This is an optimization exercise on Yosys and OpenROAD, whose aim is small area, a short achievable clock period and few clock cycles, not a production implementation. RTL that was checked went through simulation tests only; none was proved equivalent to the original. Not every run is shown, and edits may drop behaviour that the tests do not exercise. Only the layout flow was run in runs 4 and 8; the RTL was not checked for function there.

[flow/design.v]
module SW #(parameter WIDTH_SCORE = 8, parameter WIDTH_POS_REF = 7, parameter WIDTH_POS_QUERY = 6)
       (
           input           clk,
           input           reset,
           input           valid,
           input [1:0]     data_ref,
           input [1:0]     data_query,
           output          finish,
           output [WIDTH_SCORE - 1:0]   max,
           output [WIDTH_POS_REF - 1:0]   pos_ref,
           output [WIDTH_POS_QUERY - 1:0]   pos_query
       );
parameter IDLE = 3'd0;
parameter CAL1 = 3'd1;                   
parameter CAL2 = 3'd2;
parameter CAL3 = 3'd3;
parameter OUT = 3'd4;
parameter signed [7:0] gopen = 8'shFE;  
parameter signed [7:0] gextend = 8'shFF; 
parameter signed [7:0] match = 8'sh02;
parameter signed [7:0] mismatch = 8'shFF;
parameter signed [7:0] zero = 8'sh00;
parameter num_q = 7'd47;
parameter num_h0 = 7'd48;
parameter num_r = 7'd63;
parameter num_s = 7'd15;    
parameter num_2s = 7'd31;
integer i;
reg [2:0] state, state_n;
reg [6:0] count, count_n;
reg [1:0] row, row_n;
reg [WIDTH_SCORE-1:0] maxi, maxi_n;
reg [WIDTH_POS_REF-1:0] refi, refi_n;
reg [WIDTH_POS_QUERY-1:0] queryi, queryi_n;
reg [1:0] ref_mem [0:num_r];
reg [1:0] ref_n [0:num_r];
reg [1:0] query [0:num_q];
reg [1:0] query_n [0:num_q];
reg signed [7:0] S [0:num_s];
reg signed [7:0] S_n [0:num_s];
reg [1:0] S_ref [0:num_s];
reg [1:0] S_query [0:num_s];
reg [1:0] S_query_n [0:num_s];
reg signed [WIDTH_SCORE-1:0] I [0:num_s];
reg signed [WIDTH_SCORE-1:0] I_n [0:num_s];
reg signed [WIDTH_SCORE-1:0] I0 [0:num_q];
reg signed [WIDTH_SCORE-1:0] D [0:num_s];
reg signed [WIDTH_SCORE-1:0] D_n [0:num_s];
reg signed [WIDTH_SCORE-1:0] H0 [0:num_h0];
reg signed [WIDTH_SCORE-1:0] H [0:num_2s];
reg signed [WIDTH_SCORE-1:0] H_n [0:num_2s];
reg signed [WIDTH_SCORE-1:0] max_h;
reg [WIDTH_POS_QUERY-1:0] max_i;
assign max = maxi;
assign pos_query = queryi;
assign pos_ref = refi;
assign finish = (state==OUT)? 1'd1 : 1'd0;
always @(*)
begin
    case(state)
        IDLE:
        begin
            state_n = (valid==1)? CAL1 : IDLE;
            count_n = 7'd0;
            row_n = 2'd0;
        end
        CAL1:
        begin
            state_n = (count < num_r-1)? CAL1 : CAL2;     
            count_n = (count < num_r-1)? count+1 : 7'd0;
            row_n = (count < num_r-1)? row : row+1;
        end
        CAL2:
        begin
            state_n = (row < 2'd2 | count < num_r)? CAL2 : CAL3;
            count_n = (count < num_r)? count+1 : 7'd0;
            row_n = (count < num_r)? row : row+1;
        end
        CAL3:
        begin
            state_n = (count < num_s+1)? CAL3 : OUT;   
            count_n = count + 1;
            row_n = row;
        end
        default:
        begin
            state_n = IDLE;
            count_n = 7'd0;
            row_n = 2'd0;
        end
    endcase
end
always @(*)
begin
    case(state)
        IDLE:
        begin
            S_query_n[0] = (valid==1)? data_query :2'd1;
            for(i=1;i<=num_s;i=i+1)
            begin
                S_query_n[i] = S_query[i];
            end
        end
        CAL1:
        begin
            S_query_n[0] = S_query[0];
            for(i=1;i<=num_s;i=i+1)
            begin
                S_query_n[i] = (count==i-1)? data_query : S_query[i];
            end
        end
        CAL2:
        begin
            for(i=0;i<=num_s;i=i+1)
            begin
                S_query_n[i] = (count==i)? query[i+(num_s+1)*row] : S_query[i];
            end
        end
        CAL3:
        begin
            for(i=0;i<=num_s;i=i+1)
            begin
                S_query_n[i] = (count==i)? 2'd1 : S_query[i];
            end
        end
        default:
        begin
            for(i=0;i<=num_s;i=i+1)
            begin
                S_query_n[i] = S_query[i];
            end
        end
    endcase
end
always @(*)
begin
    case(state)
        IDLE:
        begin
            for(i=1;i<=num_s;i=i+1)
            begin
                S_n[i] = S[i];
            end
            if(valid==1)
            begin
                S_n[0] = (data_query==data_ref)? match : mismatch;   
            end
            else
            begin
                S_n[0] = S[0];
            end
        end
        CAL1:
        begin
            S_n[0] = (data_ref==S_query[0])? match : mismatch;
            for(i=1;i<=num_s;i=i+1)
            begin
                S_n[i] = (i-1==count)? ((data_query==S_ref[i-1])? match : mismatch) :
                    (S_ref[i-1]==S_query[i])? match : mismatch;
            end
        end
        CAL2:
        begin
            S_n[0] = (S_query_n[0]==ref_mem[count])? match : mismatch;
            for(i=1;i<=num_s;i=i+1)
            begin
                S_n[i] = (S_query_n[i]==S_ref[i-1])? match : mismatch;
            end
        end
        CAL3:
        begin
            S_n[0] = mismatch;
            for(i=1;i<=num_s;i=i+1)
            begin
                S_n[i] = (S_query_n[i]==S_ref[i-1])? match : mismatch;
            end
        end
        default:
        begin
            for(i=0;i<=num_s;i=i+1)
            begin
                S_n[i] = S[i];
            end
        end
    endcase
end
always @(*)
begin
    for(i=0;i<=num_q;i=i+1)
    begin
        query_n[i] = query[i];
    end
    for(i=0;i<=num_r;i=i+1)
    begin
        ref_n[i] = ref_mem[i];
    end
    if(state==IDLE)
    begin
        ref_n[0] = (valid==1)? data_ref : ref_mem[0];
        query_n[0] = (valid==1)? data_query : query[0];
    end
    else if(state==CAL1)
    begin
        if(count<num_q)
        begin
            query_n[count+1] = data_query;
        end
        ref_n[count+1] = data_ref;
    end
end
always @(*)
begin
    case(state)
        IDLE:
        begin
            for(i=0;i<=num_2s;i=i+1)
            begin
                H_n[i] = H[i];
            end
        end
        CAL1:
        begin
            H_n[0] = (D[0][7] == 0)? {(D[0] > S[0])? D[0] : S[0]} : {(S[0] > zero)? S[0] : zero};    
            for(i=1;i<=num_s;i=i+1)
            begin
                if(I[i]>D[i])
                begin
                    if(H[i+num_s]+S[i]>zero)
                    begin
                        H_n[i] = (I[i]>H[i+num_s]+S[i])? I[i] : H[i+num_s]+S[i];
                    end
                    else
                    begin
                        H_n[i] = (I[i]>zero)? I[i] : zero;
                    end
                end
                else
                begin
                    if(H[i+num_s]+S[i]>zero)
                    begin
                        H_n[i] = (D[i]>H[i+num_s]+S[i])? D[i] : H[i+num_s]+S[i];
                    end
                    else
                    begin
                        H_n[i] = (D[i]>zero)? D[i] : zero;
                    end
                end
            end
            for(i=num_s+1;i<=num_2s;i=i+1)
            begin
                H_n[i] = H[i-num_s-1];
            end
        end
        CAL2, CAL3:
        begin
            if(I[0]>D[0])
            begin
                if(H0[num_h0]+S[0]>zero)
                begin
                    H_n[0] = (I[0]>H0[num_h0]+S[0])? I[0] : H0[num_h0]+S[0];
                end
                else
                begin
                    H_n[0] = (I[0]>zero)? I[0] : zero;
                end
            end
            else
            begin
                if(H0[num_h0]+S[0]>zero)
                begin
                    H_n[0] = (D[0]>H0[num_h0]+S[0])? D[0] : H0[num_h0]+S[0];
                end
                else
                begin
                    H_n[0] = (D[0]>zero)? D[0] : zero;
                end
            end
            for(i=1;i<=num_s;i=i+1)
            begin
                if(I[i]>D[i])
                begin
                    if(H[i+num_s]+S[i]>zero)
                    begin
                        H_n[i] = (I[i]>H[i+num_s]+S[i])? I[i] : H[i+num_s]+S[i];
                    end
                    else
                    begin
                        H_n[i] = (I[i]>zero)? I[i] : zero;
                    end
                end
                else
                begin
                    if(H[i+num_s]+S[i]>zero)
                    begin
                        H_n[i] = (D[i]>H[i+num_s]+S[i])? D[i] : H[i+num_s]+S[i];
                    end
                    else
                    begin
                        H_n[i] = (D[i]>zero)? D[i] : zero;
                    end
                end
            end
            for(i=num_s+1;i<=num_2s;i=i+1)
            begin
                H_n[i] = (i-(num_s+1)==count-1)? 8'd0 : H[i-num_s-1];
            end
        end
        default:
        begin
            for(i=0;i<=num_2s;i=i+1)
            begin
                H_n[i] = H[i];
            end
        end
    endcase
end
always @(*)
begin
    case(state)
        IDLE:
        begin
            for(i=0;i<=num_s;i=i+1)
            begin
                I_n[i] = I[i];
            end
        end
        CAL1:
        begin
            I_n[0] = I[0];
            for(i=1;i<=num_s;i=i+1)
            begin
                I_n[i] = (count>=i-1)? {(H_n[i-1]+gopen > I[i-1]+gextend)? H_n[i-1]+gopen : I[i-1]+gextend} : I[i];
            end
        end
        CAL2, CAL3:
        begin
            I_n[0] = (H0[num_q-1]+gopen > I0[num_q]+gextend)? H0[num_q-1]+gopen : I0[num_q]+gextend;
            for(i=1;i<=num_s;i=i+1)
            begin
                I_n[i] = (H_n[i-1]+gopen > I[i-1]+gextend)? H_n[i-1]+gopen : I[i-1]+gextend;
            end
        end
        default:
        begin
            for(i=0;i<=num_s;i=i+1)
            begin
                I_n[i] = I[i];
            end
        end
    endcase
end
always @(*)
begin
    case(state)
        IDLE:
        begin
            for(i=0;i<=num_s;i=i+1)
            begin
                D_n[i] = D[i];
            end
        end
        CAL1:
        begin
            for(i=0;i<=num_s;i=i+1)
            begin
                D_n[i] = (count>=i-1)? {(H_n[i]+gopen > D[i]+gextend)? H_n[i]+gopen : D[i]+gextend} : D[i];
            end
        end
        CAL2, CAL3:
        begin
            for(i=0;i<=num_s;i=i+1)
            begin
                D_n[i] = (i==count)? gopen :
                    (H_n[i]+gopen > D[i]+gextend)? H_n[i]+gopen : D[i]+gextend;
            end
        end
        default:
        begin
            for(i=0;i<=num_s;i=i+1)
            begin
                D_n[i] = D[i];
            end
        end
    endcase
end
always @(*)
begin
    case(state)
        IDLE:
        begin
            maxi_n = 8'd0;
            queryi_n = 6'd0;
            refi_n = 7'd0;
            max_h = 8'd0;
            max_i = 6'd0;
        end
        CAL1:
        begin
            max_i = num_s;
            max_h = H[num_s];
            for(i=0;i<num_s;i=i+1)
            begin  
                if(H[i] > max_h)
                begin
                    max_h = H[i];
                    max_i = i;
                end
            end
            if(max_h > $signed(maxi))
            begin
                maxi_n = max_h;
                refi_n = count-max_i;
                queryi_n = max_i+1;
            end
            else
            begin
                maxi_n = maxi;
                queryi_n = queryi;
                refi_n = refi;
            end
        end
        CAL2:
        begin
            max_i = num_s;
            max_h = H[num_s];
            for(i=0;i<num_s;i=i+1)
            begin
                if(H[i] > max_h)
                begin
                    max_h = H[i];
                    max_i = i;
                end
            end
            if(max_h > $signed(maxi))
            begin
                maxi_n = max_h;
                refi_n = ((count-max_i+num_r) > num_r+1)? count-max_i-1 : count-max_i+num_r;
                queryi_n = (count > max_i+1)? max_i+1+(1+num_s)*row :  max_i+1+(1+num_s)*(row-1);
            end
            else
            begin
                maxi_n = maxi;
                queryi_n = queryi;
                refi_n = refi;
            end
        end
        CAL3:
        begin                 
            max_i = num_s;
            max_h = H[num_s];
            for(i=0;i<num_s;i=i+1)
            begin
                if(H[i] > max_h)
                begin
                    max_h = H[i];
                    max_i = i;
                end
            end
            if(max_h > $signed(maxi))
            begin
                maxi_n = max_h;
                refi_n = ((count-max_i+num_r) > num_r+1)? count-max_i-1 : count-max_i+num_r;
                queryi_n = (count > max_i+1)? max_i+1+(1+num_s)*row :  max_i+1+(1+num_s)*(row-1);
            end
            else
            begin
                maxi_n = maxi;
                queryi_n = queryi;
                refi_n = refi;
            end
        end
        default:
        begin
            max_h = 8'd0;
            max_i = 6'd0;
            maxi_n = maxi;
            queryi_n = queryi;
            refi_n = refi;
        end
    endcase
end
always@(posedge clk or posedge reset)
begin
    if(reset)
    begin
        state <= IDLE;
        count <= 7'd0;
        row <= 2'd0;
        for(i=0;i<=num_q;i=i+1)
        begin
            query[i] <= 2'd1;       
        end
        for(i=0;i<=num_r;i=i+1)
        begin
            ref_mem[i] <= 2'd0;         
        end
        for(i=0;i<=num_s;i=i+1)
        begin
            S_query[i] <= 2'd1;
        end
        for(i=0;i<=num_s;i=i+1)
        begin
            S_ref[i] <= 2'd0;
        end
        for(i=0;i<=num_s;i=i+1)
        begin
            S[i] <= mismatch;
        end
        for(i=0;i<=num_q;i=i+1)
        begin
            I0[i] <= gopen;
        end
        for(i=0;i<=num_s;i=i+1)
        begin
            I[i] <= gopen;
        end
        for(i=0;i<=num_s;i=i+1)
        begin
            D[i] <= gopen;
        end
        for(i=0;i<=num_2s;i=i+1)
        begin
            H[i] <= zero;
        end
        for(i=0;i<=num_h0;i=i+1)
        begin
            H0[i] <= zero;
        end
        maxi <= 8'd0;
        queryi <= 6'd0;
        refi <= 7'd0;
    end
    else
    begin
        case(state)
            IDLE:
            begin
                S_ref[0] <= (valid==1)? data_ref : 2'd0;  
                for(i=1;i<=num_s;i=i+1)
                begin
                    S_ref[i] <= S_ref[i-1];
                end
                for(i=1;i<=num_h0;i=i+1)
                begin
                    H0[i] <= H0[i-1];
                end
                for(i=0;i<=num_q;i=i+1)
                begin
                    I0[i] <= I0[i];
                end
            end
            CAL1:
            begin
                S_ref[0] <= data_ref;  
                for(i=1;i<=num_s;i=i+1)
                begin
                    S_ref[i] <= S_ref[i-1];
                end
                H0[0] <= (count[6:4] > 3'd0)? H[15] : 8'd0;     
                for(i=1;i<=num_h0;i=i+1)
                begin
                    H0[i] <= H0[i-1];
                end
                I0[0] <= (count>=num_s)? I[num_s] : gopen;
                for(i=1;i<=num_q;i=i+1)
                begin
                    I0[i] <= I0[i-1];
                end
            end
            CAL2:
            begin
                S_ref[0] <= ref_mem[count];  
                for(i=1;i<=num_s;i=i+1)
                begin
                    S_ref[i] <= S_ref[i-1];
                end
                H0[0] <= (count == 7'd16)?  8'd0 : H[15];   
                for(i=1;i<=num_h0;i=i+1)
                begin
                    H0[i] <= H0[i-1];
                end
                I0[0] <= I[num_s];
                for(i=1;i<=num_q;i=i+1)
                begin
                    I0[i] <= I0[i-1];
                end
            end
            CAL3:
            begin
                S_ref[0] <= 2'd0;  
                for(i=1;i<=num_s;i=i+1)
                begin
                    S_ref[i] <= S_ref[i-1];
                end
                H0[0] <= (count == 7'd16)?  8'd0 : H[15];   
                for(i=1;i<=num_h0;i=i+1)
                begin
                    H0[i] <= H0[i-1];
                end
                I0[0] <= I[num_s];
                for(i=1;i<=num_q;i=i+1)
                begin
                    I0[i] <= I0[i-1];
                end
            end
            default:
            begin  
                for(i=1;i<=num_s;i=i+1)
                begin
                    S_ref[i] <= S_ref[i-1];
                end
                for(i=1;i<=num_h0;i=i+1)
                begin
                    H0[i] <= H0[i-1];
                end
                for(i=0;i<=num_q;i=i+1)
                begin
                    I0[i] <= I0[i];
                end
            end
        endcase
        state <= state_n;
        count <= count_n;
        row <= row_n;
        for(i=0;i<=num_q;i=i+1)
        begin
            query[i] <= query_n[i];
        end
        for(i=0;i<=num_r;i=i+1)
        begin
            ref_mem[i] <= ref_n[i];
        end
        for(i=0;i<=num_s;i=i+1)
        begin
            S_query[i] <= S_query_n[i];
        end
        for(i=0;i<=num_s;i=i+1)
        begin
            S[i] <= S_n[i];
        end
        for(i=0;i<=num_s;i=i+1)
        begin
            I[i] <= I_n[i];
        end
        for(i=0;i<=num_s;i=i+1)
        begin
            D[i] <= D_n[i];
        end
        for(i=0;i<=num_2s;i=i+1)
        begin
            H[i] <= H_n[i];
        end
        maxi <= maxi_n;
        queryi <= queryi_n;
        refi <= refi_n;
    end
end
endmodule
[flow/run.sh]
#!/bin/bash
# synth_recipe.tcl (not shown) runs the flow's synth.tcl, then flattens the netlist and writes it again
# the make line also repeats each setting of config.mk as NAME=value (left out here)
make -C /OpenROAD-flow-scripts/flow DESIGN_CONFIG=/design/flow/config.mk WORK_HOME=/design/flow/orfs CLKGATE_MAP_FILE= SYNTH_SCRIPT=/design/flow/synth_recipe.tcl finish
[flow/config.mk]
export PLATFORM = sky130hd
export DESIGN_NAME = SW
export DESIGN_NICKNAME = SW
export VERILOG_FILES = /design/flow/design.v
export SDC_FILE = /design/flow/constraint.sdc
export NUM_CORES = 4
export LEC_CHECK = 0
export CAP_MARGIN = 20
export CORE_MARGIN = 2
export CORE_UTILIZATION = 40
export SLEW_MARGIN = 20
[flow/constraint.sdc]
create_clock -name core_clock -period 33.0 [get_ports {clk}]
set_input_delay 6.6000 -clock core_clock [delete_from_list [all_inputs] [get_ports {clk}]]
set_output_delay 6.6000 -clock core_clock [all_outputs]
set_load 0.01 [all_outputs]
### Routing view, run 1

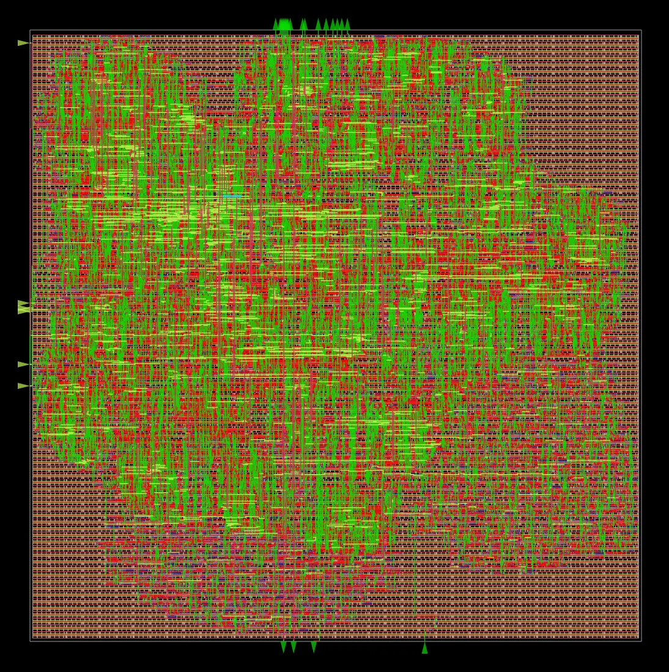
global-route usage over all layers: 0.232
DRT Wirelength: 298 mm
Top Metal Used: met5
via count: 81049

### Power grid, run 1

(1 px per um) Pins as bars on the die edge. Tap cells in gray.
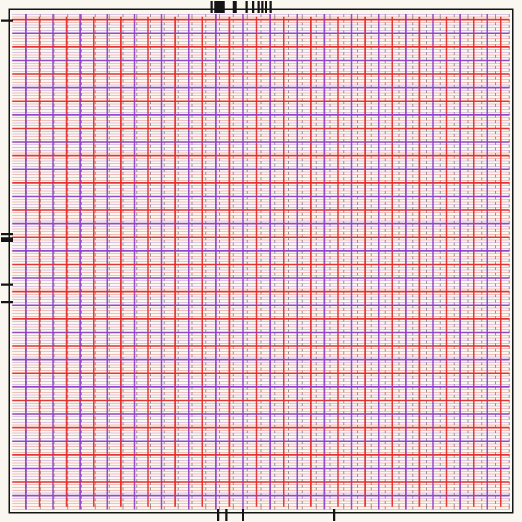
purple -> VSS
red -> VDD
met4 straps = 36
tap cells = 3312
die height: 502 um
Die X: 502 um

==> impl_metrics.csv, run 1 <==
group,metric,value,unit
route,ant_nets,0,
synth,async_reset_ff_frac,1.00,
placed_design,io_buffers,28,
sta,hold_ws,335,ps
final_layout,fin_area,0.111,sq mm
clocking,clockBufferDepth,3,
final_layout,final_nets,11779,
grt,overflow,0,
sta,setup_viol,0,
floorplan,die_area,0.252,sq mm
synth,synth_area,0.0992,sq mm
sta,fin_crit_sh,0.950,
placed_design,post_dp_cell_area,0.103,sq mm
flow_run,maxCapViolCount,0,
synth,ys_seq_area_frac,0.415,
synth,synth_cells,10864,
critical_path,cp_num_buf_inv,20,
synth,syn_area_per_cell,9.13,sq um
synth,synthXorXnorAreaFrac,0.0417,
floorplan,rows,182,
run_status,run_status,"finished clean",
clocking,cts_tree,"yes",
route,wl_per_cell,20.9,um
placed_design,routabilityCongestion,0.941,
grt,grt_max_degree,222,
critical_path,critical_path_class,"reg2reg",
synth,synth_top_family_by_area,"simple AND/OR/NAND/NOR gates",
critical_path,cpMaxStageDelayCell,"o32a_1",
route,drtPass1Iterations,8,
critical_path,cp-end-kind,"flip-flop",
route,routed_via_density,5.67,
synth,yosys_warnings,18,
clocking,clock_latency,860,ps
clocking,cts-root-buf,"clkbuf_16",
grt,antenna_found_initial,6,
clocking,clk_pin_slew_worst_paths,60,ps
min_path,hold_path_class,"reg2reg",
synth,ys.flop_type,"dfrtp_1",
clocking,htree_levels,4,
sta,slew_viol_final,0,
sta,period_minus_slack,31340,ps
critical_path,path_delay_family,"compound AO/OA/AOI/OAI gates",
placed_design,hpwlAfterDp,214,mm
clocking,cts_hold_buf,0,
sta,clock-skew-final,70.9,ps
sta,max_freq,31.9,MHz
critical_path,arrival,32090,ps
final_layout,area_growth,11.5,%
placed_design,post-place-cells,13919,
placed_design,pre_cts_slack,-966,ps
critical_path,required,33750,ps
sta,fin_ws,1660,ps
synth,synth_compound_area_frac,0.157,
synth,synth_seq_cells,1615,
sta,tns,0,ps
final_layout,instances_no_fill,14300,
sta,worst_pin_slew,1240,ps
critical_path,crit_fanout,29,
synth,ys_types,107,
final_layout,layout-drive-gt1-share,0.141,
synth,synthAdderAreaFrac,0.120,
critical_path,cpPeakStageDelay,410,ps
clocking,clock_sinks,1615,
synth,synth-simple-area-share,0.171,
sta,hold_viol_final,0,
grt,grt_pass1_wl,468,mm
synth,synthMuxAreaShare,0.0581,
sta,slew_headroom,0.165,
route,first_iter_violations,7242,
floorplan,coreArea,0.246,sq mm
floorplan,start_util,0.403,
grt,grt_pass1_vias,80269,
clocking,numCtsBuffers,186,
critical_path,crit_path_start_kind,"flip-flop",
synth,synth-edff-count,0,
floorplan,ios,29,
route,route.detailed.drc,0,
final_layout,post-route-util,0.449,
Testbench counts for the RTL of run 1, summed over its fixed seeds: cycles 40,504.
### M1 wires, run 1

(1 px per um)
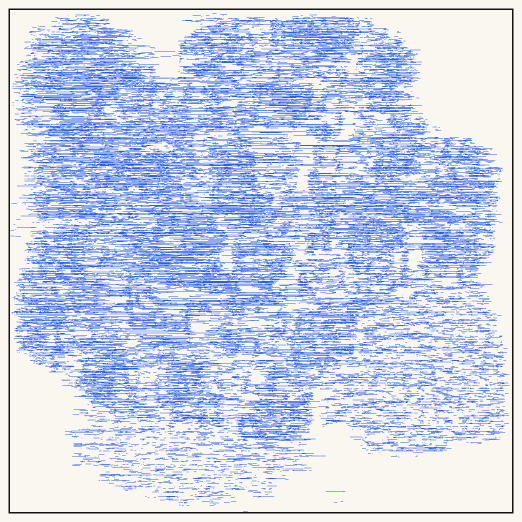
longest straight run = 121 um
wire length on this layer = 138 mm
main direction = horizontal
share of all routed wire = 46%

### Register map, names as in the netlist, run 1

(1 px per um) Other sequential cells in the stronger gray, the rest of the logic in the fainter gray.
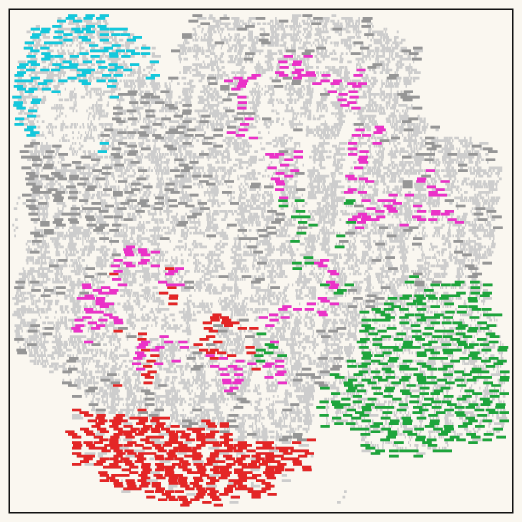
magenta -> H  # sequential cells 248
green -> I0  # sequential cells 384
red -> H0  # sequential cells 392
cyan -> ref_mem  # sequential cells 128, where top left

run 1: registers in the layout, summed over array words and instances (netlist names):
name / count
H: 248
query: 96
I0: 384
S_ref: 30
state: 3
H0: 392
refi: 7
S: 16
queryi: 6
S_query: 32
count: 7
D: 128
I: 128
ref_mem: 128
maxi: 8
row: 2
run 1: worst register-to-register path: cells and delay by family (launching register included):
family	cells	cell delay (ps)
adders and majority gates	18	5090
and+or+nand+nor	41	5180
muxes	7	2240
AOI/OAI and AO/OA	80	15700
buffers and inverters	20	2490
DFF	1	390
xor gates and xnor gates	1	130
run 1: logic make-up after synthesis:
kind of cell / Yosys count
xor+xnor: 472
flops: 1615
mux: 539
fa+ha+maj: 950
buf+inv: 977
simple gates: 3839
compound gates: 2472
run 1: synthesized netlist by cell type (21+ instances only):
cell type / number / area [sq um]
nand2_1: 1816 / 6820
dfrtp_1: 975 / 24400
ha_1: 946 / 11800
nor2_1: 871 / 3270
a21oi_1: 765 / 3830
o21ai_0: 657 / 3290
dfstp_2: 640 / 16800
inv_1: 561 / 2110
clkbuf_1: 374 / 1400
xnor2_1: 284 / 2490
mux2i_1: 267 / 2670
mux2_2: 266 / 3000
nor2b_1: 224 / 1400
nand3_1: 215 / 1080
nor3_1: 190 / 951
xor2_1: 188 / 1650
nand2b_1: 151 / 945
a22oi_1: 148 / 1110
a22o_1: 129 / 1130
o21a_1: 129 / 968
nand4_1: 120 / 751
and3_1: 67 / 419
a21o_1: 59 / 443
o31ai_1: 56 / 420
o211ai_1: 50 / 375
a221oi_1: 49 / 429
a31oi_1: 48 / 300
a211oi_1: 46 / 345
nor4_1: 41 / 257
and2_1: 37 / 231
o21ai_1: 35 / 175
o22ai_1: 34 / 213
buf_1: 33 / 124
o211a_1: 31 / 310
a221o_1: 29 / 290
a311oi_1: 24 / 210
nor3b_1: 23 / 173
or2_2: 21 / 131
run 1: routing by layer:
metal	part of all wire	vias up	GRT usage	wire, um
met3	0.055	541	0.0297	16500
met4	0.032	2	0.0765	9570
met2	0.45	2353	0.365	134000
met5	0.000040	-	0	12
li1	-	38001	-	-
met1	0.46	40152	0.331	138000
run 1: cell usage in the layout, fill, tap and decap left out, types with 120 or more instances in the layout:
master / instances
clkbuf_16: 189
mux2_2: 266
o21ai_0: 645
dfrtp_1: 970
nand3_1: 212
xnor2_1: 281
nor2_1: 856
xor2_1: 188
nor2b_1: 223
ha_1: 942
nand4_1: 120
nand2_1: 1814
buf_4: 139
o21a_1: 128
nand2b_1: 150
a22oi_1: 148
a22o_1: 129
a21oi_1: 756
nor3_1: 186
inv_1: 560
dfstp_2: 640
mux2i_1: 249
run 1: path summary, 6_finish.rpt:
path	start	endpoint	slack (ps)	depth (start not counted)
setup / recovery	H[15][1]	refi[6]	1660	167
hold / removal	H0[4][7]	H0[5][7]	340	0
setup reg to reg	H[15][1]	refi[6]	1660	167
hold reg to reg	H0[4][7]	H0[5][7]	340	0
max in group asynchronous	reset	H[15][2]	22780	7
min in group asynchronous	reset	I0[19][0]	6350	3
run 1: timing repair:
action | CTS | global route
setup endpoints to repair | 13 | 21
buffers inserted | 2 | 22
gates resized for setup | 12 | 108
gates cloned | 0 | 4
pin swaps | 1 | 20
run 1: final cells by class:
| class | count | area [sq um] |
|---|---|---|
| clock inverter | 92 | 1220 |
| inverter | 565 | 2120 |
| sequential | 1615 | 41200 |
| fill | 23663 | 136000 |
| tap | 3312 | 4140 |
| multi-input combinational | 8275 | 55000 |
| timing repair buffer | 182 | 1540 |
| clock buffer | 257 | 5350 |
| antenna | 2 | 5.00 |
### Placed cells, one color a class, run 1

(1 px per um) Fill, decap, tap and diode cells in gray.
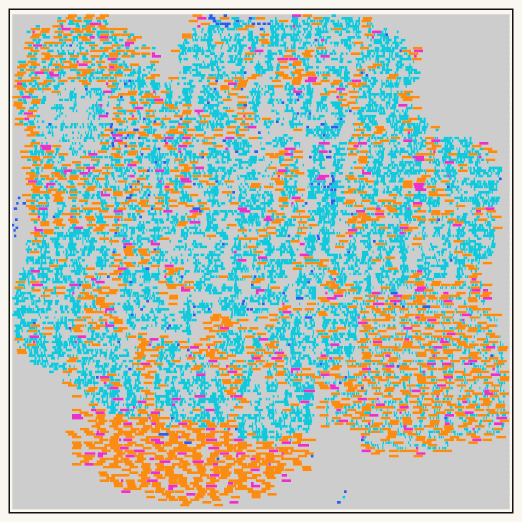

## Run 2: files that changed since run 1, shown whole
==> flow/design.v <==
module SW #(parameter WIDTH_SCORE = 8, parameter WIDTH_POS_REF = 7, parameter WIDTH_POS_QUERY = 6)
       (
           input           clk,
           input           reset,
           input           valid,
           input [1:0]     data_ref,
           input [1:0]     data_query,
           output          finish,
           output [WIDTH_SCORE - 1:0]   max,
           output [WIDTH_POS_REF - 1:0]   pos_ref,
           output [WIDTH_POS_QUERY - 1:0]   pos_query
       );
localparam NQ = 48;
localparam K  = 4;                  
localparam P  = NQ / K;             
localparam D0 = 50 - P;             
localparam DL = D0 + P - 1;         
localparam FIN = DL + 65;           
function integer hw;                
    input integer v;
    integer b;
    begin
        b = 0;
        while ((1 << b) <= v) b = b + 1;
        hw = b;
    end
endfunction
reg [6:0] cnt;                      
reg       run;
reg       fin;
wire      go = valid | run;
always @(posedge clk or posedge reset)
begin
    if (reset) begin
        cnt <= 7'd0;
        run <= 1'b0;
        fin <= 1'b0;
    end
    else begin
        run <= go;
        if (go && cnt != FIN)
            cnt <= cnt + 7'd1;
        fin <= (cnt == FIN - 1);
    end
end
assign finish = fin;
reg [1:0] q_in;
reg [2*D0-1:0] rline;               
always @(posedge clk)
begin
    q_in  <= data_query;
    rline <= {rline[2*D0-3:0], data_ref};
end
reg  [7*NQ-1:0] Hr;                 
reg  [NQ-1:0]   eIr;
reg  [2*NQ-1:0] Qr;
wire [8*NQ-1:0] Xw, Dw;
wire [NQ-1:0]   gew;
reg  [7*P-1:0]  Hdiag;              
reg  [P-1:0]    eDr;                
reg  [2*P-1:0]  Rr;                 
wire [2*P-1:0]  Rin;                
reg  [7*P-1:0]  Mr;                 
reg  [6*P-1:0]  Jr;                 
reg  [6:0] best;
reg  [6:0] best_r;
reg  [5:0] best_q;
genvar p, c;
generate
for (p = 0; p < P; p = p + 1) begin : pe
    wire clr = (cnt == D0 + p - 1);
    wire ld  = (cnt >= p*K + 1) && (cnt <= p*K + K);
    if (p == 0) begin : r0
        assign Rin[1:0] = rline[2*D0-1:2*D0-2];
    end
    else begin : rn
        assign Rin[2*p+:2] = Rr[2*(p-1)+:2];
    end
    always @(posedge clk) begin
        Rr[2*p+:2] <= Rin[2*p+:2];
        eDr[p] <= gew[p*K+K-1];
    end
    if (p > 0) begin : hd
        always @(posedge clk)
            Hdiag[7*p+:7] <= Hr[7*(p*K-1)+:7];
    end
    for (c = 0; c < K; c = c + 1) begin : col
        localparam j = p*K + c;
        localparam W = hw(2*(j+1));
        wire [7:0] hup  = {1'b0, Hr[7*j+:7]};
        wire [7:0] diag;
        wire [7:0] dp;
        if (c == 0) begin : c0
            if (p == 0) begin : p0
                assign diag = 8'd0;
                assign dp   = 8'd0;
            end
            else begin : pn
                wire [7:0] hl = {1'b0, Hr[7*(j-1)+:7]} + eDr[p-1];
                assign diag = {1'b0, Hdiag[7*p+:7]};
                assign dp   = (hl >= 8'd2) ? hl - 8'd2 : 8'd0;
            end
        end
        else begin : cn
            wire [7:0] dprev = Dw[8*(j-1)+:8];
            wire [7:0] xprev = Xw[8*(j-1)+:8];
            assign diag = {1'b0, Hr[7*(j-1)+:7]};
            assign dp   = gew[j-1] ? ((dprev != 8'd0) ? dprev - 8'd1 : 8'd0)
                                   : ((xprev >= 8'd2) ? xprev - 8'd2 : 8'd0);
        end
        wire [7:0] a  = (Rin[2*p+:2] == Qr[2*j+:2]) ? diag + 8'd2
                      : ((diag != 8'd0) ? diag - 8'd1 : 8'd0);
        wire [7:0] t  = hup + eIr[j];
        wire [7:0] ip = (t >= 8'd2) ? t - 8'd2 : 8'd0;
        wire       cia = (ip >= a);
        wire [7:0] x  = cia ? ip : a;
        wire       ge = (dp >= x);
        wire [7:0] h  = ge ? dp : x;
        assign Xw[8*j+:8] = x;
        assign Dw[8*j+:8] = dp;
        assign gew[j] = ge;
        always @(posedge clk) begin
            Hr[7*j+:7] <= clr ? 7'd0 : {{(7-W){1'b0}}, h[W-1:0]};
            eIr[j]     <= clr ? 1'b0 : (cia & (x >= dp));
            if (ld)
                Qr[2*j+:2] <= (c == K-1) ? q_in : Qr[2*(j+1)+:2];
        end
    end
    wire [7*(K+1)-1:0] mv;
    wire [6*(K+1)-1:0] jv;
    if (p == 0) begin : m0
        assign mv[6:0] = 7'd0;
        assign jv[5:0] = 6'd0;
    end
    else begin : mn
        assign mv[6:0] = Mr[7*(p-1)+:7];
        assign jv[5:0] = Jr[6*(p-1)+:6];
    end
    for (c = 0; c < K; c = c + 1) begin : mc
        wire [6:0] hc = Hr[7*(p*K+c)+:7];
        wire       gt = (hc > mv[7*c+:7]);
        assign mv[7*(c+1)+:7] = gt ? hc : mv[7*c+:7];
        assign jv[6*(c+1)+:6] = gt ? (p*K + c + 1) : jv[6*c+:6];
    end
    if (p < P-1) begin : mreg
        localparam WM = hw(2*(p*K+K));
        always @(posedge clk) begin
            Mr[7*p+:7] <= {{(7-WM){1'b0}}, mv[7*K+:WM]};
            Jr[6*p+:6] <= jv[6*K+:6];
        end
    end
    else begin : mlast
        wire en = (cnt >= DL + 1) && (cnt <= DL + 64);
        always @(posedge clk or posedge reset) begin
            if (reset) begin
                best   <= 7'd0;
                best_r <= 7'd0;
                best_q <= 6'd0;
            end
            else if (en && mv[7*K+:7] > best) begin
                best   <= mv[7*K+:7];
                best_q <= jv[6*K+:6];
                best_r <= cnt - DL;
            end
        end
    end
end
endgenerate
assign max       = {1'b0, best};
assign pos_ref   = best_r;
assign pos_query = best_q;
endmodule
### Placed cells, one color a class, run 2

(1 px per um) Fill, decap, tap and diode cells in gray.
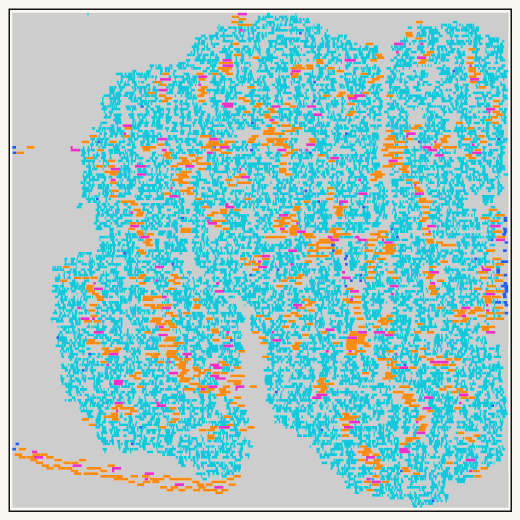
blue -> other buffers and delay cells  # cells 74, share of their area 0.62%
magenta -> clock drivers and dummy loads  # cells 188, share of their area 3.5%
orange -> flops  # cells 750, share of their area 16%
cyan -> combinational and other logic  # cells 11796, share of their area 80%
row count: 182
sequential cell area share: 0.153
CORE AREA: 0.245 sq mm

==> impl_metrics.csv, run 2 <==
group,metric,value,unit
route,drtPass1Iterations,7,
placed_design,hpwlAfterDp,218,mm
final_layout,regArea,0.0161,sq mm
synth,synth_cells,12976,
sta,fin_crit_sh,0.416,
grt,grt_pass1_wl,442,mm
final_layout,area_growth,6.62,%
sta,hold_ws,322,ps
floorplan,die_area,0.250,sq mm
final_layout,final_common_cell,"ha_1",
final_layout,num-fill-cells,25065,
route,routed_wirelength,273,mm
final_layout,instances_no_fill,16030,
critical_path,cpMaxStageDelayCell,"a21oi_1",
route,num_vias,91461,
final_layout,reg_top3,"Hr (279), Qr (96), rline (76)",
clocking,clockBufferDepth,3,
final_layout,top_register,"Hr",
route,wl_per_cell,17.0,um
synth,yosysMostFrequentCell,"ha_1",
floorplan,die-height,500,um
clocking,clock_sinks,750,
critical_path,reg2reg_from,"Hr[310]",
clocking,cts_hold_buf,0,
clocking,cts_resized,0,
synth,synth-edff-count,96,
synth,yosys_warnings,1,
synth,ys_types,148,
critical_path,arrival,14370,ps
flow_run,maxCapViolCount,0,
sta,tns,0,ps
critical_path,crit_path_start,"Hr[310]",
synth,ys.flop_type,"dfxtp_1",
critical_path,timing.rr.end,"Hr[335]",
final_layout,post-route-util,0.428,
final_layout,mostFrequentLayoutCells,"ha_1 (1529), nor2_1 (1245), inv_1 (989)",
sta,setup_viol,0,
grt,grt_use_total,0.209,
clocking,clock_latency,760,ps
clocking,cts_tree,"yes",
placed_design,routabilityCongestion,0.922,
sta,clock-skew-final,47.7,ps
clocking,cts_setup_buffers,0,
floorplan,ios,29,
route,first_iter_violations,6408,
clocking,clk_pin_slew_worst_paths,60,ps
final_layout,layout-drive-gt1-share,0.0579,
sta,rsz0062_at_grt,"no",
route,routed_via_density,5.71,
run_status,run_status,"finished clean",
clocking,cts-root-buf,"clkbuf_16",
synth,synth_seq_cells,750,
grt,antenna_found_initial,9,
final_layout,fin_area,0.105,sq mm
final_layout,final_nets,14258,
sta,max_freq,72.8,MHz
critical_path,endpoint,"Hr[335]",
final_layout,multi_input_area,0.0771,sq mm
sta,slew_headroom,0.258,
synth,synth_common_cells,"ha_1 (1529), nor2_1 (1245), inv_1 (989)",
critical_path,critical_path_class,"reg2reg",
synth,async_reset_ff_frac,0.0387,
critical_path,crit_path_start_kind,"flip-flop",
synth,synth_area,0.0986,sq mm
min_path,hold_path_class,"reg2reg",
critical_path,cpPeakStageDelay,700,ps
sta,worst_pin_slew,1100,ps
sta,fin_ws,19260,ps
sta,hold_viol_final,0,
floorplan,start_util,0.402,
grt,grt_pass1_vias,84549,
synth,ys_seq_area_frac,0.164,
critical_path,r2r_setup_slack,19260,ps
synth,syn_area_per_cell,7.60,sq um
critical_path,rr_worst_depth,53,
placed_design,pre_cts_slack,19520,ps
placed_design,post-place-cells,15839,
placed_design,io_buffers,27,
floorplan,die_x,500,um
grt,grt_max_degree,34,
final_layout,largest_reg_flops,279,
clocking,htree_levels,3,
critical_path,cp-end-kind,"flip-flop",
synth,yosysTopAreaCellShare,0.194,
route,route.detailed.drc,0,
synth,synth.area.top_cells,"ha_1 (19%), dfxtp_1 (13%), nor2_1 (4.7%)",
synth,synth.largest_area_cell,"ha_1",
clocking,numCtsBuffers,100,
sta,slew_viol_final,0,
critical_path,crit_fanout,16,
grt,overflow,0,
sta,period_minus_slack,13740,ps
critical_path,required,33640,ps
placed_design,post_dp_cell_area,0.102,sq mm
route,ant_nets,0,
Testbench counts for the RTL of run 2, summed over its fixed seeds: cycles 22,264.
### M1 wires, run 2

(1 px per um)
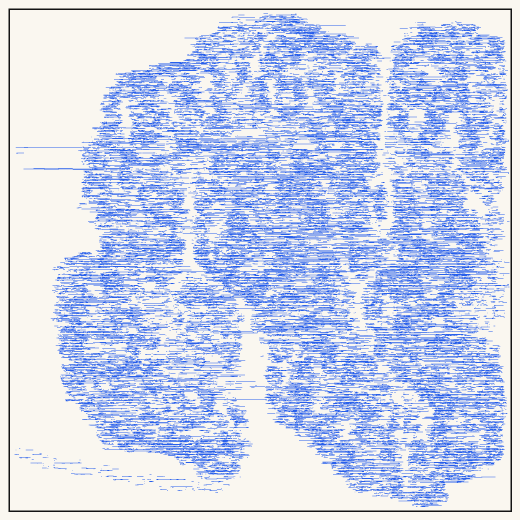
share of all routed wire = 48%
nets with wire on the layer = 13653
wire length on this layer = 131 mm
longest straight run = 222 um
main direction = horizontal

run 2: cell count changes after synthesis, moves of 202 or more:
| cell | delta |
|---|---|
| dfrtp_1 | -946 |
| nand2_1 | -897 |
| dfstp_2 | -640 |
| dfxtp_1 | +625 |
| ha_1 | +583 |
| inv_1 | +428 |
| nor2_1 | +374 |
| nand3_1 | +202 |
run 2: worst min path at each step:
stage | depth (start not counted) | end | slack [ps] | start
detailed placement | 0 | rline[22] | 310 | rline[20]
finish | 0 | rline[36] | 320 | rline[34]
global placement | 0 | rline[52] | 310 | rline[50]
global route | 0 | rline[36] | 320 | rline[34]
floorplan | 0 | rline[10] | 310 | rline[8]
CTS | 0 | rline[69] | 320 | rline[67]
run 2: cells by family (layout without fill, tap and decap cells):
group           after synthesis  count (layout)  synth area share
xor+xnor                    669             669            0.0622
simple gates               4433            4433             0.225
mux                         437             437            0.0468
buf+inv                    1465            1258            0.0575
compound gates             3688            3688             0.251
other cells                   2              43         0.0000762
flops                       750             750             0.164
fa+ha+maj                  1532            1532             0.194
run 2: area by class of cell:
| cell class | instances | share of cell area |
|---|---|---|
| antenna | 2 | 0.0000476 |
| clock buffer | 123 | 0.0268 |
| multi-input combinational | 10800 | 0.733 |
| sequential | 750 | 0.153 |
| tap | 3220 | 0.0383 |
| timing repair buffer | 74 | 0.00596 |
| clock inverter | 65 | 0.00677 |
| inverter | 996 | 0.0356 |
run 2: worst max-delay path: cells and delay by family (launching register included):
kind | cells | cell delay (ps)
adders and majority gates | 6 | 1740
AOI/OAI and AO/OA | 30 | 8250
and+or+nand+nor | 14 | 2840
buffers and inverters | 3 | 260
DFF | 1 | 570
run 2: metal layers:
metal | up-vias | track usage | share of wire
met5 | - | 0 | 0.000044
met2 | 1907 | 0.350 | 0.45
met1 | 42363 | 0.287 | 0.48
li1 | 46845 | - | -
met4 | 2 | 0.0498 | 0.023
met3 | 344 | 0.0209 | 0.042
### Routing view, run 2

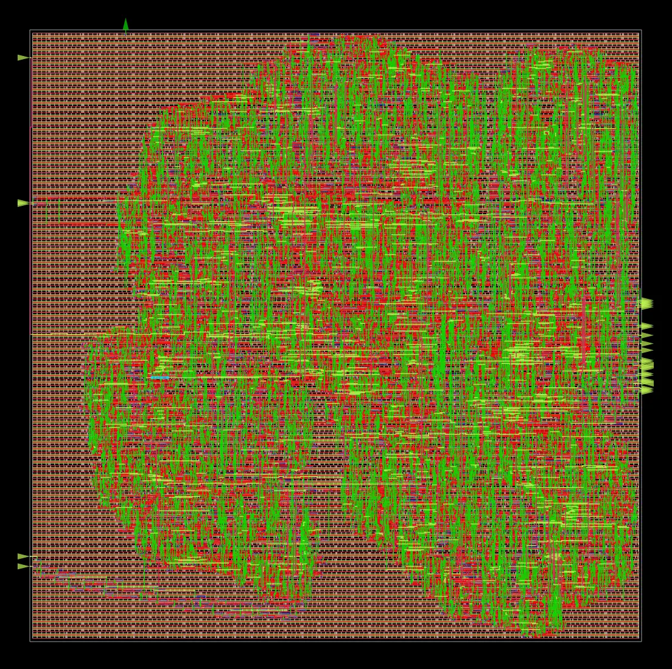

==> run 3: changes to the inputs <==
--- a/flow/design.v
+++ b/flow/design.v
@@ -54,10 +54,11 @@
 reg  [7*NQ-1:0] Hr;                 
 reg  [NQ-1:0]   eIr;
 reg  [2*NQ-1:0] Qr;
-wire [8*NQ-1:0] Xw, Dw;
-wire [NQ-1:0]   gew;
+wire [3*NQ-1:0] Ww;                 
+wire [NQ-1:0]   eDw;                
 reg  [7*P-1:0]  Hdiag;              
 reg  [P-1:0]    eDr;                
+reg  [3*P-1:0]  Wr;                 
 reg  [2*P-1:0]  Rr;                 
 wire [2*P-1:0]  Rin;                
 reg  [7*P-1:0]  Mr;                 
@@ -78,7 +79,8 @@
     end
     always @(posedge clk) begin
         Rr[2*p+:2] <= Rin[2*p+:2];
-        eDr[p] <= gew[p*K+K-1];
+        eDr[p] <= eDw[p*K+K-1];
+        Wr[3*p+:3] <= Ww[3*(p*K+K-1)+:3];
     end
     if (p > 0) begin : hd
         always @(posedge clk)
@@ -87,41 +89,41 @@
     for (c = 0; c < K; c = c + 1) begin : col
         localparam j = p*K + c;
         localparam W = hw(2*(j+1));
-        wire [7:0] hup  = {1'b0, Hr[7*j+:7]};
-        wire [7:0] diag;
-        wire [7:0] dp;
+        wire [6:0] hup = Hr[7*j+:7];
+        wire [6:0] diag;
+        wire [2:0] w;
+        wire       ed;
         if (c == 0) begin : c0
             if (p == 0) begin : p0
-                assign diag = 8'd0;
-                assign dp   = 8'd0;
+                assign diag = 7'd0;
+                assign w    = 3'd2;
+                assign ed   = 1'b0;
             end
             else begin : pn
-                wire [7:0] hl = {1'b0, Hr[7*(j-1)+:7]} + eDr[p-1];
-                assign diag = {1'b0, Hdiag[7*p+:7]};
-                assign dp   = (hl >= 8'd2) ? hl - 8'd2 : 8'd0;
+                assign diag = Hdiag[7*p+:7];
+                assign w    = Wr[3*(p-1)+:3];
+                assign ed   = eDr[p-1];
             end
         end
         else begin : cn
-            wire [7:0] dprev = Dw[8*(j-1)+:8];
-            wire [7:0] xprev = Xw[8*(j-1)+:8];
-            assign diag = {1'b0, Hr[7*(j-1)+:7]};
-            assign dp   = gew[j-1] ? ((dprev != 8'd0) ? dprev - 8'd1 : 8'd0)
-                                   : ((xprev >= 8'd2) ? xprev - 8'd2 : 8'd0);
+            assign diag = Hr[7*(j-1)+:7];
+            assign w    = Ww[3*(j-1)+:3];
+            assign ed   = eDw[j-1];
         end
-        wire [7:0] a  = (Rin[2*p+:2] == Qr[2*j+:2]) ? diag + 8'd2
-                      : ((diag != 8'd0) ? diag - 8'd1 : 8'd0);
-        wire [7:0] t  = hup + eIr[j];
-        wire [7:0] ip = (t >= 8'd2) ? t - 8'd2 : 8'd0;
-        wire       cia = (ip >= a);
-        wire [7:0] x  = cia ? ip : a;
-        wire       ge = (dp >= x);
-        wire [7:0] h  = ge ? dp : x;
-        assign Xw[8*j+:8] = x;
-        assign Dw[8*j+:8] = dp;
-        assign gew[j] = ge;
+        wire [2:0] u   = hup[2:0] - diag[2:0] + 3'd2;
+        wire [2:0] iu  = u + eIr[j];
+        wire [2:0] dw  = w + ed;
+        wire [2:0] s4  = (Rin[2*p+:2] == Qr[2*j+:2]) ? 3'd6 : 3'd3;
+        wire [2:0] x4  = (iu > s4) ? iu : s4;
+        wire [2:0] m4  = (dw > x4) ? dw : x4;
+        wire       z   = (diag == 7'd0);
+        wire [2:0] r4  = (z && m4 == 3'd3) ? 3'd4 : m4;       
+        wire [6:0] h   = diag + {{5{~r4[2]}}, r4[1:0]};      
+        assign Ww[3*j+:3] = r4 - u;
+        assign eDw[j]     = (dw >= r4);
         always @(posedge clk) begin
             Hr[7*j+:7] <= clr ? 7'd0 : {{(7-W){1'b0}}, h[W-1:0]};
-            eIr[j]     <= clr ? 1'b0 : (cia & (x >= dp));
+            eIr[j]     <= clr ? 1'b0 : (iu >= r4);
             if (ld)
                 Qr[2*j+:2] <= (c == K-1) ? q_in : Qr[2*(j+1)+:2];
         end
### Routing view, run 3

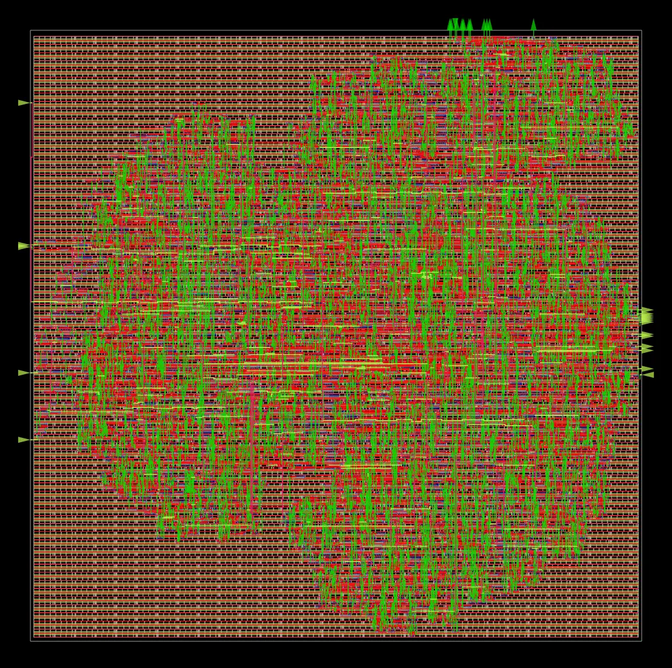
met3 wire len: 3.79 mm
routed len/inst: 14.8 um

### Power grid, run 3

(1 px per um) Pins as bars on the die edge. Tap cells in gray.
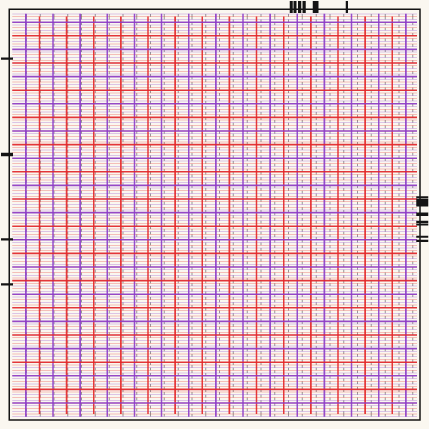
CORE AREA: 0.163 sq mm
Die X: 409 um

==> impl_metrics.csv, run 3 <==
group,metric,value,unit
critical_path,reg2reg_from,"Hr[57]",
grt,grt_pass1_vias,48553,
synth,ys_types,87,
placed_design,io_buffers,27,
route,ant_nets,0,
clocking,clk_pin_slew_worst_paths,60,ps
route,num_vias,47450,
clocking,cts_hold_buf,0,
synth,synth-edff-count,96,
clocking,numCtsBuffers,95,
final_layout,num-fill-cells,15609,
route,drtPass1Iterations,5,
grt,grt_use_total,0.167,
final_layout,multi_input_area,0.0452,sq mm
sta,fin_ws,14720,ps
floorplan,ios,29,
grt,overflow,0,
placed_design,hpwlAfterDp,112,mm
sta,tns,0,ps
synth,synth_area,0.0657,sq mm
critical_path,r2r_setup_slack,14720,ps
critical_path,crit_path_start_kind,"flip-flop",
route,route.detailed.drc,0,
clocking,clock_latency,710,ps
critical_path,crit_fanout,6,
critical_path,cp_common_cell,"ha_1",
sta,rsz0062_at_grt,"no",
sta,period_minus_slack,18280,ps
synth,ys_seq_area_frac,0.255,
synth,synth_seq_cells,783,
placed_design,post-place-cells,9276,
sta,slew_viol_final,0,
floorplan,start_util,0.403,
grt,met1_usage,0.222,
final_layout,layout-drive-gt1-share,0.0557,
critical_path,required,33570,ps
sta,clock-skew-final,44.4,ps
synth,synth.largest_area_cell,"ha_1",
sta,slew_headroom,0.178,
clocking,cts_setup_buffers,0,
synth,yosysTopAreaCellShare,0.277,
final_layout,instances_no_fill,9451,
synth,yosys_warnings,1,
route,routed_wirelength,140,mm
grt,use_met3,0.0208,
grt,antenna_found_initial,2,
synth,synth_cells,7134,
run_status,run_status,"finished clean",
synth,yosysMostFrequentCell,"ha_1",
placed_design,routabilityCongestion,0.842,
grt,grt_use_met2,0.285,
clocking,htree_levels,3,
final_layout,post-route-util,0.441,
final_layout,reg_top3,"Hr (279), Qr (96), rline (76)",
final_layout,largest_reg_flops,279,
sta,setup_viol,0,
clocking,cts-root-buf,"clkbuf_16",
final_layout,area_growth,9.34,%
synth,synth_common_cells,"ha_1 (1456), inv_1 (928), dfxtp_1 (658)",
final_layout,top_register,"Hr",
grt,top_usage_layer,"met2",
flow_run,maxCapViolCount,0,
min_path,hp-start,"rline[68]",
clocking,clockBufferDepth,3,
clocking,cts_tree,"yes",
grt,grt_pass1_wl,237,mm
clocking,clock_sinks,783,
sta,hold_viol_final,0,
final_layout,final_common_cell,"ha_1",
critical_path,critical_path_class,"reg2reg",
placed_design,pre_cts_slack,14810,ps
min_path,min_to,"rline[70]",
synth,syn_area_per_cell,9.21,sq um
critical_path,cp-end-kind,"flip-flop",
final_layout,mostFrequentLayoutCells,"ha_1 (1456), inv_1 (928), dfxtp_1 (658)",
clocking,cts_resized,0,
critical_path,cpPeakStageDelay,620,ps
grt,grt_max_degree,34,
route,first_iter_violations,1959,
final_layout,diodes,0,
final_layout,regArea,0.0168,sq mm
critical_path,timing.rr.end,"Hr[81]",
critical_path,cpMaxStageDelayCell,"o31ai_1",
critical_path,rr_worst_depth,82,
synth,ys.flop_type,"dfxtp_1",
sta,max_freq,54.7,MHz
synth,async_reset_ff_frac,0.0370,
min_path,hold_path_class,"reg2reg",
sta,fin_crit_sh,0.554,
route,routed_via_density,5.02,
min_path,whs_path_depth,0,
floorplan,rows,148,
sta,worst_pin_slew,1230,ps
synth,synth.area.top_cells,"ha_1 (28%), dfxtp_1 (20%), xnor2_1 (5.8%)",
critical_path,arrival,18850,ps
floorplan,die_area,0.168,sq mm
final_layout,final_nets,8757,
Testbench counts for the RTL of run 3, summed over its fixed seeds: cycles 22,264.
==> run 3: worst max path at each step <==
stage                       from      to  slack, ps  depth (start not counted)
after floorplan           Hr[57]  Hr[81]      16850                         81
after global placement    Hr[57]  Hr[81]      15370                         81
after detailed placement  Hr[57]  Hr[81]      14810                         82
after CTS                 Hr[57]  Hr[81]      14730                         81
after global routing      Hr[57]  Hr[81]      13200                         82
final                     Hr[57]  Hr[81]      14720                         82
==> run 3: area by class of cell <==
| class | count | area share |
|---|---|---|
| Sequential cell | 783 | 0.234 |
| Timing Repair Buffer | 51 | 0.00623 |
| Tap cell | 2175 | 0.0379 |
| Inverter | 929 | 0.0485 |
| Clock inverter | 53 | 0.00851 |
| Clock buffer | 121 | 0.0367 |
| Multi-Input combinational cell | 5339 | 0.629 |
==> run 3: stage by stage <==
stage               hold WS [ps]  cell area [sq um]
floorplan                    310              65700
global placement             313              68600
detailed placement           313              68600
CTS                          304              71800
global route                 322              71900
finish                       307              71900
==> run 3: layer usage <==
layer | wire length, um | vias up
li1 | - | 24679
met1 | 68200 | 22167
met2 | 64000 | 424
met3 | 3790 | 180
met4 | 3720 | 0
met5 | 0 | -
==> run 3: logic make-up after synthesis <==
kind of cell	Yosys count	synth area share
compound gates	1273	0.125
flops	783	0.255
buf+inv	1012	0.0579
other cells	1	0.0000571
xor+xnor	618	0.0825
simple gates	1590	0.123
mux	306	0.0494
fa+ha+maj	1551	0.306
==> run 3: worst max-delay path: cells and delay by family (launching register included) <==
family	cells	cell delay, ps
muxes	4	1060
DFF	1	430
and+or+nand+nor	17	3100
xor gates and xnor gates	13	2760
AOI/OAI and AO/OA	19	4780
adders and majority gates	21	5570
buffers and inverters	8	480
### Register map, names as in the netlist, run 3

(1 px per um) Other sequential cells in the stronger gray, the rest of the logic in the fainter gray.
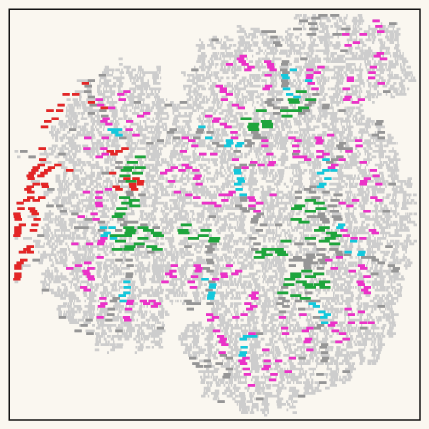

==> run 4: changes to the inputs <==
--- a/flow/design.v
+++ b/flow/design.v
@@ -11,7 +11,7 @@
            output [WIDTH_POS_QUERY - 1:0]   pos_query
        );
 localparam NQ = 48;
-localparam K  = 4;                  
+localparam K  = 6;                  
 localparam P  = NQ / K;             
 localparam D0 = 50 - P;             
 localparam DL = D0 + P - 1;         
@@ -54,11 +54,9 @@
 reg  [7*NQ-1:0] Hr;                 
 reg  [NQ-1:0]   eIr;
 reg  [2*NQ-1:0] Qr;
-wire [3*NQ-1:0] Ww;                 
-wire [NQ-1:0]   eDw;                
+wire [3*NQ-1:0] DWw;                
 reg  [7*P-1:0]  Hdiag;              
-reg  [P-1:0]    eDr;                
-reg  [3*P-1:0]  Wr;                 
+reg  [3*P-1:0]  DWr;                
 reg  [2*P-1:0]  Rr;                 
 wire [2*P-1:0]  Rin;                
 reg  [7*P-1:0]  Mr;                 
@@ -79,8 +77,7 @@
     end
     always @(posedge clk) begin
         Rr[2*p+:2] <= Rin[2*p+:2];
-        eDr[p] <= eDw[p*K+K-1];
-        Wr[3*p+:3] <= Ww[3*(p*K+K-1)+:3];
+        DWr[3*p+:3] <= DWw[3*(p*K+K-1)+:3];
     end
     if (p > 0) begin : hd
         always @(posedge clk)
@@ -91,39 +88,40 @@
         localparam W = hw(2*(j+1));
         wire [6:0] hup = Hr[7*j+:7];
         wire [6:0] diag;
-        wire [2:0] w;
-        wire       ed;
+        wire [2:0] dw;
         if (c == 0) begin : c0
             if (p == 0) begin : p0
                 assign diag = 7'd0;
-                assign w    = 3'd2;
-                assign ed   = 1'b0;
+                assign dw   = 3'd2;
             end
             else begin : pn
                 assign diag = Hdiag[7*p+:7];
-                assign w    = Wr[3*(p-1)+:3];
-                assign ed   = eDr[p-1];
+                assign dw   = DWr[3*(p-1)+:3];
             end
         end
         else begin : cn
             assign diag = Hr[7*(j-1)+:7];
-            assign w    = Ww[3*(j-1)+:3];
-            assign ed   = eDw[j-1];
+            assign dw   = DWw[3*(j-1)+:3];
         end
         wire [2:0] u   = hup[2:0] - diag[2:0] + 3'd2;
         wire [2:0] iu  = u + eIr[j];
-        wire [2:0] dw  = w + ed;
-        wire [2:0] s4  = (Rin[2*p+:2] == Qr[2*j+:2]) ? 3'd6 : 3'd3;
-        wire [2:0] x4  = (iu > s4) ? iu : s4;
-        wire [2:0] m4  = (dw > x4) ? dw : x4;
         wire       z   = (diag == 7'd0);
-        wire [2:0] r4  = (z && m4 == 3'd3) ? 3'd4 : m4;       
-        wire [6:0] h   = diag + {{5{~r4[2]}}, r4[1:0]};      
-        assign Ww[3*j+:3] = r4 - u;
-        assign eDw[j]     = (dw >= r4);
+        wire       mt  = (Rin[2*p+:2] == Qr[2*j+:2]);
+        wire [2:0] e;
+        assign e[2] = mt | iu[2] | z;
+        assign e[1] = mt | (iu[2] ? iu[1] : ~z);
+        assign e[0] = mt ? (&iu) : (iu[2] ? iu[0] : ~z);
+        wire [2:0] ea  = e - u;                  
+        wire [2:0] eb  = 3'd1 - u;               
+        wire [6:0] he  = diag + {{5{~e[2]}}, e[1:0]};     
+        wire [6:0] hd  = diag + {{5{~dw[2]}}, dw[1:0]};   
+        wire       ge  = (dw >= e);
+        wire [2:0] r4  = ge ? dw : e;            
+        wire [6:0] h   = ge ? hd : he;
+        assign DWw[3*j+:3] = ge ? dw + eb : ea;
         always @(posedge clk) begin
             Hr[7*j+:7] <= clr ? 7'd0 : {{(7-W){1'b0}}, h[W-1:0]};
-            eIr[j]     <= clr ? 1'b0 : (iu >= r4);
+            eIr[j]     <= clr ? 1'b0 : (iu == r4);
             if (ld)
                 Qr[2*j+:2] <= (c == K-1) ? q_in : Qr[2*(j+1)+:2];
         end
### Register map, names as in the netlist, run 4

(1 px per um) Other sequential cells in the stronger gray, the rest of the logic in the fainter gray.
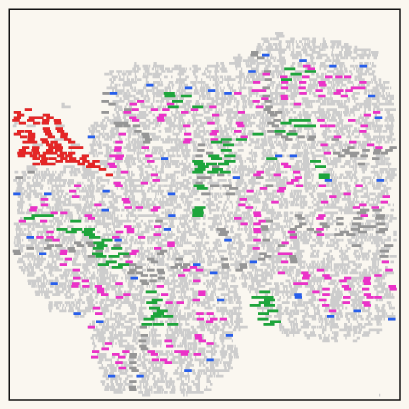
Sequential Area: 0.0149 sq mm
sequential cell area share: 0.231
fin util: 0.438

### M1 wires, run 4

(1 px per um)
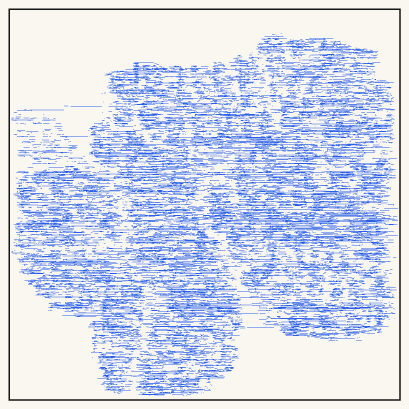
nets with wire on the layer = 7569
wire length on this layer = 63.5 mm

==> impl_metrics.csv, run 4 <==
group,metric,value,unit
route,routed_via_density,5.05,
clocking,clock_latency,700,ps
sta,hold_viol_final,0,
synth,synth-edff-count,96,
synth,ys_types,91,
synth,syn_area_per_cell,8.93,sq um
placed_design,routabilityCongestion,0.860,
sta,setup_viol,0,
synth,synth.area.top_cells,"ha_1 (23%), dfxtp_1 (19%), xnor2_1 (7.9%)",
synth,ys.flop_type,"dfxtp_1",
clocking,htree_levels,3,
synth,synth_cells,6652,
final_layout,instances_no_fill,8644,
sta,slew_viol_final,0,
grt,met1_usage,0.231,
synth,yosysMostFrequentCell,"ha_1",
critical_path,crit_fanout,25,
synth,synth.largest_area_cell,"ha_1",
placed_design,io_buffers,27,
critical_path,required,33580,ps
synth,yosys_warnings,1,
final_layout,largest_reg_flops,279,
placed_design,post-place-cells,8494,
grt,antenna_found_initial,3,
sta,period_minus_slack,13550,ps
floorplan,start_util,0.403,
final_layout,num-fill-cells,14309,
final_layout,diodes,0,
route,route.detailed.drc,0,
final_layout,top_register,"Hr",
sta,slew_headroom,0.231,
critical_path,cpMaxStageDelayCell,"a22oi_1",
clocking,cts_hold_buf,0,
clocking,cts_setup_buffers,0,
min_path,hold_path_class,"reg2reg",
floorplan,die_x,389,um
grt,grt_use_total,0.171,
synth,ys_seq_area_frac,0.251,
sta,max_freq,73.8,MHz
grt,use_met3,0.0233,
clocking,cts-root-buf,"clkbuf_16",
route,num_vias,43675,
critical_path,cp-end-kind,"flip-flop",
grt,grt_pass1_wl,217,mm
route,routed_wirelength,130,mm
flow_run,maxCapViolCount,0,
final_layout,area_growth,8.86,%
sta,rsz0062_at_grt,"no",
placed_design,hpwlAfterDp,104,mm
grt,grt_use_met2,0.289,
floorplan,die-height,389,um
synth,async_reset_ff_frac,0.0421,
synth,synth_common_cells,"ha_1 (1070), inv_1 (806), nor2_1 (596)",
sta,worst_pin_slew,1150,ps
critical_path,critical_path_class,"reg2reg",
critical_path,arrival,14120,ps
final_layout,reg_top3,"Hr (279), Qr (96), rline (84)",
route,wl_per_cell,15.0,um
critical_path,cpPeakStageDelay,640,ps
sta,fin_crit_sh,0.410,
sta,tns,0,ps
final_layout,mostFrequentLayoutCells,"ha_1 (1070), inv_1 (806), nor2_1 (596)",
floorplan,die_area,0.152,sq mm
synth,synth_area,0.0594,sq mm
grt,grt_pass1_vias,43408,
grt,top_usage_layer,"met2",
grt,overflow,0,
critical_path,cp_common_cell,"nor2b_1",
final_layout,layout-drive-gt1-share,0.0478,
critical_path,crit_path_start_kind,"flip-flop",
final_layout,final_common_cell,"ha_1",
run_status,run_status,"finished clean",
floorplan,ios,29,
route,drtPass1Iterations,7,
clocking,clock_sinks,689,
synth,synth_seq_cells,689,
clocking,numCtsBuffers,81,
clocking,cts_tree,"yes",
clocking,clk_pin_slew_worst_paths,60,ps
sta,clock-skew-final,26.2,ps
clocking,clockBufferDepth,3,
clocking,cts_resized,0,
synth,yosysTopAreaCellShare,0.225,
route,first_iter_violations,2076,
route,ant_nets,0,
floorplan,coreArea,0.147,sq mm
final_layout,final_nets,7820,
grt,grt_max_degree,53,
floorplan,rows,141,
-- run 4: through the flow --
| stage | area (sq um) | hold WS (ps) | setup slack [ps] | util |
|---|---|---|---|---|
| after floorplan | 59400 | 310 | 20990 | - |
| after global placement | 61700 | 310 | 19610 | 0.418 |
| after detailed placement | 61700 | 312 | 19480 | 0.419 |
| after CTS | 64600 | 322 | 19460 | 0.438 |
| after global routing | 64600 | 329 | 18020 | 0.438 |
| final | 64600 | 322 | 19450 | 0.438 |
-- run 4: metal layers --
metal / vias to the layer above / part of all wire
li1: 22731 / -
met1: 20326 / 0.49
met2: 467 / 0.46
met3: 149 / 0.033
met4: 2 / 0.018
met5: - / 0.00010
-- run 4: cells by family after synthesis --
family	count (synthesis)	share of synthesized area
muxes	275	0.0487
and+or+nand+nor	1527	0.123
DFF	689	0.251
other	1	0.0000632
adders and majority gates	1173	0.259
AOI/OAI and AO/OA	1209	0.127
xor gates and xnor gates	837	0.132
buffers and inverters	941	0.0599
-- run 4: path summary, 6_finish.rpt --
| path | startpoint | endpoint | slack [ps] | depth (start not counted) |
|---|---|---|---|---|
| setup reg to reg | Hr[295] | best_q[5] | 19450 | 59 |
| hold reg to reg | rline[34] | rline[36] | 320 | 0 |
| hold / removal | rline[34] | rline[36] | 320 | 0 |
| max in group asynchronous | reset | cnt[0] | 26360 | 3 |
| setup / recovery | Hr[295] | best_q[5] | 19450 | 59 |
| min in group asynchronous | reset | best_q[3] | 6310 | 3 |
-- run 4: final cells by class --
class | instances | area, sq um | area share
Tap cell | 1930 | 2410 | 0.0374
Sequential cell | 689 | 14900 | 0.231
Clock buffer | 107 | 2320 | 0.0359
Inverter | 807 | 3030 | 0.0469
Clock inverter | 42 | 568 | 0.00879
Timing Repair Buffer | 47 | 440 | 0.00681
Multi-Input combinational cell | 5022 | 41000 | 0.634
-- run 4: worst max-delay path: cells and delay by family (launching register included) --
kind            cells  cell delay [ps]
compound gates     24             5960
fa+ha+maj          11             3460
buf+inv             3              400
flops               1              460
mux                 2              760
simple gates       19             2420
### Routing view, run 4

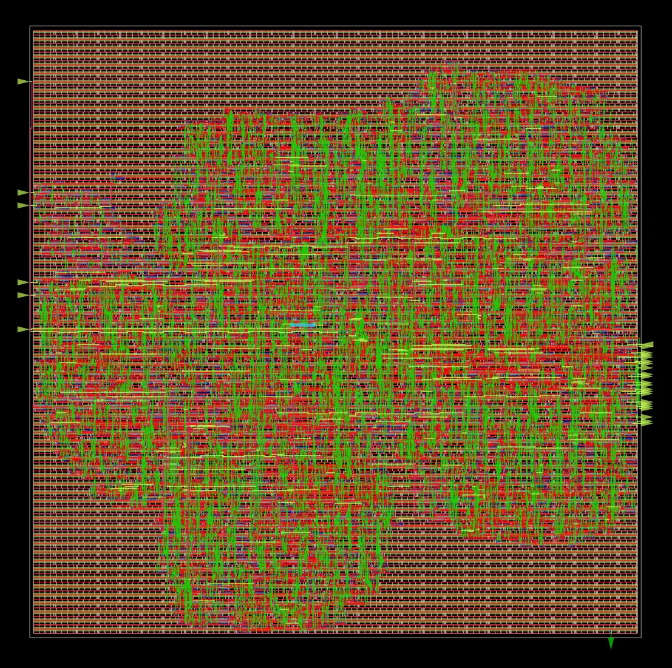

==> run 5: changes to the inputs <==
--- a/flow/design.v
+++ b/flow/design.v
@@ -11,7 +11,7 @@
            output [WIDTH_POS_QUERY - 1:0]   pos_query
        );
 localparam NQ = 48;
-localparam K  = 6;                  
+localparam K  = 4;                  
 localparam P  = NQ / K;             
 localparam D0 = 50 - P;             
 localparam DL = D0 + P - 1;         
### Routing view, run 5

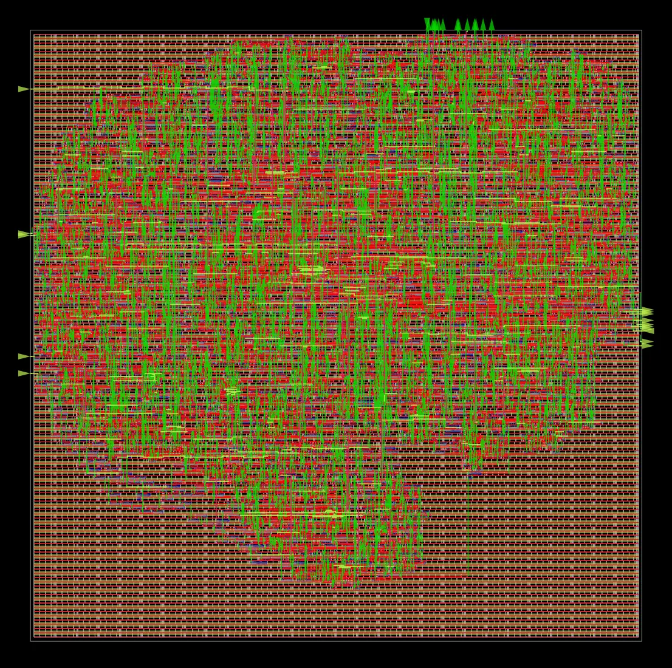
routed len/inst: 15.2 um
Top Metal Used: met4
DRT Wirelength: 132 mm
met2 WL: 60.7 mm

### M1 wires, run 5

(1 px per um)
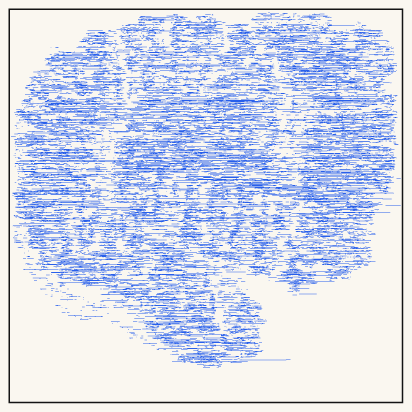
wire length on this layer = 64.4 mm
main direction = horizontal
longest straight run = 68.5 um
nets with wire on the layer = 7540
share of all routed wire = 49%
via count: 43531
met1 usage: 0.233

==> impl_metrics.csv, run 5 <==
group,metric,value,unit
run_status,run_status,"finished clean",
final_layout,mostFrequentLayoutCells,"ha_1 (1072), inv_1 (806), dfxtp_1 (647)",
synth,synth_common_cells,"ha_1 (1072), inv_1 (806), dfxtp_1 (647)",
floorplan,die_area,0.153,sq mm
final_layout,num-fill-cells,14624,
critical_path,arrival,10780,ps
final_layout,area_growth,9.52,%
floorplan,rows,142,
synth,yosysMostFrequentCell,"ha_1",
synth,ys_types,87,
synth,ys_seq_area_frac,0.275,
min_path,hold_path_class,"reg2reg",
synth,yosysTopAreaCellShare,0.223,
critical_path,cp-end-kind,"flip-flop",
floorplan,die-height,392,um
clocking,cts_hold_buf,0,
sta,slew_headroom,0.263,
clocking,numCtsBuffers,92,
final_layout,top_register,"Hr",
final_layout,final_common_cell,"ha_1",
floorplan,coreArea,0.150,sq mm
floorplan,ios,29,
final_layout,reg_top3,"Hr (279), Qr (96), rline (76)",
synth,yosys_warnings,1,
synth,ys.flop_type,"dfxtp_1",
synth,synth.area.top_cells,"ha_1 (22%), dfxtp_1 (22%), xnor2_1 (7.4%)",
grt,grt_pass1_wl,220,mm
placed_design,io_buffers,27,
final_layout,post-route-util,0.440,
floorplan,die_x,392,um
critical_path,critical_path_class,"reg2reg",
clocking,clock_latency,700,ps
critical_path,cp_common_cell,"ha_1",
clocking,clockBufferDepth,3,
sta,hold_ws,294,ps
grt,antenna_found_initial,1,
clocking,htree_levels,3,
clocking,cts_tree,"yes",
critical_path,crit_fanout,15,
route,routed_via_density,5.01,
placed_design,post-place-cells,8515,
sta,slew_viol_final,0,
sta,tns,0,ps
critical_path,crit_path_start_kind,"flip-flop",
sta,worst_pin_slew,1100,ps
floorplan,start_util,0.402,
grt,grt_max_degree,34,
synth,synth.largest_area_cell,"ha_1",
sta,max_freq,98.2,MHz
grt,grt_pass1_vias,43880,
critical_path,cpMaxStageDelayCell,"a21oi_1",
synth,synth-edff-count,96,
clocking,cts_resized,0,
placed_design,routabilityCongestion,0.846,
route,drtPass1Iterations,7,
grt,grt_use_total,0.173,
sta,setup_viol,0,
sta,hold_viol_final,0,
final_layout,largest_reg_flops,279,
flow_run,maxCapViolCount,0,
route,ant_nets,0,
clocking,clk_pin_slew_worst_paths,60,ps
placed_design,hpwlAfterDp,105,mm
clocking,clock_sinks,772,
sta,fin_crit_sh,0.309,
synth,synth_area,0.0601,sq mm
synth,synth_seq_cells,772,
sta,rsz0062_at_grt,"no",
grt,overflow,0,
critical_path,cpPeakStageDelay,730,ps
final_layout,final_nets,7767,
sta,clock-skew-final,42.3,ps
route,first_iter_violations,1835,
route,route.detailed.drc,0,
synth,async_reset_ff_frac,0.0376,
critical_path,required,33600,ps
synth,syn_area_per_cell,9.14,sq um
sta,period_minus_slack,10180,ps
final_layout,diodes,0,
final_layout,layout-drive-gt1-share,0.0465,
clocking,cts-root-buf,"clkbuf_16",
clocking,cts_setup_buffers,0,
synth,synth_cells,6580,
final_layout,instances_no_fill,8687,
Testbench counts for the RTL of run 5, summed over its fixed seeds: cycles 22,264.
run 5: changes by cell type after synthesis, sizes merged, moves of 29 or more:
cell,delta
a21oi,-31
nor2,-64
xnor2,-31
o21ai,+29
dfxtp,+83
and2,+38
run 5: per-stage QoR:
| stage | cell area [sq um] | worst slack, ps |
|---|---|---|
| after floorplan | 60100 | 24070 |
| after global placement | 62600 | 23200 |
| after detailed placement | 62600 | 22990 |
| after CTS | 65800 | 22920 |
| after global routing | 65800 | 21870 |
| final | 65800 | 22820 |
run 5: kinds of logic after synthesis:
kind of cell             after synthesis  synth area share
AO/OA/AOI/OAI                       1171             0.119
XOR/XNOR                             820             0.129
adder cells (fa/ha/maj)             1170             0.255
buffers and inverters                938            0.0589
flip-flops                           772             0.275
multiplexers                         292            0.0507
other                                  1         0.0000624
AND/OR/NAND/NOR                     1416             0.112
run 5: worst max-delay path: cells and delay by family, from the launching register on:
family,cells,cell delay (ps)
flops,1,470
fa+ha+maj,9,2460
mux,2,270
simple gates,11,1850
buf+inv,6,460
xor+xnor,6,1830
compound gates,10,2720
run 5: path summary, 6_finish.rpt:
check | startpoint | end | slack, ps | cells after the start
max reg2reg | Hr[29] | Hr[53] | 22820 | 44
min reg2reg | rline[57] | rline[59] | 290 | 0
max in group asynchronous | reset | best_q[4] | 26370 | 3
min in group asynchronous | reset | best_q[0] | 6300 | 3
min | rline[57] | rline[59] | 290 | 0
max | Hr[29] | Hr[53] | 22820 | 44
run 5: layer usage:
metal	part of all wire	up-vias	track usage
met5	0	-	0
met4	0.018	0	0.0360
met3	0.031	155	0.0237
met2	0.46	506	0.293
met1	0.49	20472	0.233
li1	-	22398	-
run 5: final cells by class:
type / count / area, sq um / area share
Clock buffer: 133 / 2740 / 0.0417
Inverter: 807 / 3030 / 0.0460
Timing Repair Buffer: 50 / 443 / 0.00673
Multi-Input combinational cell: 4870 / 40100 / 0.609
Sequential cell: 772 / 16600 / 0.252
Tap cell: 2016 / 2520 / 0.0383
Clock inverter: 39 / 470 / 0.00714
### Power grid, run 5

(1 px per um) Pins as bars on the die edge. Tap cells in gray.
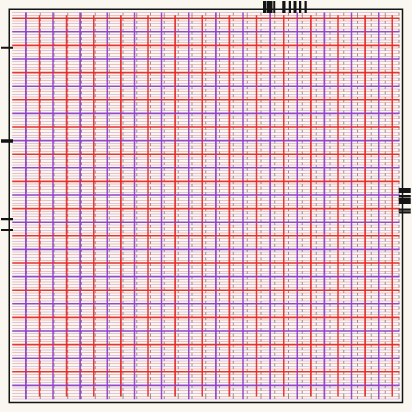

==> run 6: changes to the inputs <==
--- a/flow/design.v
+++ b/flow/design.v
@@ -11,7 +11,7 @@
            output [WIDTH_POS_QUERY - 1:0]   pos_query
        );
 localparam NQ = 48;
-localparam K  = 4;                  
+localparam K  = 2;                  
 localparam P  = NQ / K;             
 localparam D0 = 50 - P;             
 localparam DL = D0 + P - 1;         
@@ -111,7 +111,9 @@
         assign e[2] = mt | iu[2] | z;
         assign e[1] = mt | (iu[2] ? iu[1] : ~z);
         assign e[0] = mt ? (&iu) : (iu[2] ? iu[0] : ~z);
-        wire [2:0] ea  = e - u;                  
+        wire [2:0] ea  = mt     ? ((&iu) ? 3'd1 : 3'd6 - u) :
+                         iu[2]  ? {2'b00, eIr[j]} :
+                         z      ? 3'd4 - u : 3'd3 - u;
         wire [2:0] eb  = 3'd1 - u;               
         wire [6:0] he  = diag + {{5{~e[2]}}, e[1:0]};     
         wire [6:0] hd  = diag + {{5{~dw[2]}}, dw[1:0]};   
### Power grid, run 6

(1 px per um) Pins as bars on the die edge. Tap cells in gray.
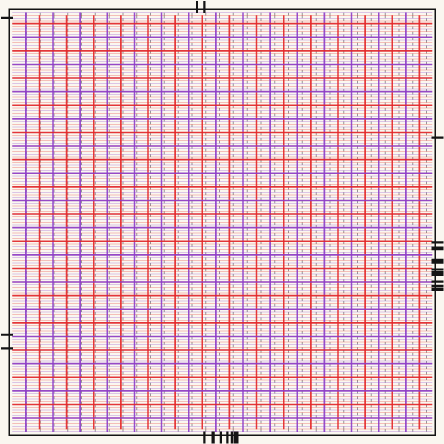
purple -> VSS
red -> VDD
met5 straps = 30
rows = 154
CORE AREA: 0.176 sq mm
die height: 424 um

==> impl_metrics.csv, run 6 <==
group,metric,value,unit
synth,yosysTopAreaCellShare,0.249,
route,route.detailed.drc,0,
synth,async_reset_ff_frac,0.0289,
final_layout,area_growth,9.97,%
sta,rsz0062_at_grt,"no",
clocking,cts-root-buf,"clkbuf_16",
synth,synth_cells,7752,
critical_path,cp-end-kind,"output pin",
clocking,cts_setup_buffers,0,
synth,ys.flop_type,"dfxtp_1",
floorplan,start_util,0.402,
route,first_iter_violations,2582,
flow_run,maxCapViolCount,0,
synth,syn_area_per_cell,9.12,sq um
clocking,clock_latency,760,ps
placed_design,io_buffers,27,
synth,ys_types,101,
critical_path,arrival,1660,ps
critical_path,reg2reg_from,"Hr[267]",
floorplan,die_area,0.180,sq mm
sta,worst_pin_slew,1140,ps
min_path,hold_path_class,"reg2reg",
critical_path,r2r_setup_slack,25150,ps
final_layout,mostFrequentLayoutCells,"ha_1 (1151), dfxtp_1 (876), inv_1 (812)",
grt,grt_pass1_wl,264,mm
critical_path,critical_path_class,"reg2out",
clocking,numCtsBuffers,114,
critical_path,required,26400,ps
critical_path,rr_worst_depth,32,
grt,overflow,0,
route,ant_nets,0,
critical_path,cpPeakStageDelay,550,ps
route,num_vias,53218,
route,routed_via_density,5.20,
final_layout,top_register,"Hr",
min_path,min_to,"rline[30]",
critical_path,crit_path_start_kind,"flip-flop",
final_layout,final_nets,9004,
final_layout,post-route-util,0.442,
sta,fin_crit_sh,0.250,
sta,setup_viol,0,
placed_design,routabilityCongestion,0.862,
route,routed_wirelength,159,mm
synth,synth_common_cells,"ha_1 (1151), dfxtp_1 (878), inv_1 (812)",
critical_path,path_delay_family,"buffers and inverters",
floorplan,die_x,424,um
clocking,cts_tree,"yes",
placed_design,hpwlAfterDp,126,mm
route,wl_per_cell,15.5,um
placed_design,post_dp_cell_area,0.0737,sq mm
final_layout,fin_area,0.0777,sq mm
grt,antenna_found_initial,3,
final_layout,largest_reg_flops,279,
final_layout,reg_top3,"Hr (279), Hdiag (135), Mr (135)",
synth,synth.largest_area_cell,"dfxtp_1",
min_path,whs_path_depth,0,
placed_design,pre_cts_slack,24830,ps
synth,synth.area.top_cells,"dfxtp_1 (25%), ha_1 (20%), xnor2_1 (7.0%)",
run_status,run_status,"finished clean",
synth,yosys_warnings,1,
synth,synth_seq_cells,1003,
min_path,hp-start,"rline[28]",
sta,max_freq,121,MHz
route,drtPass1Iterations,6,
critical_path,worstPathCellList,"clkdlybuf4s50_1",
sta,slew_viol_final,0,
critical_path,cp_num_buf_inv,1,
placed_design,post-place-cells,10020,
grt,grt_max_degree,30,
clocking,clock_sinks,1003,
floorplan,rows,154,
synth,synth-edff-count,96,
synth,yosysMostFrequentCell,"ha_1",
clocking,htree_levels,3,
grt,grt_pass1_vias,52555,
sta,slew_headroom,0.234,
sta,hold_viol_final,0,
critical_path,crit_path_start,"best[5]",
sta,hold_ws,323,ps
sta,tns,0,ps
critical_path,cpMaxStageDelayCell,"clkdlybuf4s50_1",
grt,grt_use_total,0.174,
final_layout,layout-drive-gt1-share,0.0536,
critical_path,crit_fanout,3,
clocking,cts_hold_buf,0,
final_layout,final_common_cell,"ha_1",
clocking,clk_pin_slew_worst_paths,60,ps
synth,synth_area,0.0707,sq mm
critical_path,timing.rr.end,"Hr[279]",
clocking,cts_resized,0,
synth,ys_seq_area_frac,0.300,
clocking,clockBufferDepth,3,
final_layout,instances_no_fill,10241,
floorplan,ios,29,
sta,clock-skew-final,84.8,ps
sta,fin_ws,24740,ps
sta,period_minus_slack,8260,ps
Testbench counts for the RTL of run 6, summed over its fixed seeds: cycles 22,264.
### Placed cells, one color a class, run 6

(1 px per um) Fill, decap, tap and diode cells in gray.
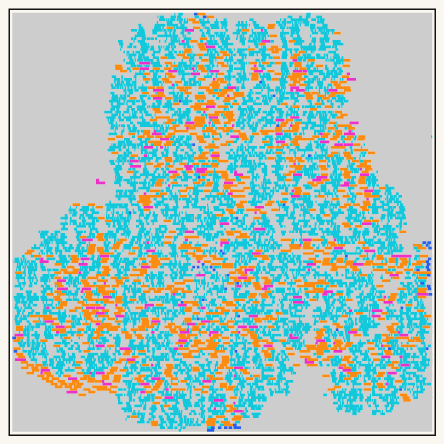
orange -> flops  # cells 1003, share of their area 28%
magenta -> clock drivers and dummy loads  # cells 217, share of their area 5.4%
cyan -> combinational and other logic  # cells 6620, share of their area 66%
blue -> other buffers and delay cells  # cells 59, share of their area 0.68%

run 6: changes by cell type after synthesis, sizes merged, moves of 50 or more:
cell and change:
xnor2 +50, nor2 +96, xor2 -76, dfxtp +231, nand2 +102, o211ai +56
o21a +72, ha +79, nand3 +57
run 6: how the worst max path moves through the flow:
stage               endpoint  slack, ps  depth (start not counted)
floorplan             cnt[2]      25570                          4
global placement      cnt[2]      24830                          5
detailed placement    cnt[2]      24830                          5
CTS                   max[5]      24670                          1
global route         Hr[279]      24570                         32
finish                max[5]      24740                          1
run 6: area by class of cell:
cell class	instances	area, sq um
fill	16888	98200
clock inverter	77	916
inverter	814	3060
tap	2340	2930
antenna	2	5.00
sequential	1003	21200
timing repair buffer	59	508
multi-input combinational	5806	46000
clock buffer	140	3110
run 6: cell families after synthesis:
logic type | Yosys count | share of synthesized area
DFF | 1003 | 0.300
and+or+nand+nor | 1865 | 0.127
adders and majority gates | 1207 | 0.219
muxes | 305 | 0.0451
other | 1 | 0.0000530
buffers and inverters | 943 | 0.0504
AOI/OAI and AO/OA | 1629 | 0.151
xor gates and xnor gates | 799 | 0.108
run 6: routing by layer:
metal	wire length [um]	share of wire	track usage	up-vias
met2	75400	0.47	0.303	771
li1	-	-	-	27232
met4	4030	0.025	0.0488	0
met3	4640	0.029	0.0202	207
met5	0	0	0	-
met1	74900	0.47	0.227	25008
### M1 wires, run 6

(1 px per um)
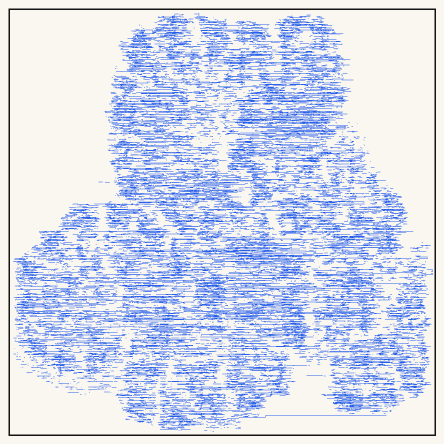

==> run 7: changes to the inputs <==
==> flow/flow/run.sh (new file) <==
#!/bin/bash
set -euo pipefail
WORK=$(pwd)
rm -rf "$WORK/scripts_abc"
mkdir -p "$WORK/scripts_abc"
cp -r "$FLOW_HOME/scripts/." "$WORK/scripts_abc/"
cp "$WORK/flow/abc.script" "$WORK/scripts_abc/abc_speed.script"
bash "$WORK/standard.sh" SCRIPTS_DIR="$WORK/scripts_abc" ADDER_MAP_FILE= finish > "$WORK/flow_make.log" 2>&1
==> flow/flow/abc.script (new file) <==
strash
&get -n
&fraig -x
&put
scorr
dc2
strash
&get -n
&dch -f
&nf
&put
topo
stime -c
==> flow/standard.sh (new file) <==
#!/bin/bash
# synth_recipe.tcl (not shown) runs the flow's synth.tcl, then flattens the netlist and writes it again
# the make line also repeats each setting of config.mk as NAME=value (left out here)
make -C /OpenROAD-flow-scripts/flow DESIGN_CONFIG=/design/flow/config.mk WORK_HOME=/design/flow/orfs CLKGATE_MAP_FILE= SYNTH_SCRIPT=/design/flow/synth_recipe.tcl "${@:-finish}"
removed: flow/run.sh
### M1 wires, run 7

(1 px per um)
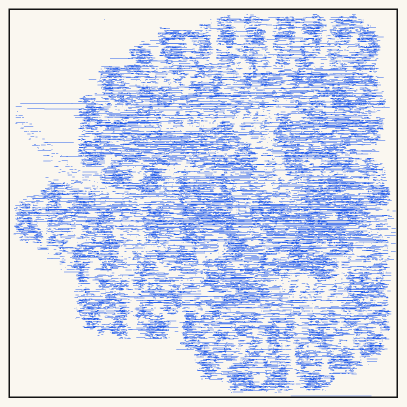
share of all routed wire = 48%
nets with wire on the layer = 7016
longest straight run = 148 um

### Register map, names as in the netlist, run 7

(1 px per um) Other sequential cells in the stronger gray, the rest of the logic in the fainter gray.
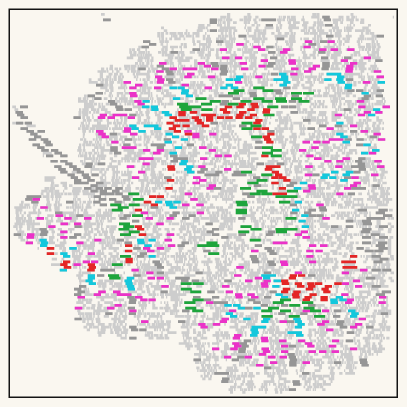
sequential cell area share: 0.325
Sequential Area: 0.0212 sq mm
fin util: 0.448

==> impl_metrics.csv, run 7 <==
group,metric,value,unit
sta,tns,0,ps
critical_path,cpPeakStageDelay,710,ps
run_status,run_status,"finished clean",
sta,slew_viol_final,0,
final_layout,mostFrequentLayoutCells,"dfxtp_1 (876), nor2_1 (785), xnor2_1 (775)",
critical_path,cp-end-kind,"output pin",
synth,syn_area_per_cell,8.26,sq um
critical_path,critical_path_class,"reg2out",
min_path,whs_path_depth,0,
final_layout,largest_reg_flops,279,
grt,grt_use_total,0.189,
route,routed_via_density,5.39,
final_layout,num-fill-cells,14193,
final_layout,final_nets,7247,
route,wl_per_cell,15.8,um
clocking,cts-root-buf,"clkbuf_16",
critical_path,timing.rr.end,"Hr[95]",
clocking,cts_hold_buf,0,
critical_path,reg2reg_from,"Hr[84]",
placed_design,io_buffers,27,
clocking,cts_setup_buffers,0,
floorplan,die_x,387,um
synth,synth-simple-area-share,0.189,
clocking,numCtsBuffers,108,
route,num_vias,49856,
sta,fin_crit_sh,0.256,
grt,grt_max_degree,30,
route,route.detailed.drc,0,
synth,synth.area.top_cells,"dfxtp_1 (30%), xnor2_1 (12%), nor2_1 (5.0%)",
final_layout,final_common_cell,"dfxtp_1",
synth,synth_cells,7090,
grt,antenna_found_initial,0,
clocking,clock_sinks,1003,
floorplan,die_area,0.149,sq mm
synth,synth.largest_area_cell,"dfxtp_1",
flow_run,maxCapViolCount,0,
sta,rsz0062_at_grt,"no",
synth,async_reset_ff_frac,0.0289,
synth,synthMuxAreaShare,0.0496,
synth,synthAdderAreaFrac,0.0162,
floorplan,rows,140,
clocking,cts_tree,"yes",
critical_path,cp_num_buf_inv,1,
sta,setup_viol,0,
final_layout,area_growth,11.3,%
route,routed_wirelength,146,mm
placed_design,routabilityCongestion,0.873,
grt,grt_pass1_vias,46237,
sta,slew_headroom,0.265,
clocking,clockBufferDepth,3,
sta,worst_pin_slew,1090,ps
critical_path,crit_fanout,4,
floorplan,ios,29,
critical_path,worstPathCellList,"clkdlybuf4s50_1",
final_layout,reg_top3,"Hr (279), Hdiag (135), Mr (135)",
synth,synth-edff-count,96,
synth,ys_types,75,
sta,max_freq,118,MHz
clocking,htree_levels,3,
final_layout,layout-drive-gt1-share,0.0288,
route,first_iter_violations,3122,
critical_path,arrival,1850,ps
final_layout,top_register,"Hr",
grt,grt_pass1_wl,238,mm
synth,ys.flop_type,"dfxtp_1",
synth,synth_common_cells,"dfxtp_1 (878), nor2_1 (786), xnor2_1 (775)",
critical_path,path_delay_family,"buffers and inverters",
route,drtPass1Iterations,5,
synth,yosysTopAreaCellShare,0.300,
grt,overflow,0,
synth,yosysMostFrequentCell,"dfxtp_1",
sta,period_minus_slack,8450,ps
synth,yosys_warnings,1,
placed_design,hpwlAfterDp,111,mm
run 7: changes by cell type in the layout (fill, tap and decap cells not counted), sizes merged, moves of 158 or more:
cell    delta
ha      -1151
o21ai    +241
a21o     -182
inv      -819
nor2     +158
xnor2    +211
clkinv   +339
nand2    +258
run 7: cells by family after synthesis:
kind of cell,Yosys count
buf+inv,347
other cells,1
fa+ha+maj,95
mux,283
xor+xnor,1107
simple gates,2379
compound gates,1875
flops,1003
run 7: layer usage:
layer / wire (um) / global-route usage
met4: 3040 / 0.0477
met3: 6130 / 0.0242
met5: 0 / 0
met2: 66500 / 0.311
met1: 70800 / 0.259
run 7: area by class of cell:
cell class                      count  area share
Sequential cell                  1003       0.325
Tap cell                         1917      0.0368
Multi-Input combinational cell   5740       0.554
Clock inverter                     71      0.0134
Antenna cell                        2   0.0000768
Timing Repair Buffer               46     0.00630
Inverter                          341      0.0196
Clock buffer                      132      0.0447
run 7: how the worst max path moves through the flow:
stage / startpoint / to / slack, ps / cells past startpoint
finish: best[1] / max[1] / 24550 / 1
global route: best[1] / max[1] / 24440 / 1
CTS: best[1] / max[1] / 24440 / 1
detailed placement: valid / cnt[6] / 24920 / 6
global placement: valid / cnt[6] / 24910 / 6
floorplan: valid / cnt[6] / 25520 / 5
run 7: through the flow:
step	instance area [sq um]	hold WS, ps	cells	setup slack [ps]
finish	65100	288	9252	24550
global route	65100	297	9250	24440
CTS	65100	296	9248	24440
detailed placement	61300	312	9045	24920
global placement	61300	311	9045	24910
floorplan	58500	310	7090	25520
run 7: worst reg2reg max path, stage by stage (launching register included):
cell       delay, ps
dfxtp_1          610
nor2b_1          130
xnor2_1          600
nor2_1           200
xnor2_1          450
mux2i_1          370
a21oi_1          140
o21a_1           220
a2111oi_0        600
a211oi_1         160
maj3_1           400
maj3_1           480
mux2i_1          420
nand2_1          160
maj3_1           450
nor2_1           260
a221oi_1         140
a221oi_1         250
### Power grid, run 7

(1 px per um) Pins as bars on the die edge. Tap cells in gray.
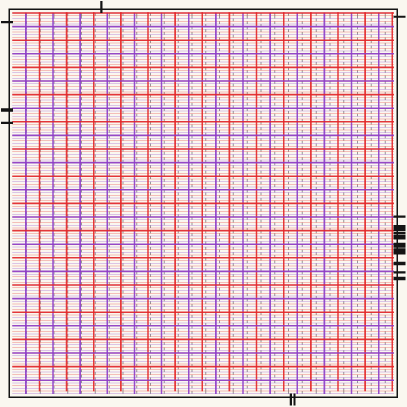

==> run 8: changes to the inputs <==
--- a/flow/design.v
+++ b/flow/design.v
@@ -11,7 +11,7 @@
            output [WIDTH_POS_QUERY - 1:0]   pos_query
        );
 localparam NQ = 48;
-localparam K  = 2;                  
+localparam K  = 4;                  
 localparam P  = NQ / K;             
 localparam D0 = 50 - P;             
 localparam DL = D0 + P - 1;         
### Power grid, run 8

(1 px per um) Pins as bars on the die edge. Tap cells in gray.
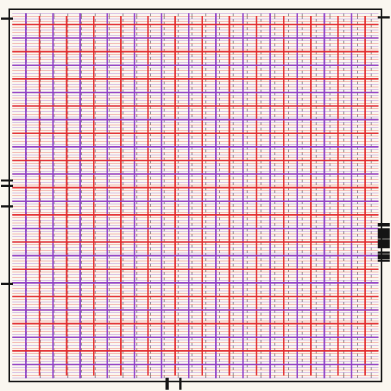
red -> VDD
purple -> VSS
met4 straps = 26
met1 rails = 135
tap cells = 1768
rows = 134
signal pins = 29
die height: 371 um
Die X: 371 um
CORE AREA: 0.133 sq mm

==> impl_metrics.csv, run 8 <==
group,metric,value,unit
grt,grt_max_degree,30,
synth,yosysMostFrequentCell,"nor2_1",
synth,synth.area.top_cells,"dfxtp_1 (24%), xnor2_1 (12%), a21oi_1 (5.9%)",
floorplan,start_util,0.403,
clocking,cts_hold_buf,0,
synth,synth_common_cells,"nor2_1 (786), xnor2_1 (741), dfxtp_1 (647)",
synth,synth_area,0.0538,sq mm
final_layout,mostFrequentLayoutCells,"nor2_1 (785), xnor2_1 (741), dfxtp_1 (647)",
critical_path,critical_path_class,"reg2reg",
placed_design,io_buffers,27,
synth,synth-edff-count,96,
final_layout,num-fill-cells,13342,
clocking,cts_tree,"yes",
route,drtPass1Iterations,6,
clocking,clockBufferDepth,3,
placed_design,post_dp_cell_area,0.0565,sq mm
final_layout,layout-drive-gt1-share,0.0271,
synth,synth_top_family_by_area,"compound AO/OA/AOI/OAI gates",
synth,yosysTopAreaCellShare,0.241,
route,route.detailed.drc,0,
synth,synth.largest_area_cell,"dfxtp_1",
critical_path,path_delay_family,"compound AO/OA/AOI/OAI gates",
grt,grt_pass1_wl,228,mm
clocking,clock_sinks,772,
synth,ys_seq_area_frac,0.308,
critical_path,cp_num_buf_inv,2,
synth,synthMuxAreaShare,0.0569,
sta,setup_viol,0,
final_layout,instances_no_fill,8791,
final_layout,top_register,"Hr",
sta,hold_ws,319,ps
grt,antenna_found_initial,3,
route,routed_via_density,5.49,
route,wl_per_cell,15.8,um
clocking,cts_setup_buffers,0,
critical_path,cpPeakStageDelay,730,ps
sta,tns,0,ps
sta,worst_pin_slew,1170,ps
placed_design,routabilityCongestion,0.885,
sta,hold_viol_final,0,
floorplan,ios,29,
synth,synthXorXnorAreaFrac,0.180,
final_layout,reg_top3,"Hr (279), Qr (96), rline (76)",
synth,ys_types,75,
clocking,clock_latency,680,ps
floorplan,die_area,0.137,sq mm
final_layout,area_growth,10.9,%
clocking,clk_pin_slew_worst_paths,60,ps
clocking,numCtsBuffers,89,
final_layout,final_nets,6955,
critical_path,crit_fanout,15,
sta,max_freq,104,MHz
route,ant_nets,0,
critical_path,cp-end-kind,"flip-flop",
sta,slew_headroom,0.210,
grt,overflow,0,
critical_path,required,33550,ps
critical_path,cpMaxStageDelayCell,"a2111oi_0",
clocking,cts-root-buf,"clkbuf_16",
grt,grt_pass1_vias,45019,
final_layout,final_common_cell,"nor2_1",
synth,synthAdderAreaFrac,0.0177,
placed_design,hpwlAfterDp,106,mm
synth,synth_cells,6813,
run_status,run_status,"finished clean",
min_path,hold_path_class,"reg2reg",
sta,rsz0062_at_grt,"no",
synth,ys.flop_type,"dfxtp_1",
critical_path,crit_path_start_kind,"flip-flop",
final_layout,fin_area,0.0597,sq mm
sta,fin_crit_sh,0.293,
clocking,cts_resized,0,
sta,period_minus_slack,9660,ps
sta,slew_viol_final,0,
synth,synth-simple-area-share,0.194,
placed_design,post-place-cells,8625,
synth,synth_seq_cells,772,
synth,syn_area_per_cell,7.90,sq um
flow_run,maxCapViolCount,0,
synth,async_reset_ff_frac,0.0376,
sta,clock-skew-final,25.3,ps
floorplan,rows,134,
final_layout,largest_reg_flops,279,
synth,synth_compound_area_frac,0.221,
clocking,htree_levels,3,
grt,grt_use_total,0.197,
synth,yosys_warnings,1,
route,first_iter_violations,3380,
critical_path,arrival,10210,ps
final_layout,post-route-util,0.447,
### M1 wires, run 8

(1 px per um)
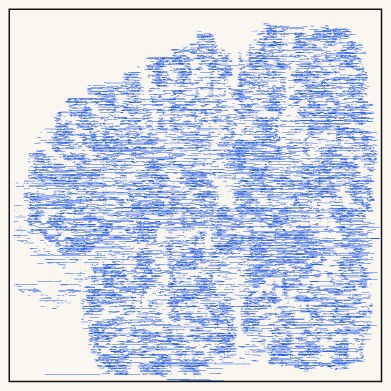
longest straight run = 102 um
share of all routed wire = 47%
main direction = horizontal
DRT Wirelength: 139 mm
via count: 48293
met1 usage: 0.263

run 8: changes by cell type after synthesis, sizes merged, moves of 40 or more:
cell    previous run  this run
dfxtp            878       647
o21ai            515       600
nand2            668       627
o22ai            163       119
nand2b           135        95
a21oi            565       637
run 8: worst paths after layout:
| path | start | end | slack, ps | cells past startpoint |
|---|---|---|---|---|
| min in group asynchronous | reset | best[3] | 6280 | 2 |
| hold / removal | rline[63] | rline[65] | 320 | 0 |
| setup reg to reg | Hr[308] | best_q[4] | 23340 | 25 |
| max in group asynchronous | reset | cnt[6] | 26370 | 2 |
| setup / recovery | Hr[308] | best_q[4] | 23340 | 25 |
| hold reg to reg | rline[63] | rline[65] | 320 | 0 |
run 8: per-layer routing:
layer / global-route usage / share of wire
met2: 0.332 / 0.46
met5: 0 / 0
met4: 0.0533 / 0.023
met1: 0.263 / 0.47
met3: 0.0256 / 0.043
run 8: final cells by class:
cell class / count / area [sq um] / area share
diodes: 1 / 2.50 / 0.0000419
clock buffers: 116 / 2500 / 0.0420
clock inverters: 49 / 643 / 0.0108
inverters: 307 / 1150 / 0.0193
multi-input cells: 5729 / 36200 / 0.606
flip-flops and latches: 772 / 16600 / 0.277
well taps: 1768 / 2210 / 0.0371
repair buffers: 49 / 435 / 0.00730
run 8: worst reg2reg max path, delay by kind of cell (launching register included):
family	cells	cell delay (ps)
muxes	3	1040
AOI/OAI and AO/OA	14	5680
buffers and inverters	2	470
and+or+nand+nor	6	1710
DFF	1	620
run 8: kinds of logic (layout without fill, tap and decap cells):
group / Yosys count / count (layout)
xor+xnor: 1094 / 1094
mux: 297 / 297
flops: 772 / 772
simple gates: 2269 / 2269
buf+inv: 312 / 521
other cells: 1 / 2
compound gates: 1973 / 1973
fa+ha+maj: 95 / 95
run 8: through the flow:
stage | setup slack (ps)
finish | 23340
global route | 22390
CTS | 22820
detailed placement | 22840
global placement | 22900
floorplan | 23950
### Routing view, run 8

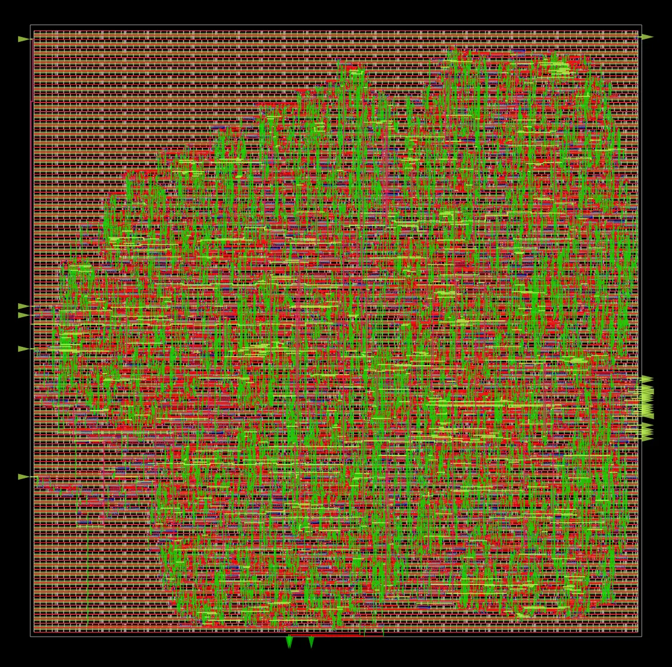

==> run 9: changes to the inputs <==
--- a/flow/design.v
+++ b/flow/design.v
@@ -11,7 +11,7 @@
            output [WIDTH_POS_QUERY - 1:0]   pos_query
        );
 localparam NQ = 48;
-localparam K  = 4;                  
+localparam K  = 3;                  
 localparam P  = NQ / K;             
 localparam D0 = 50 - P;             
 localparam DL = D0 + P - 1;         
### Routing view, run 9

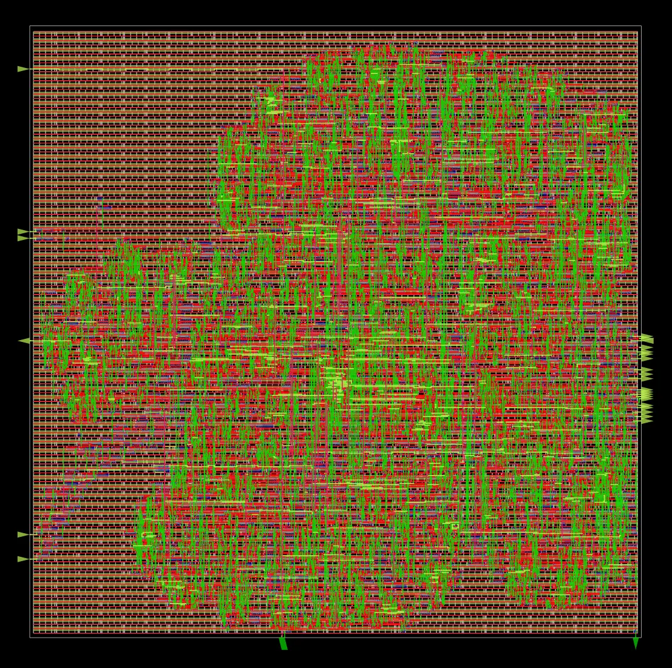
met3 wire len: 5.46 mm
DRT Wirelength: 136 mm
routed len/inst: 15.5 um
DRT met1 WL: 64.3 mm
via count: 47795

### Register map, names as in the netlist, run 9

(1 px per um) Other sequential cells in the stronger gray, the rest of the logic in the fainter gray.
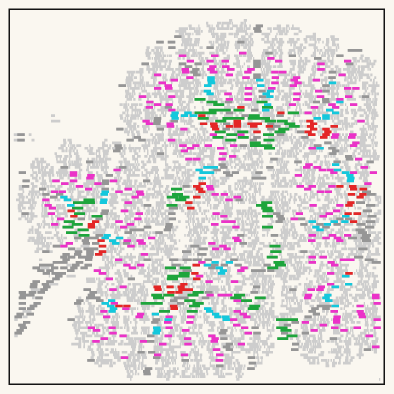
red -> Jr  # sequential cells 72
green -> Qr  # sequential cells 96
cyan -> Mr  # sequential cells 87
magenta -> Hr  # sequential cells 279, where widely spread
Sequential Area: 0.0180 sq mm
sequential cell area share: 0.297

==> impl_metrics.csv, run 9 <==
group,metric,value,unit
sta,setup_viol,0,
route,ant_nets,0,
floorplan,coreArea,0.135,sq mm
synth,ys.flop_type,"dfxtp_1",
final_layout,num-fill-cells,13279,
critical_path,critical_path_class,"reg2out",
critical_path,arrival,1720,ps
critical_path,rr_worst_depth,22,
sta,slew_headroom,0.205,
clocking,clk_pin_slew_worst_paths,60,ps
final_layout,area_growth,11.0,%
run_status,run_status,"finished clean",
sta,rsz0062_at_grt,"no",
synth,synth_cells,6795,
synth,yosys_warnings,1,
clocking,cts_tree,"yes",
min_path,hold_path_class,"reg2reg",
placed_design,routabilityCongestion,0.902,
clocking,cts_hold_buf,0,
clocking,numCtsBuffers,94,
synth,ys_seq_area_frac,0.329,
floorplan,ios,29,
floorplan,die-height,374,um
clocking,cts_resized,0,
critical_path,required,26400,ps
synth,synthMuxAreaShare,0.0525,
route,drtPass1Iterations,5,
synth,synth_area,0.0546,sq mm
critical_path,r2r_setup_slack,25160,ps
floorplan,die_area,0.140,sq mm
synth,synth_top_family_by_area,"compound AO/OA/AOI/OAI gates",
final_layout,largest_reg_flops,279,
synth,synth.largest_area_cell,"dfxtp_1",
synth,synth_seq_cells,843,
synth,synth_common_cells,"nor2_1 (815), xnor2_1 (772), dfxtp_1 (718)",
sta,hold_viol_final,0,
route,route.detailed.drc,0,
final_layout,final_nets,6943,
critical_path,cp-end-kind,"output pin",
sta,fin_crit_sh,0.252,
final_layout,reg_top3,"Hr (279), Qr (96)",
floorplan,start_util,0.403,
floorplan,die_x,374,um
grt,overflow,0,
sta,tns,0,ps
final_layout,layout-drive-gt1-share,0.0255,
synth,synthAdderAreaFrac,0.0229,
critical_path,cpMaxStageDelayCell,"clkdlybuf4s50_1",
clocking,clock_sinks,843,
critical_path,cp_num_buf_inv,1,
synth,syn_area_per_cell,8.04,sq um
clocking,cts_setup_buffers,0,
synth,yosysMostFrequentCell,"nor2_1",
synth,yosysTopAreaCellShare,0.263,
final_layout,mostFrequentLayoutCells,"nor2_1 (814), xnor2_1 (772), dfxtp_1 (718)",
final_layout,top_register,"Hr",
synth,synthXorXnorAreaFrac,0.180,
min_path,whs_path_depth,0,
flow_run,maxCapViolCount,0,
critical_path,crit_fanout,2,
sta,clock-skew-final,30.4,ps
synth,synth_compound_area_frac,0.202,
synth,synth-simple-area-share,0.195,
grt,grt_use_total,0.188,
sta,max_freq,120,MHz
grt,antenna_found_initial,2,
placed_design,io_buffers,27,
route,routed_via_density,5.43,
synth,synth-edff-count,96,
placed_design,hpwlAfterDp,103,mm
grt,grt_pass1_vias,44176,
sta,period_minus_slack,8320,ps
synth,async_reset_ff_frac,0.0344,
synth,ys_types,73,
sta,slew_viol_final,0,
clocking,cts-root-buf,"clkbuf_16",
critical_path,path_delay_family,"buffers and inverters",
clocking,clock_latency,700,ps
Testbench counts for the RTL of run 9, summed over its fixed seeds: cycles 22,264.
## run 9: final timing paths
check,start,end
max reg2reg,Hr[316],best_r[6]
max in group asynchronous,reset,best_r[2]
min reg2reg,rline[23],rline[25]
min,rline[23],rline[25]
min in group asynchronous,reset,best_r[3]
max,best_r[2],pos_ref[2]
## run 9: layer usage
metal / up-vias / GRT usage / part of all wire / routed length [um]
met3: 192 / 0.0249 / 0.040 / 5460
li1: 24347 / - / - / -
met2: 937 / 0.319 / 0.47 / 63500
met5: - / 0 / 0 / 0
met4: 0 / 0.0509 / 0.023 / 3170
met1: 22319 / 0.250 / 0.47 / 64300
## run 9: cell type report
type	instances	area share
repair buffers	46	0.00691
well taps	1781	0.0367
clock inverters	52	0.0108
inverters	261	0.0162
clock buffers	124	0.0447
multi-input cells	5690	0.588
flip-flops and latches	843	0.297
## run 9: stage by stage
stage                     hold WS [ps]  worst slack [ps]   util  area (sq um)  std cells
final                              321             24680  0.448         60600       8797
after global routing               323             24500  0.448         60600       8797
after CTS                          325             24610  0.448         60600       8796
after detailed placement           312             24710  0.423         57300       8620
after global placement             312             24670  0.423         57300       8620
after floorplan                    310             25160      -         54600       6795
## run 9: cell families (layout without fill, tap and decap cells)
group,after synthesis,after routing
AND/OR/NAND/NOR,2319,2319
AO/OA/AOI/OAI,1844,1844
XOR/XNOR,1123,1123
flip-flops,843,843
multiplexers,278,278
buffers and inverters,262,483
adder cells (fa/ha/maj),125,125
other,1,1
### Placed cells, one color a class, run 9

(1 px per um) Fill, decap, tap and diode cells in gray.
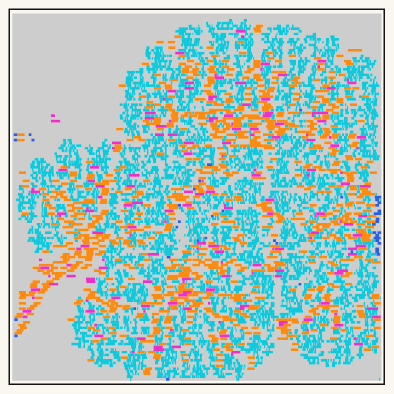

==> run 10: changes to the inputs <==
--- a/flow/config.mk
+++ b/flow/config.mk
@@ -8,4 +8,6 @@
 export CAP_MARGIN = 20
 export CORE_MARGIN = 2
 export CORE_UTILIZATION = 40
+export CTS_CLUSTER_DIAMETER = 100
+export CTS_CLUSTER_SIZE = 30
 export SLEW_MARGIN = 20
### Placed cells, one color a class, run 10

(1 px per um) Fill, decap, tap and diode cells in gray.
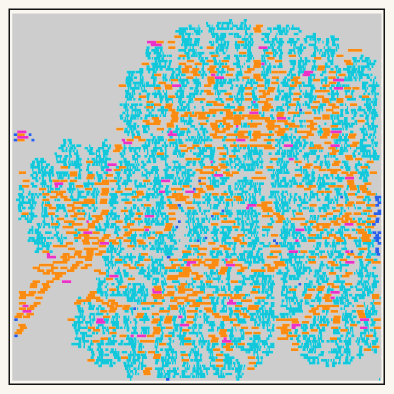
orange -> flops  # cells 843, share of their area 32%
magenta -> clock drivers and dummy loads  # cells 77, share of their area 2.7%
blue -> other buffers and delay cells  # cells 45, share of their area 0.72%
cyan -> combinational and other logic  # cells 5951, share of their area 65%

### M1 wires, run 10

(1 px per um)
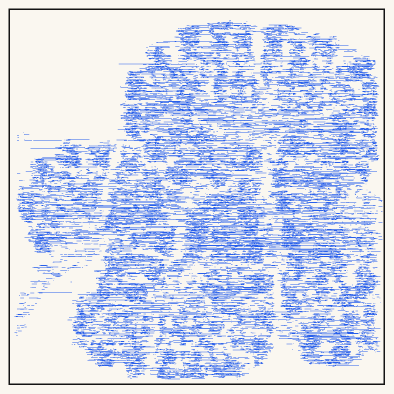
main direction = horizontal
nets with wire on the layer = 6664
wire length on this layer = 64.2 mm
longest straight run = 87.9 um

==> impl_metrics.csv, run 10 <==
group,metric,value,unit
floorplan,ios,29,
sta,hold_viol_final,0,
route,first_iter_violations,3498,
critical_path,worstPathCellList,"clkdlybuf4s50_1",
synth,synth_seq_cells,843,
grt,grt_pass1_vias,43448,
route,routed_wirelength,134,mm
critical_path,crit_fanout,2,
grt,grt_use_met2,0.317,
grt,antenna_found_initial,3,
final_layout,num-fill-cells,13463,
clocking,cts_hold_buf,0,
sta,period_minus_slack,8340,ps
clocking,clock_latency,660,ps
grt,met1_usage,0.249,
placed_design,hpwlAfterDp,103,mm
sta,rsz0062_at_grt,"no",
critical_path,cpPeakStageDelay,730,ps
floorplan,die-height,374,um
grt,overflow,0,
final_layout,mostFrequentLayoutCells,"nor2_1 (813), xnor2_1 (772), dfxtp_1 (718)",
synth,ys_seq_area_frac,0.329,
grt,grt_use_total,0.185,
clocking,cts_tree,"yes",
synth,synth-edff-count,96,
critical_path,path_delay_family,"buffers and inverters",
final_layout,post-route-util,0.434,
grt,top_usage_layer,"met2",
final_layout,reg_top3,"Hr (279), Qr (96)",
final_layout,area_growth,7.62,%
sta,hold_ws,316,ps
synth,yosysTopAreaCellShare,0.263,
critical_path,arrival,1740,ps
final_layout,diodes,0,
clocking,cts_setup_buffers,0,
run_status,run_status,"finished clean",
grt,grt_pass1_wl,221,mm
synth,synth_cells,6795,
sta,fin_crit_sh,0.253,
clocking,numCtsBuffers,43,
critical_path,crit_path_start_kind,"flip-flop",
synth,yosysMostFrequentCell,"nor2_1",
route,num_vias,47198,
synth,ys_types,73,
synth,syn_area_per_cell,8.04,sq um
critical_path,cp-end-kind,"output pin",
floorplan,rows,135,
critical_path,required,26400,ps
synth,yosys_warnings,1,
placed_design,routabilityCongestion,0.902,
sta,tns,0,ps
sta,clock-skew-final,44.3,ps
clocking,cts-root-buf,"clkbuf_16",
critical_path,cp_num_buf_inv,1,
synth,synth_common_cells,"nor2_1 (815), xnor2_1 (772), dfxtp_1 (718)",
synth,synth_area,0.0546,sq mm
final_layout,layout-drive-gt1-share,0.0136,
critical_path,cpMaxStageDelayCell,"clkdlybuf4s50_1",
final_layout,top_register,"Hr",
clocking,clk_pin_slew_worst_paths,100,ps
placed_design,io_buffers,27,
synth,synth.area.top_cells,"dfxtp_1 (26%), xnor2_1 (12%), xor2_1 (5.6%)",
route,drtPass1Iterations,6,
floorplan,start_util,0.403,
synth,ys.flop_type,"dfxtp_1",
grt,use_met3,0.0160,
sta,setup_viol,0,
route,wl_per_cell,15.4,um
clocking,clock_sinks,843,
route,routed_via_density,5.43,
floorplan,die_area,0.140,sq mm
sta,fin_ws,24660,ps
clocking,htree_levels,2,
final_layout,final_nets,6891,
placed_design,pre_cts_slack,24710,ps
critical_path,critical_path_class,"reg2out",
synth,synth.largest_area_cell,"dfxtp_1",
min_path,hold_path_class,"reg2reg",
final_layout,final_common_cell,"nor2_1",
final_layout,largest_reg_flops,279,
clocking,clockBufferDepth,3,
floorplan,coreArea,0.135,sq mm
flow_run,maxCapViolCount,0,
sta,worst_pin_slew,1250,ps
synth,async_reset_ff_frac,0.0344,
clocking,cts_resized,0,
sta,slew_headroom,0.157,
route,route.detailed.drc,0,
sta,max_freq,120,MHz
grt,grt_max_degree,32,
route,ant_nets,0,
sta,slew_viol_final,0,
floorplan,die_x,374,um
==> run 10: cell count changes in the layout (fill, tap and decap cells not counted), sizes merged <==
cell / before / now
clkbuf: 125 / 50
clkinv: 285 / 266
inv: 13 / 20
bufinv: 11 / 2
clkinvlp: 4 / 0
==> run 10: cells by family (layout without fill, tap and decap cells) <==
group / Yosys count / after routing / synth area share
and+or+nand+nor: 2319 / 2319 / 0.195
AOI/OAI and AO/OA: 1844 / 1844 / 0.202
xor gates and xnor gates: 1123 / 1123 / 0.180
DFF: 843 / 843 / 0.329
muxes: 278 / 278 / 0.0525
buffers and inverters: 262 / 383 / 0.0181
adders and majority gates: 125 / 125 / 0.0229
other: 1 / 1 / 0.0000687
==> run 10: cell type report <==
type | count | area, sq um | area share
clock inverters | 27 | 398 | 0.00677
clock buffers | 50 | 1110 | 0.0189
flip-flops and latches | 843 | 18000 | 0.306
multi-input cells | 5690 | 35700 | 0.607
well taps | 1781 | 2230 | 0.0379
repair buffers | 45 | 405 | 0.00690
inverters | 261 | 980 | 0.0167
==> run 10: routing by layer <==
| metal | up-vias | part of all wire | routed length [um] |
|---|---|---|---|
| met5 | - | 0.00015 | 20 |
| met4 | 2 | 0.022 | 2990 |
| met3 | 156 | 0.032 | 4300 |
| met2 | 784 | 0.47 | 62900 |
| met1 | 22087 | 0.48 | 64200 |
| li1 | 24169 | - | - |
==> run 10: stage by stage <==
step,cells,cell area [sq um]
floorplan,6795,54600
global placement,8620,57300
detailed placement,8620,57300
CTS,8697,58800
global route,8697,58800
finish,8697,58800
==> run 10: path summary, 6_finish.rpt <==
check,start,endpoint,slack (ps),cells after the start
min reg2reg,rline[12],rline[14],320,0
min in group asynchronous,reset,best_q[2],6330,3
max in group asynchronous,reset,cnt[1],26300,3
min,rline[12],rline[14],320,0
max reg2reg,Hr[316],best_r[6],25130,22
max,best_r[2],pos_ref[2],24660,1

## Gallery

Register map, names as in the netlist.
(1 px per um) Other sequential cells in the stronger gray, the rest of the logic in the fainter gray.
Plate I
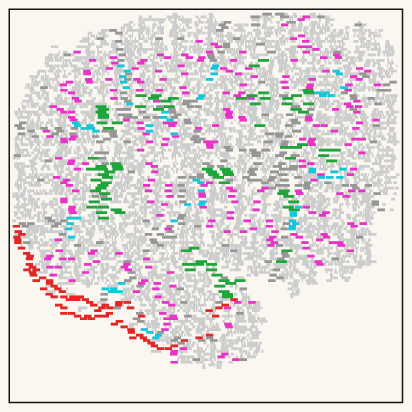
Plate II
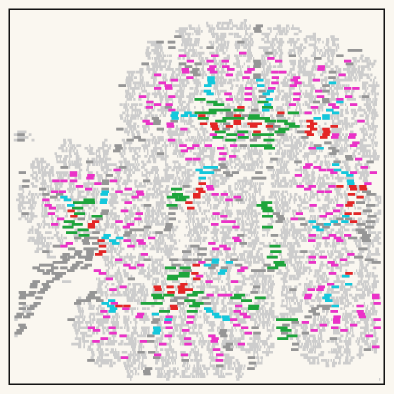
Plate III
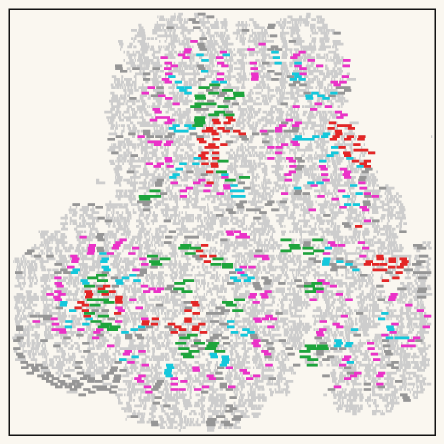
Plate IV
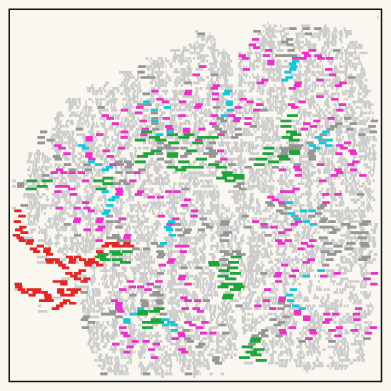
Plate V
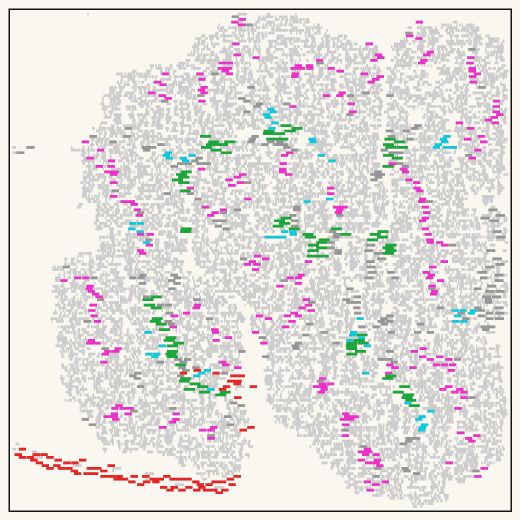
run 2 -> Plate V
run 6 -> Plate III
run 8 -> Plate IV
run 5 -> Plate I
run 10 -> Plate II
- most cells: Plate V
- most sequential cells: Plate III

Key to Plate IV:
cyan -> Mr  # sequential cells 66
red -> rline  # sequential cells 76
green -> Qr  # sequential cells 96
magenta -> Hr  # sequential cells 279, where widely spread
not colored = 255


==> screenshots <==
Placed cells, one color a class.
(1 px per um) Fill, decap, tap and diode cells in gray.
(a)
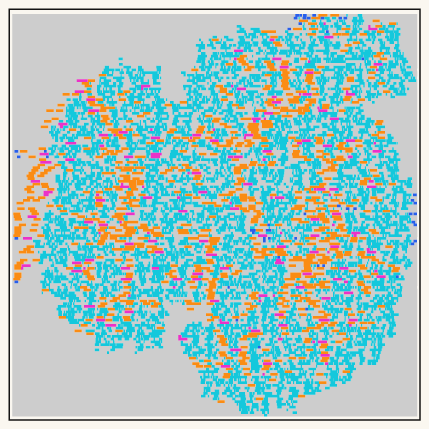
(b)
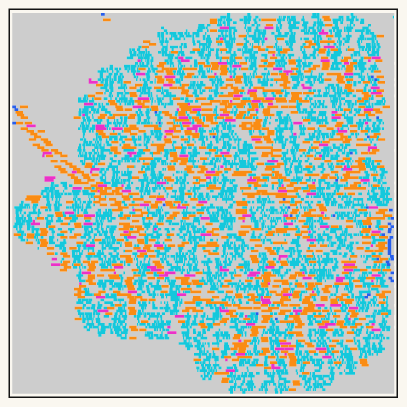
(c)
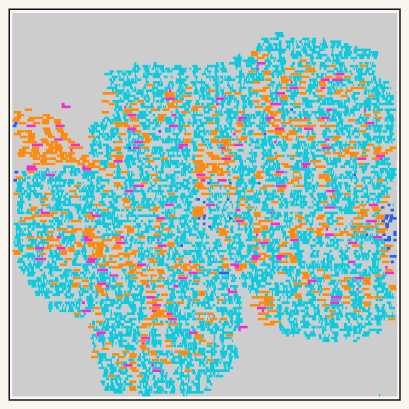
(d)
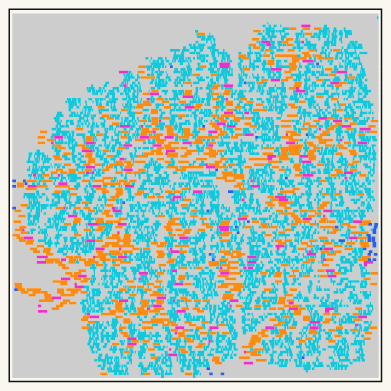
(e)
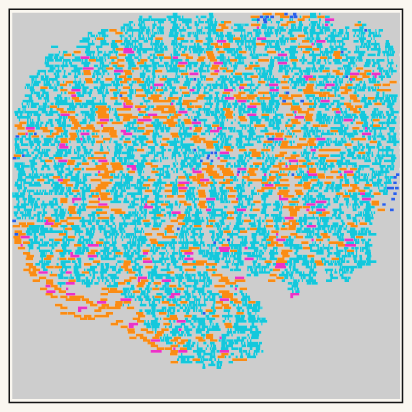
run 4: (c)
run 5: (e)
run 7: (b)
run 8: (d)
run 3: (a)

Key to (a):
orange -> flops  # cells 783, share of their area 24%
blue -> other buffers and delay cells  # cells 51, share of their area 0.65%
magenta -> clock drivers and dummy loads  # cells 174, share of their area 4.7%
cyan -> combinational and other logic  # cells 6268, share of their area 70%

[static timing again, ports no longer ideal]
In the flow no input, the clock included, has a driving cell. The finished layouts below were timed again as built, in two steps.
Step 1 (the two cells are an assumption about what drives the block):
set clk [get_ports {clk}]
set_driving_cell -lib_cell sky130_fd_sc_hd__clkbuf_16 $clk
set_driving_cell -lib_cell sky130_fd_sc_hd__buf_2 [delete_from_list [all_inputs] $clk]
Step 2, shift: input delay + t, output delay - t, t = (earliest + latest rising clock arrival at the registers) / 2. This alone moves slack from input paths to output paths.
Three values: no drivers, after step 1, after step 2; two values: the first two.
run | t, ns | slack for setup (ns) | worst setup path at the end | latest minus earliest clock arrival (ns) | worst data-port slew with drivers (ns)
run 1 | 0.918 | 1.658 / 1.658 / 1.658 | register to register | 0.076 / 0.076 | 0.06
run 2 | 0.821 | 19.262 / 19.262 / 19.262 | register to register | 0.049 / 0.049 | 0.03
run 3 | 0.762 | 14.721 / 14.721 / 14.721 | register to register | 0.057 / 0.056 | 0.03
run 4 | 0.758 | 19.454 / 19.454 / 19.454 | register to register | 0.027 / 0.027 | 0.15
run 5 | 0.754 | 22.819 / 22.819 / 22.819 | register to register | 0.042 / 0.043 | 0.04
run 6 | 0.799 | 24.744 / 24.666 / 24.800 | input to register | 0.090 / 0.090 | 0.03
run 7 | 0.794 | 24.550 / 24.473 / 24.922 | input to register | 0.083 / 0.083 | 0.03
run 8 | 0.734 | 23.345 / 23.345 / 23.345 | register to register | 0.026 / 0.026 | 0.04
run 9 | 0.762 | 24.676 / 24.602 / 24.719 | input to register | 0.033 / 0.033 | 0.03
run 10 | 0.712 | 24.658 / 24.586 / 24.737 | input to register | 0.045 / 0.044 | 0.03
After both steps setup and hold are still met in every run listed.
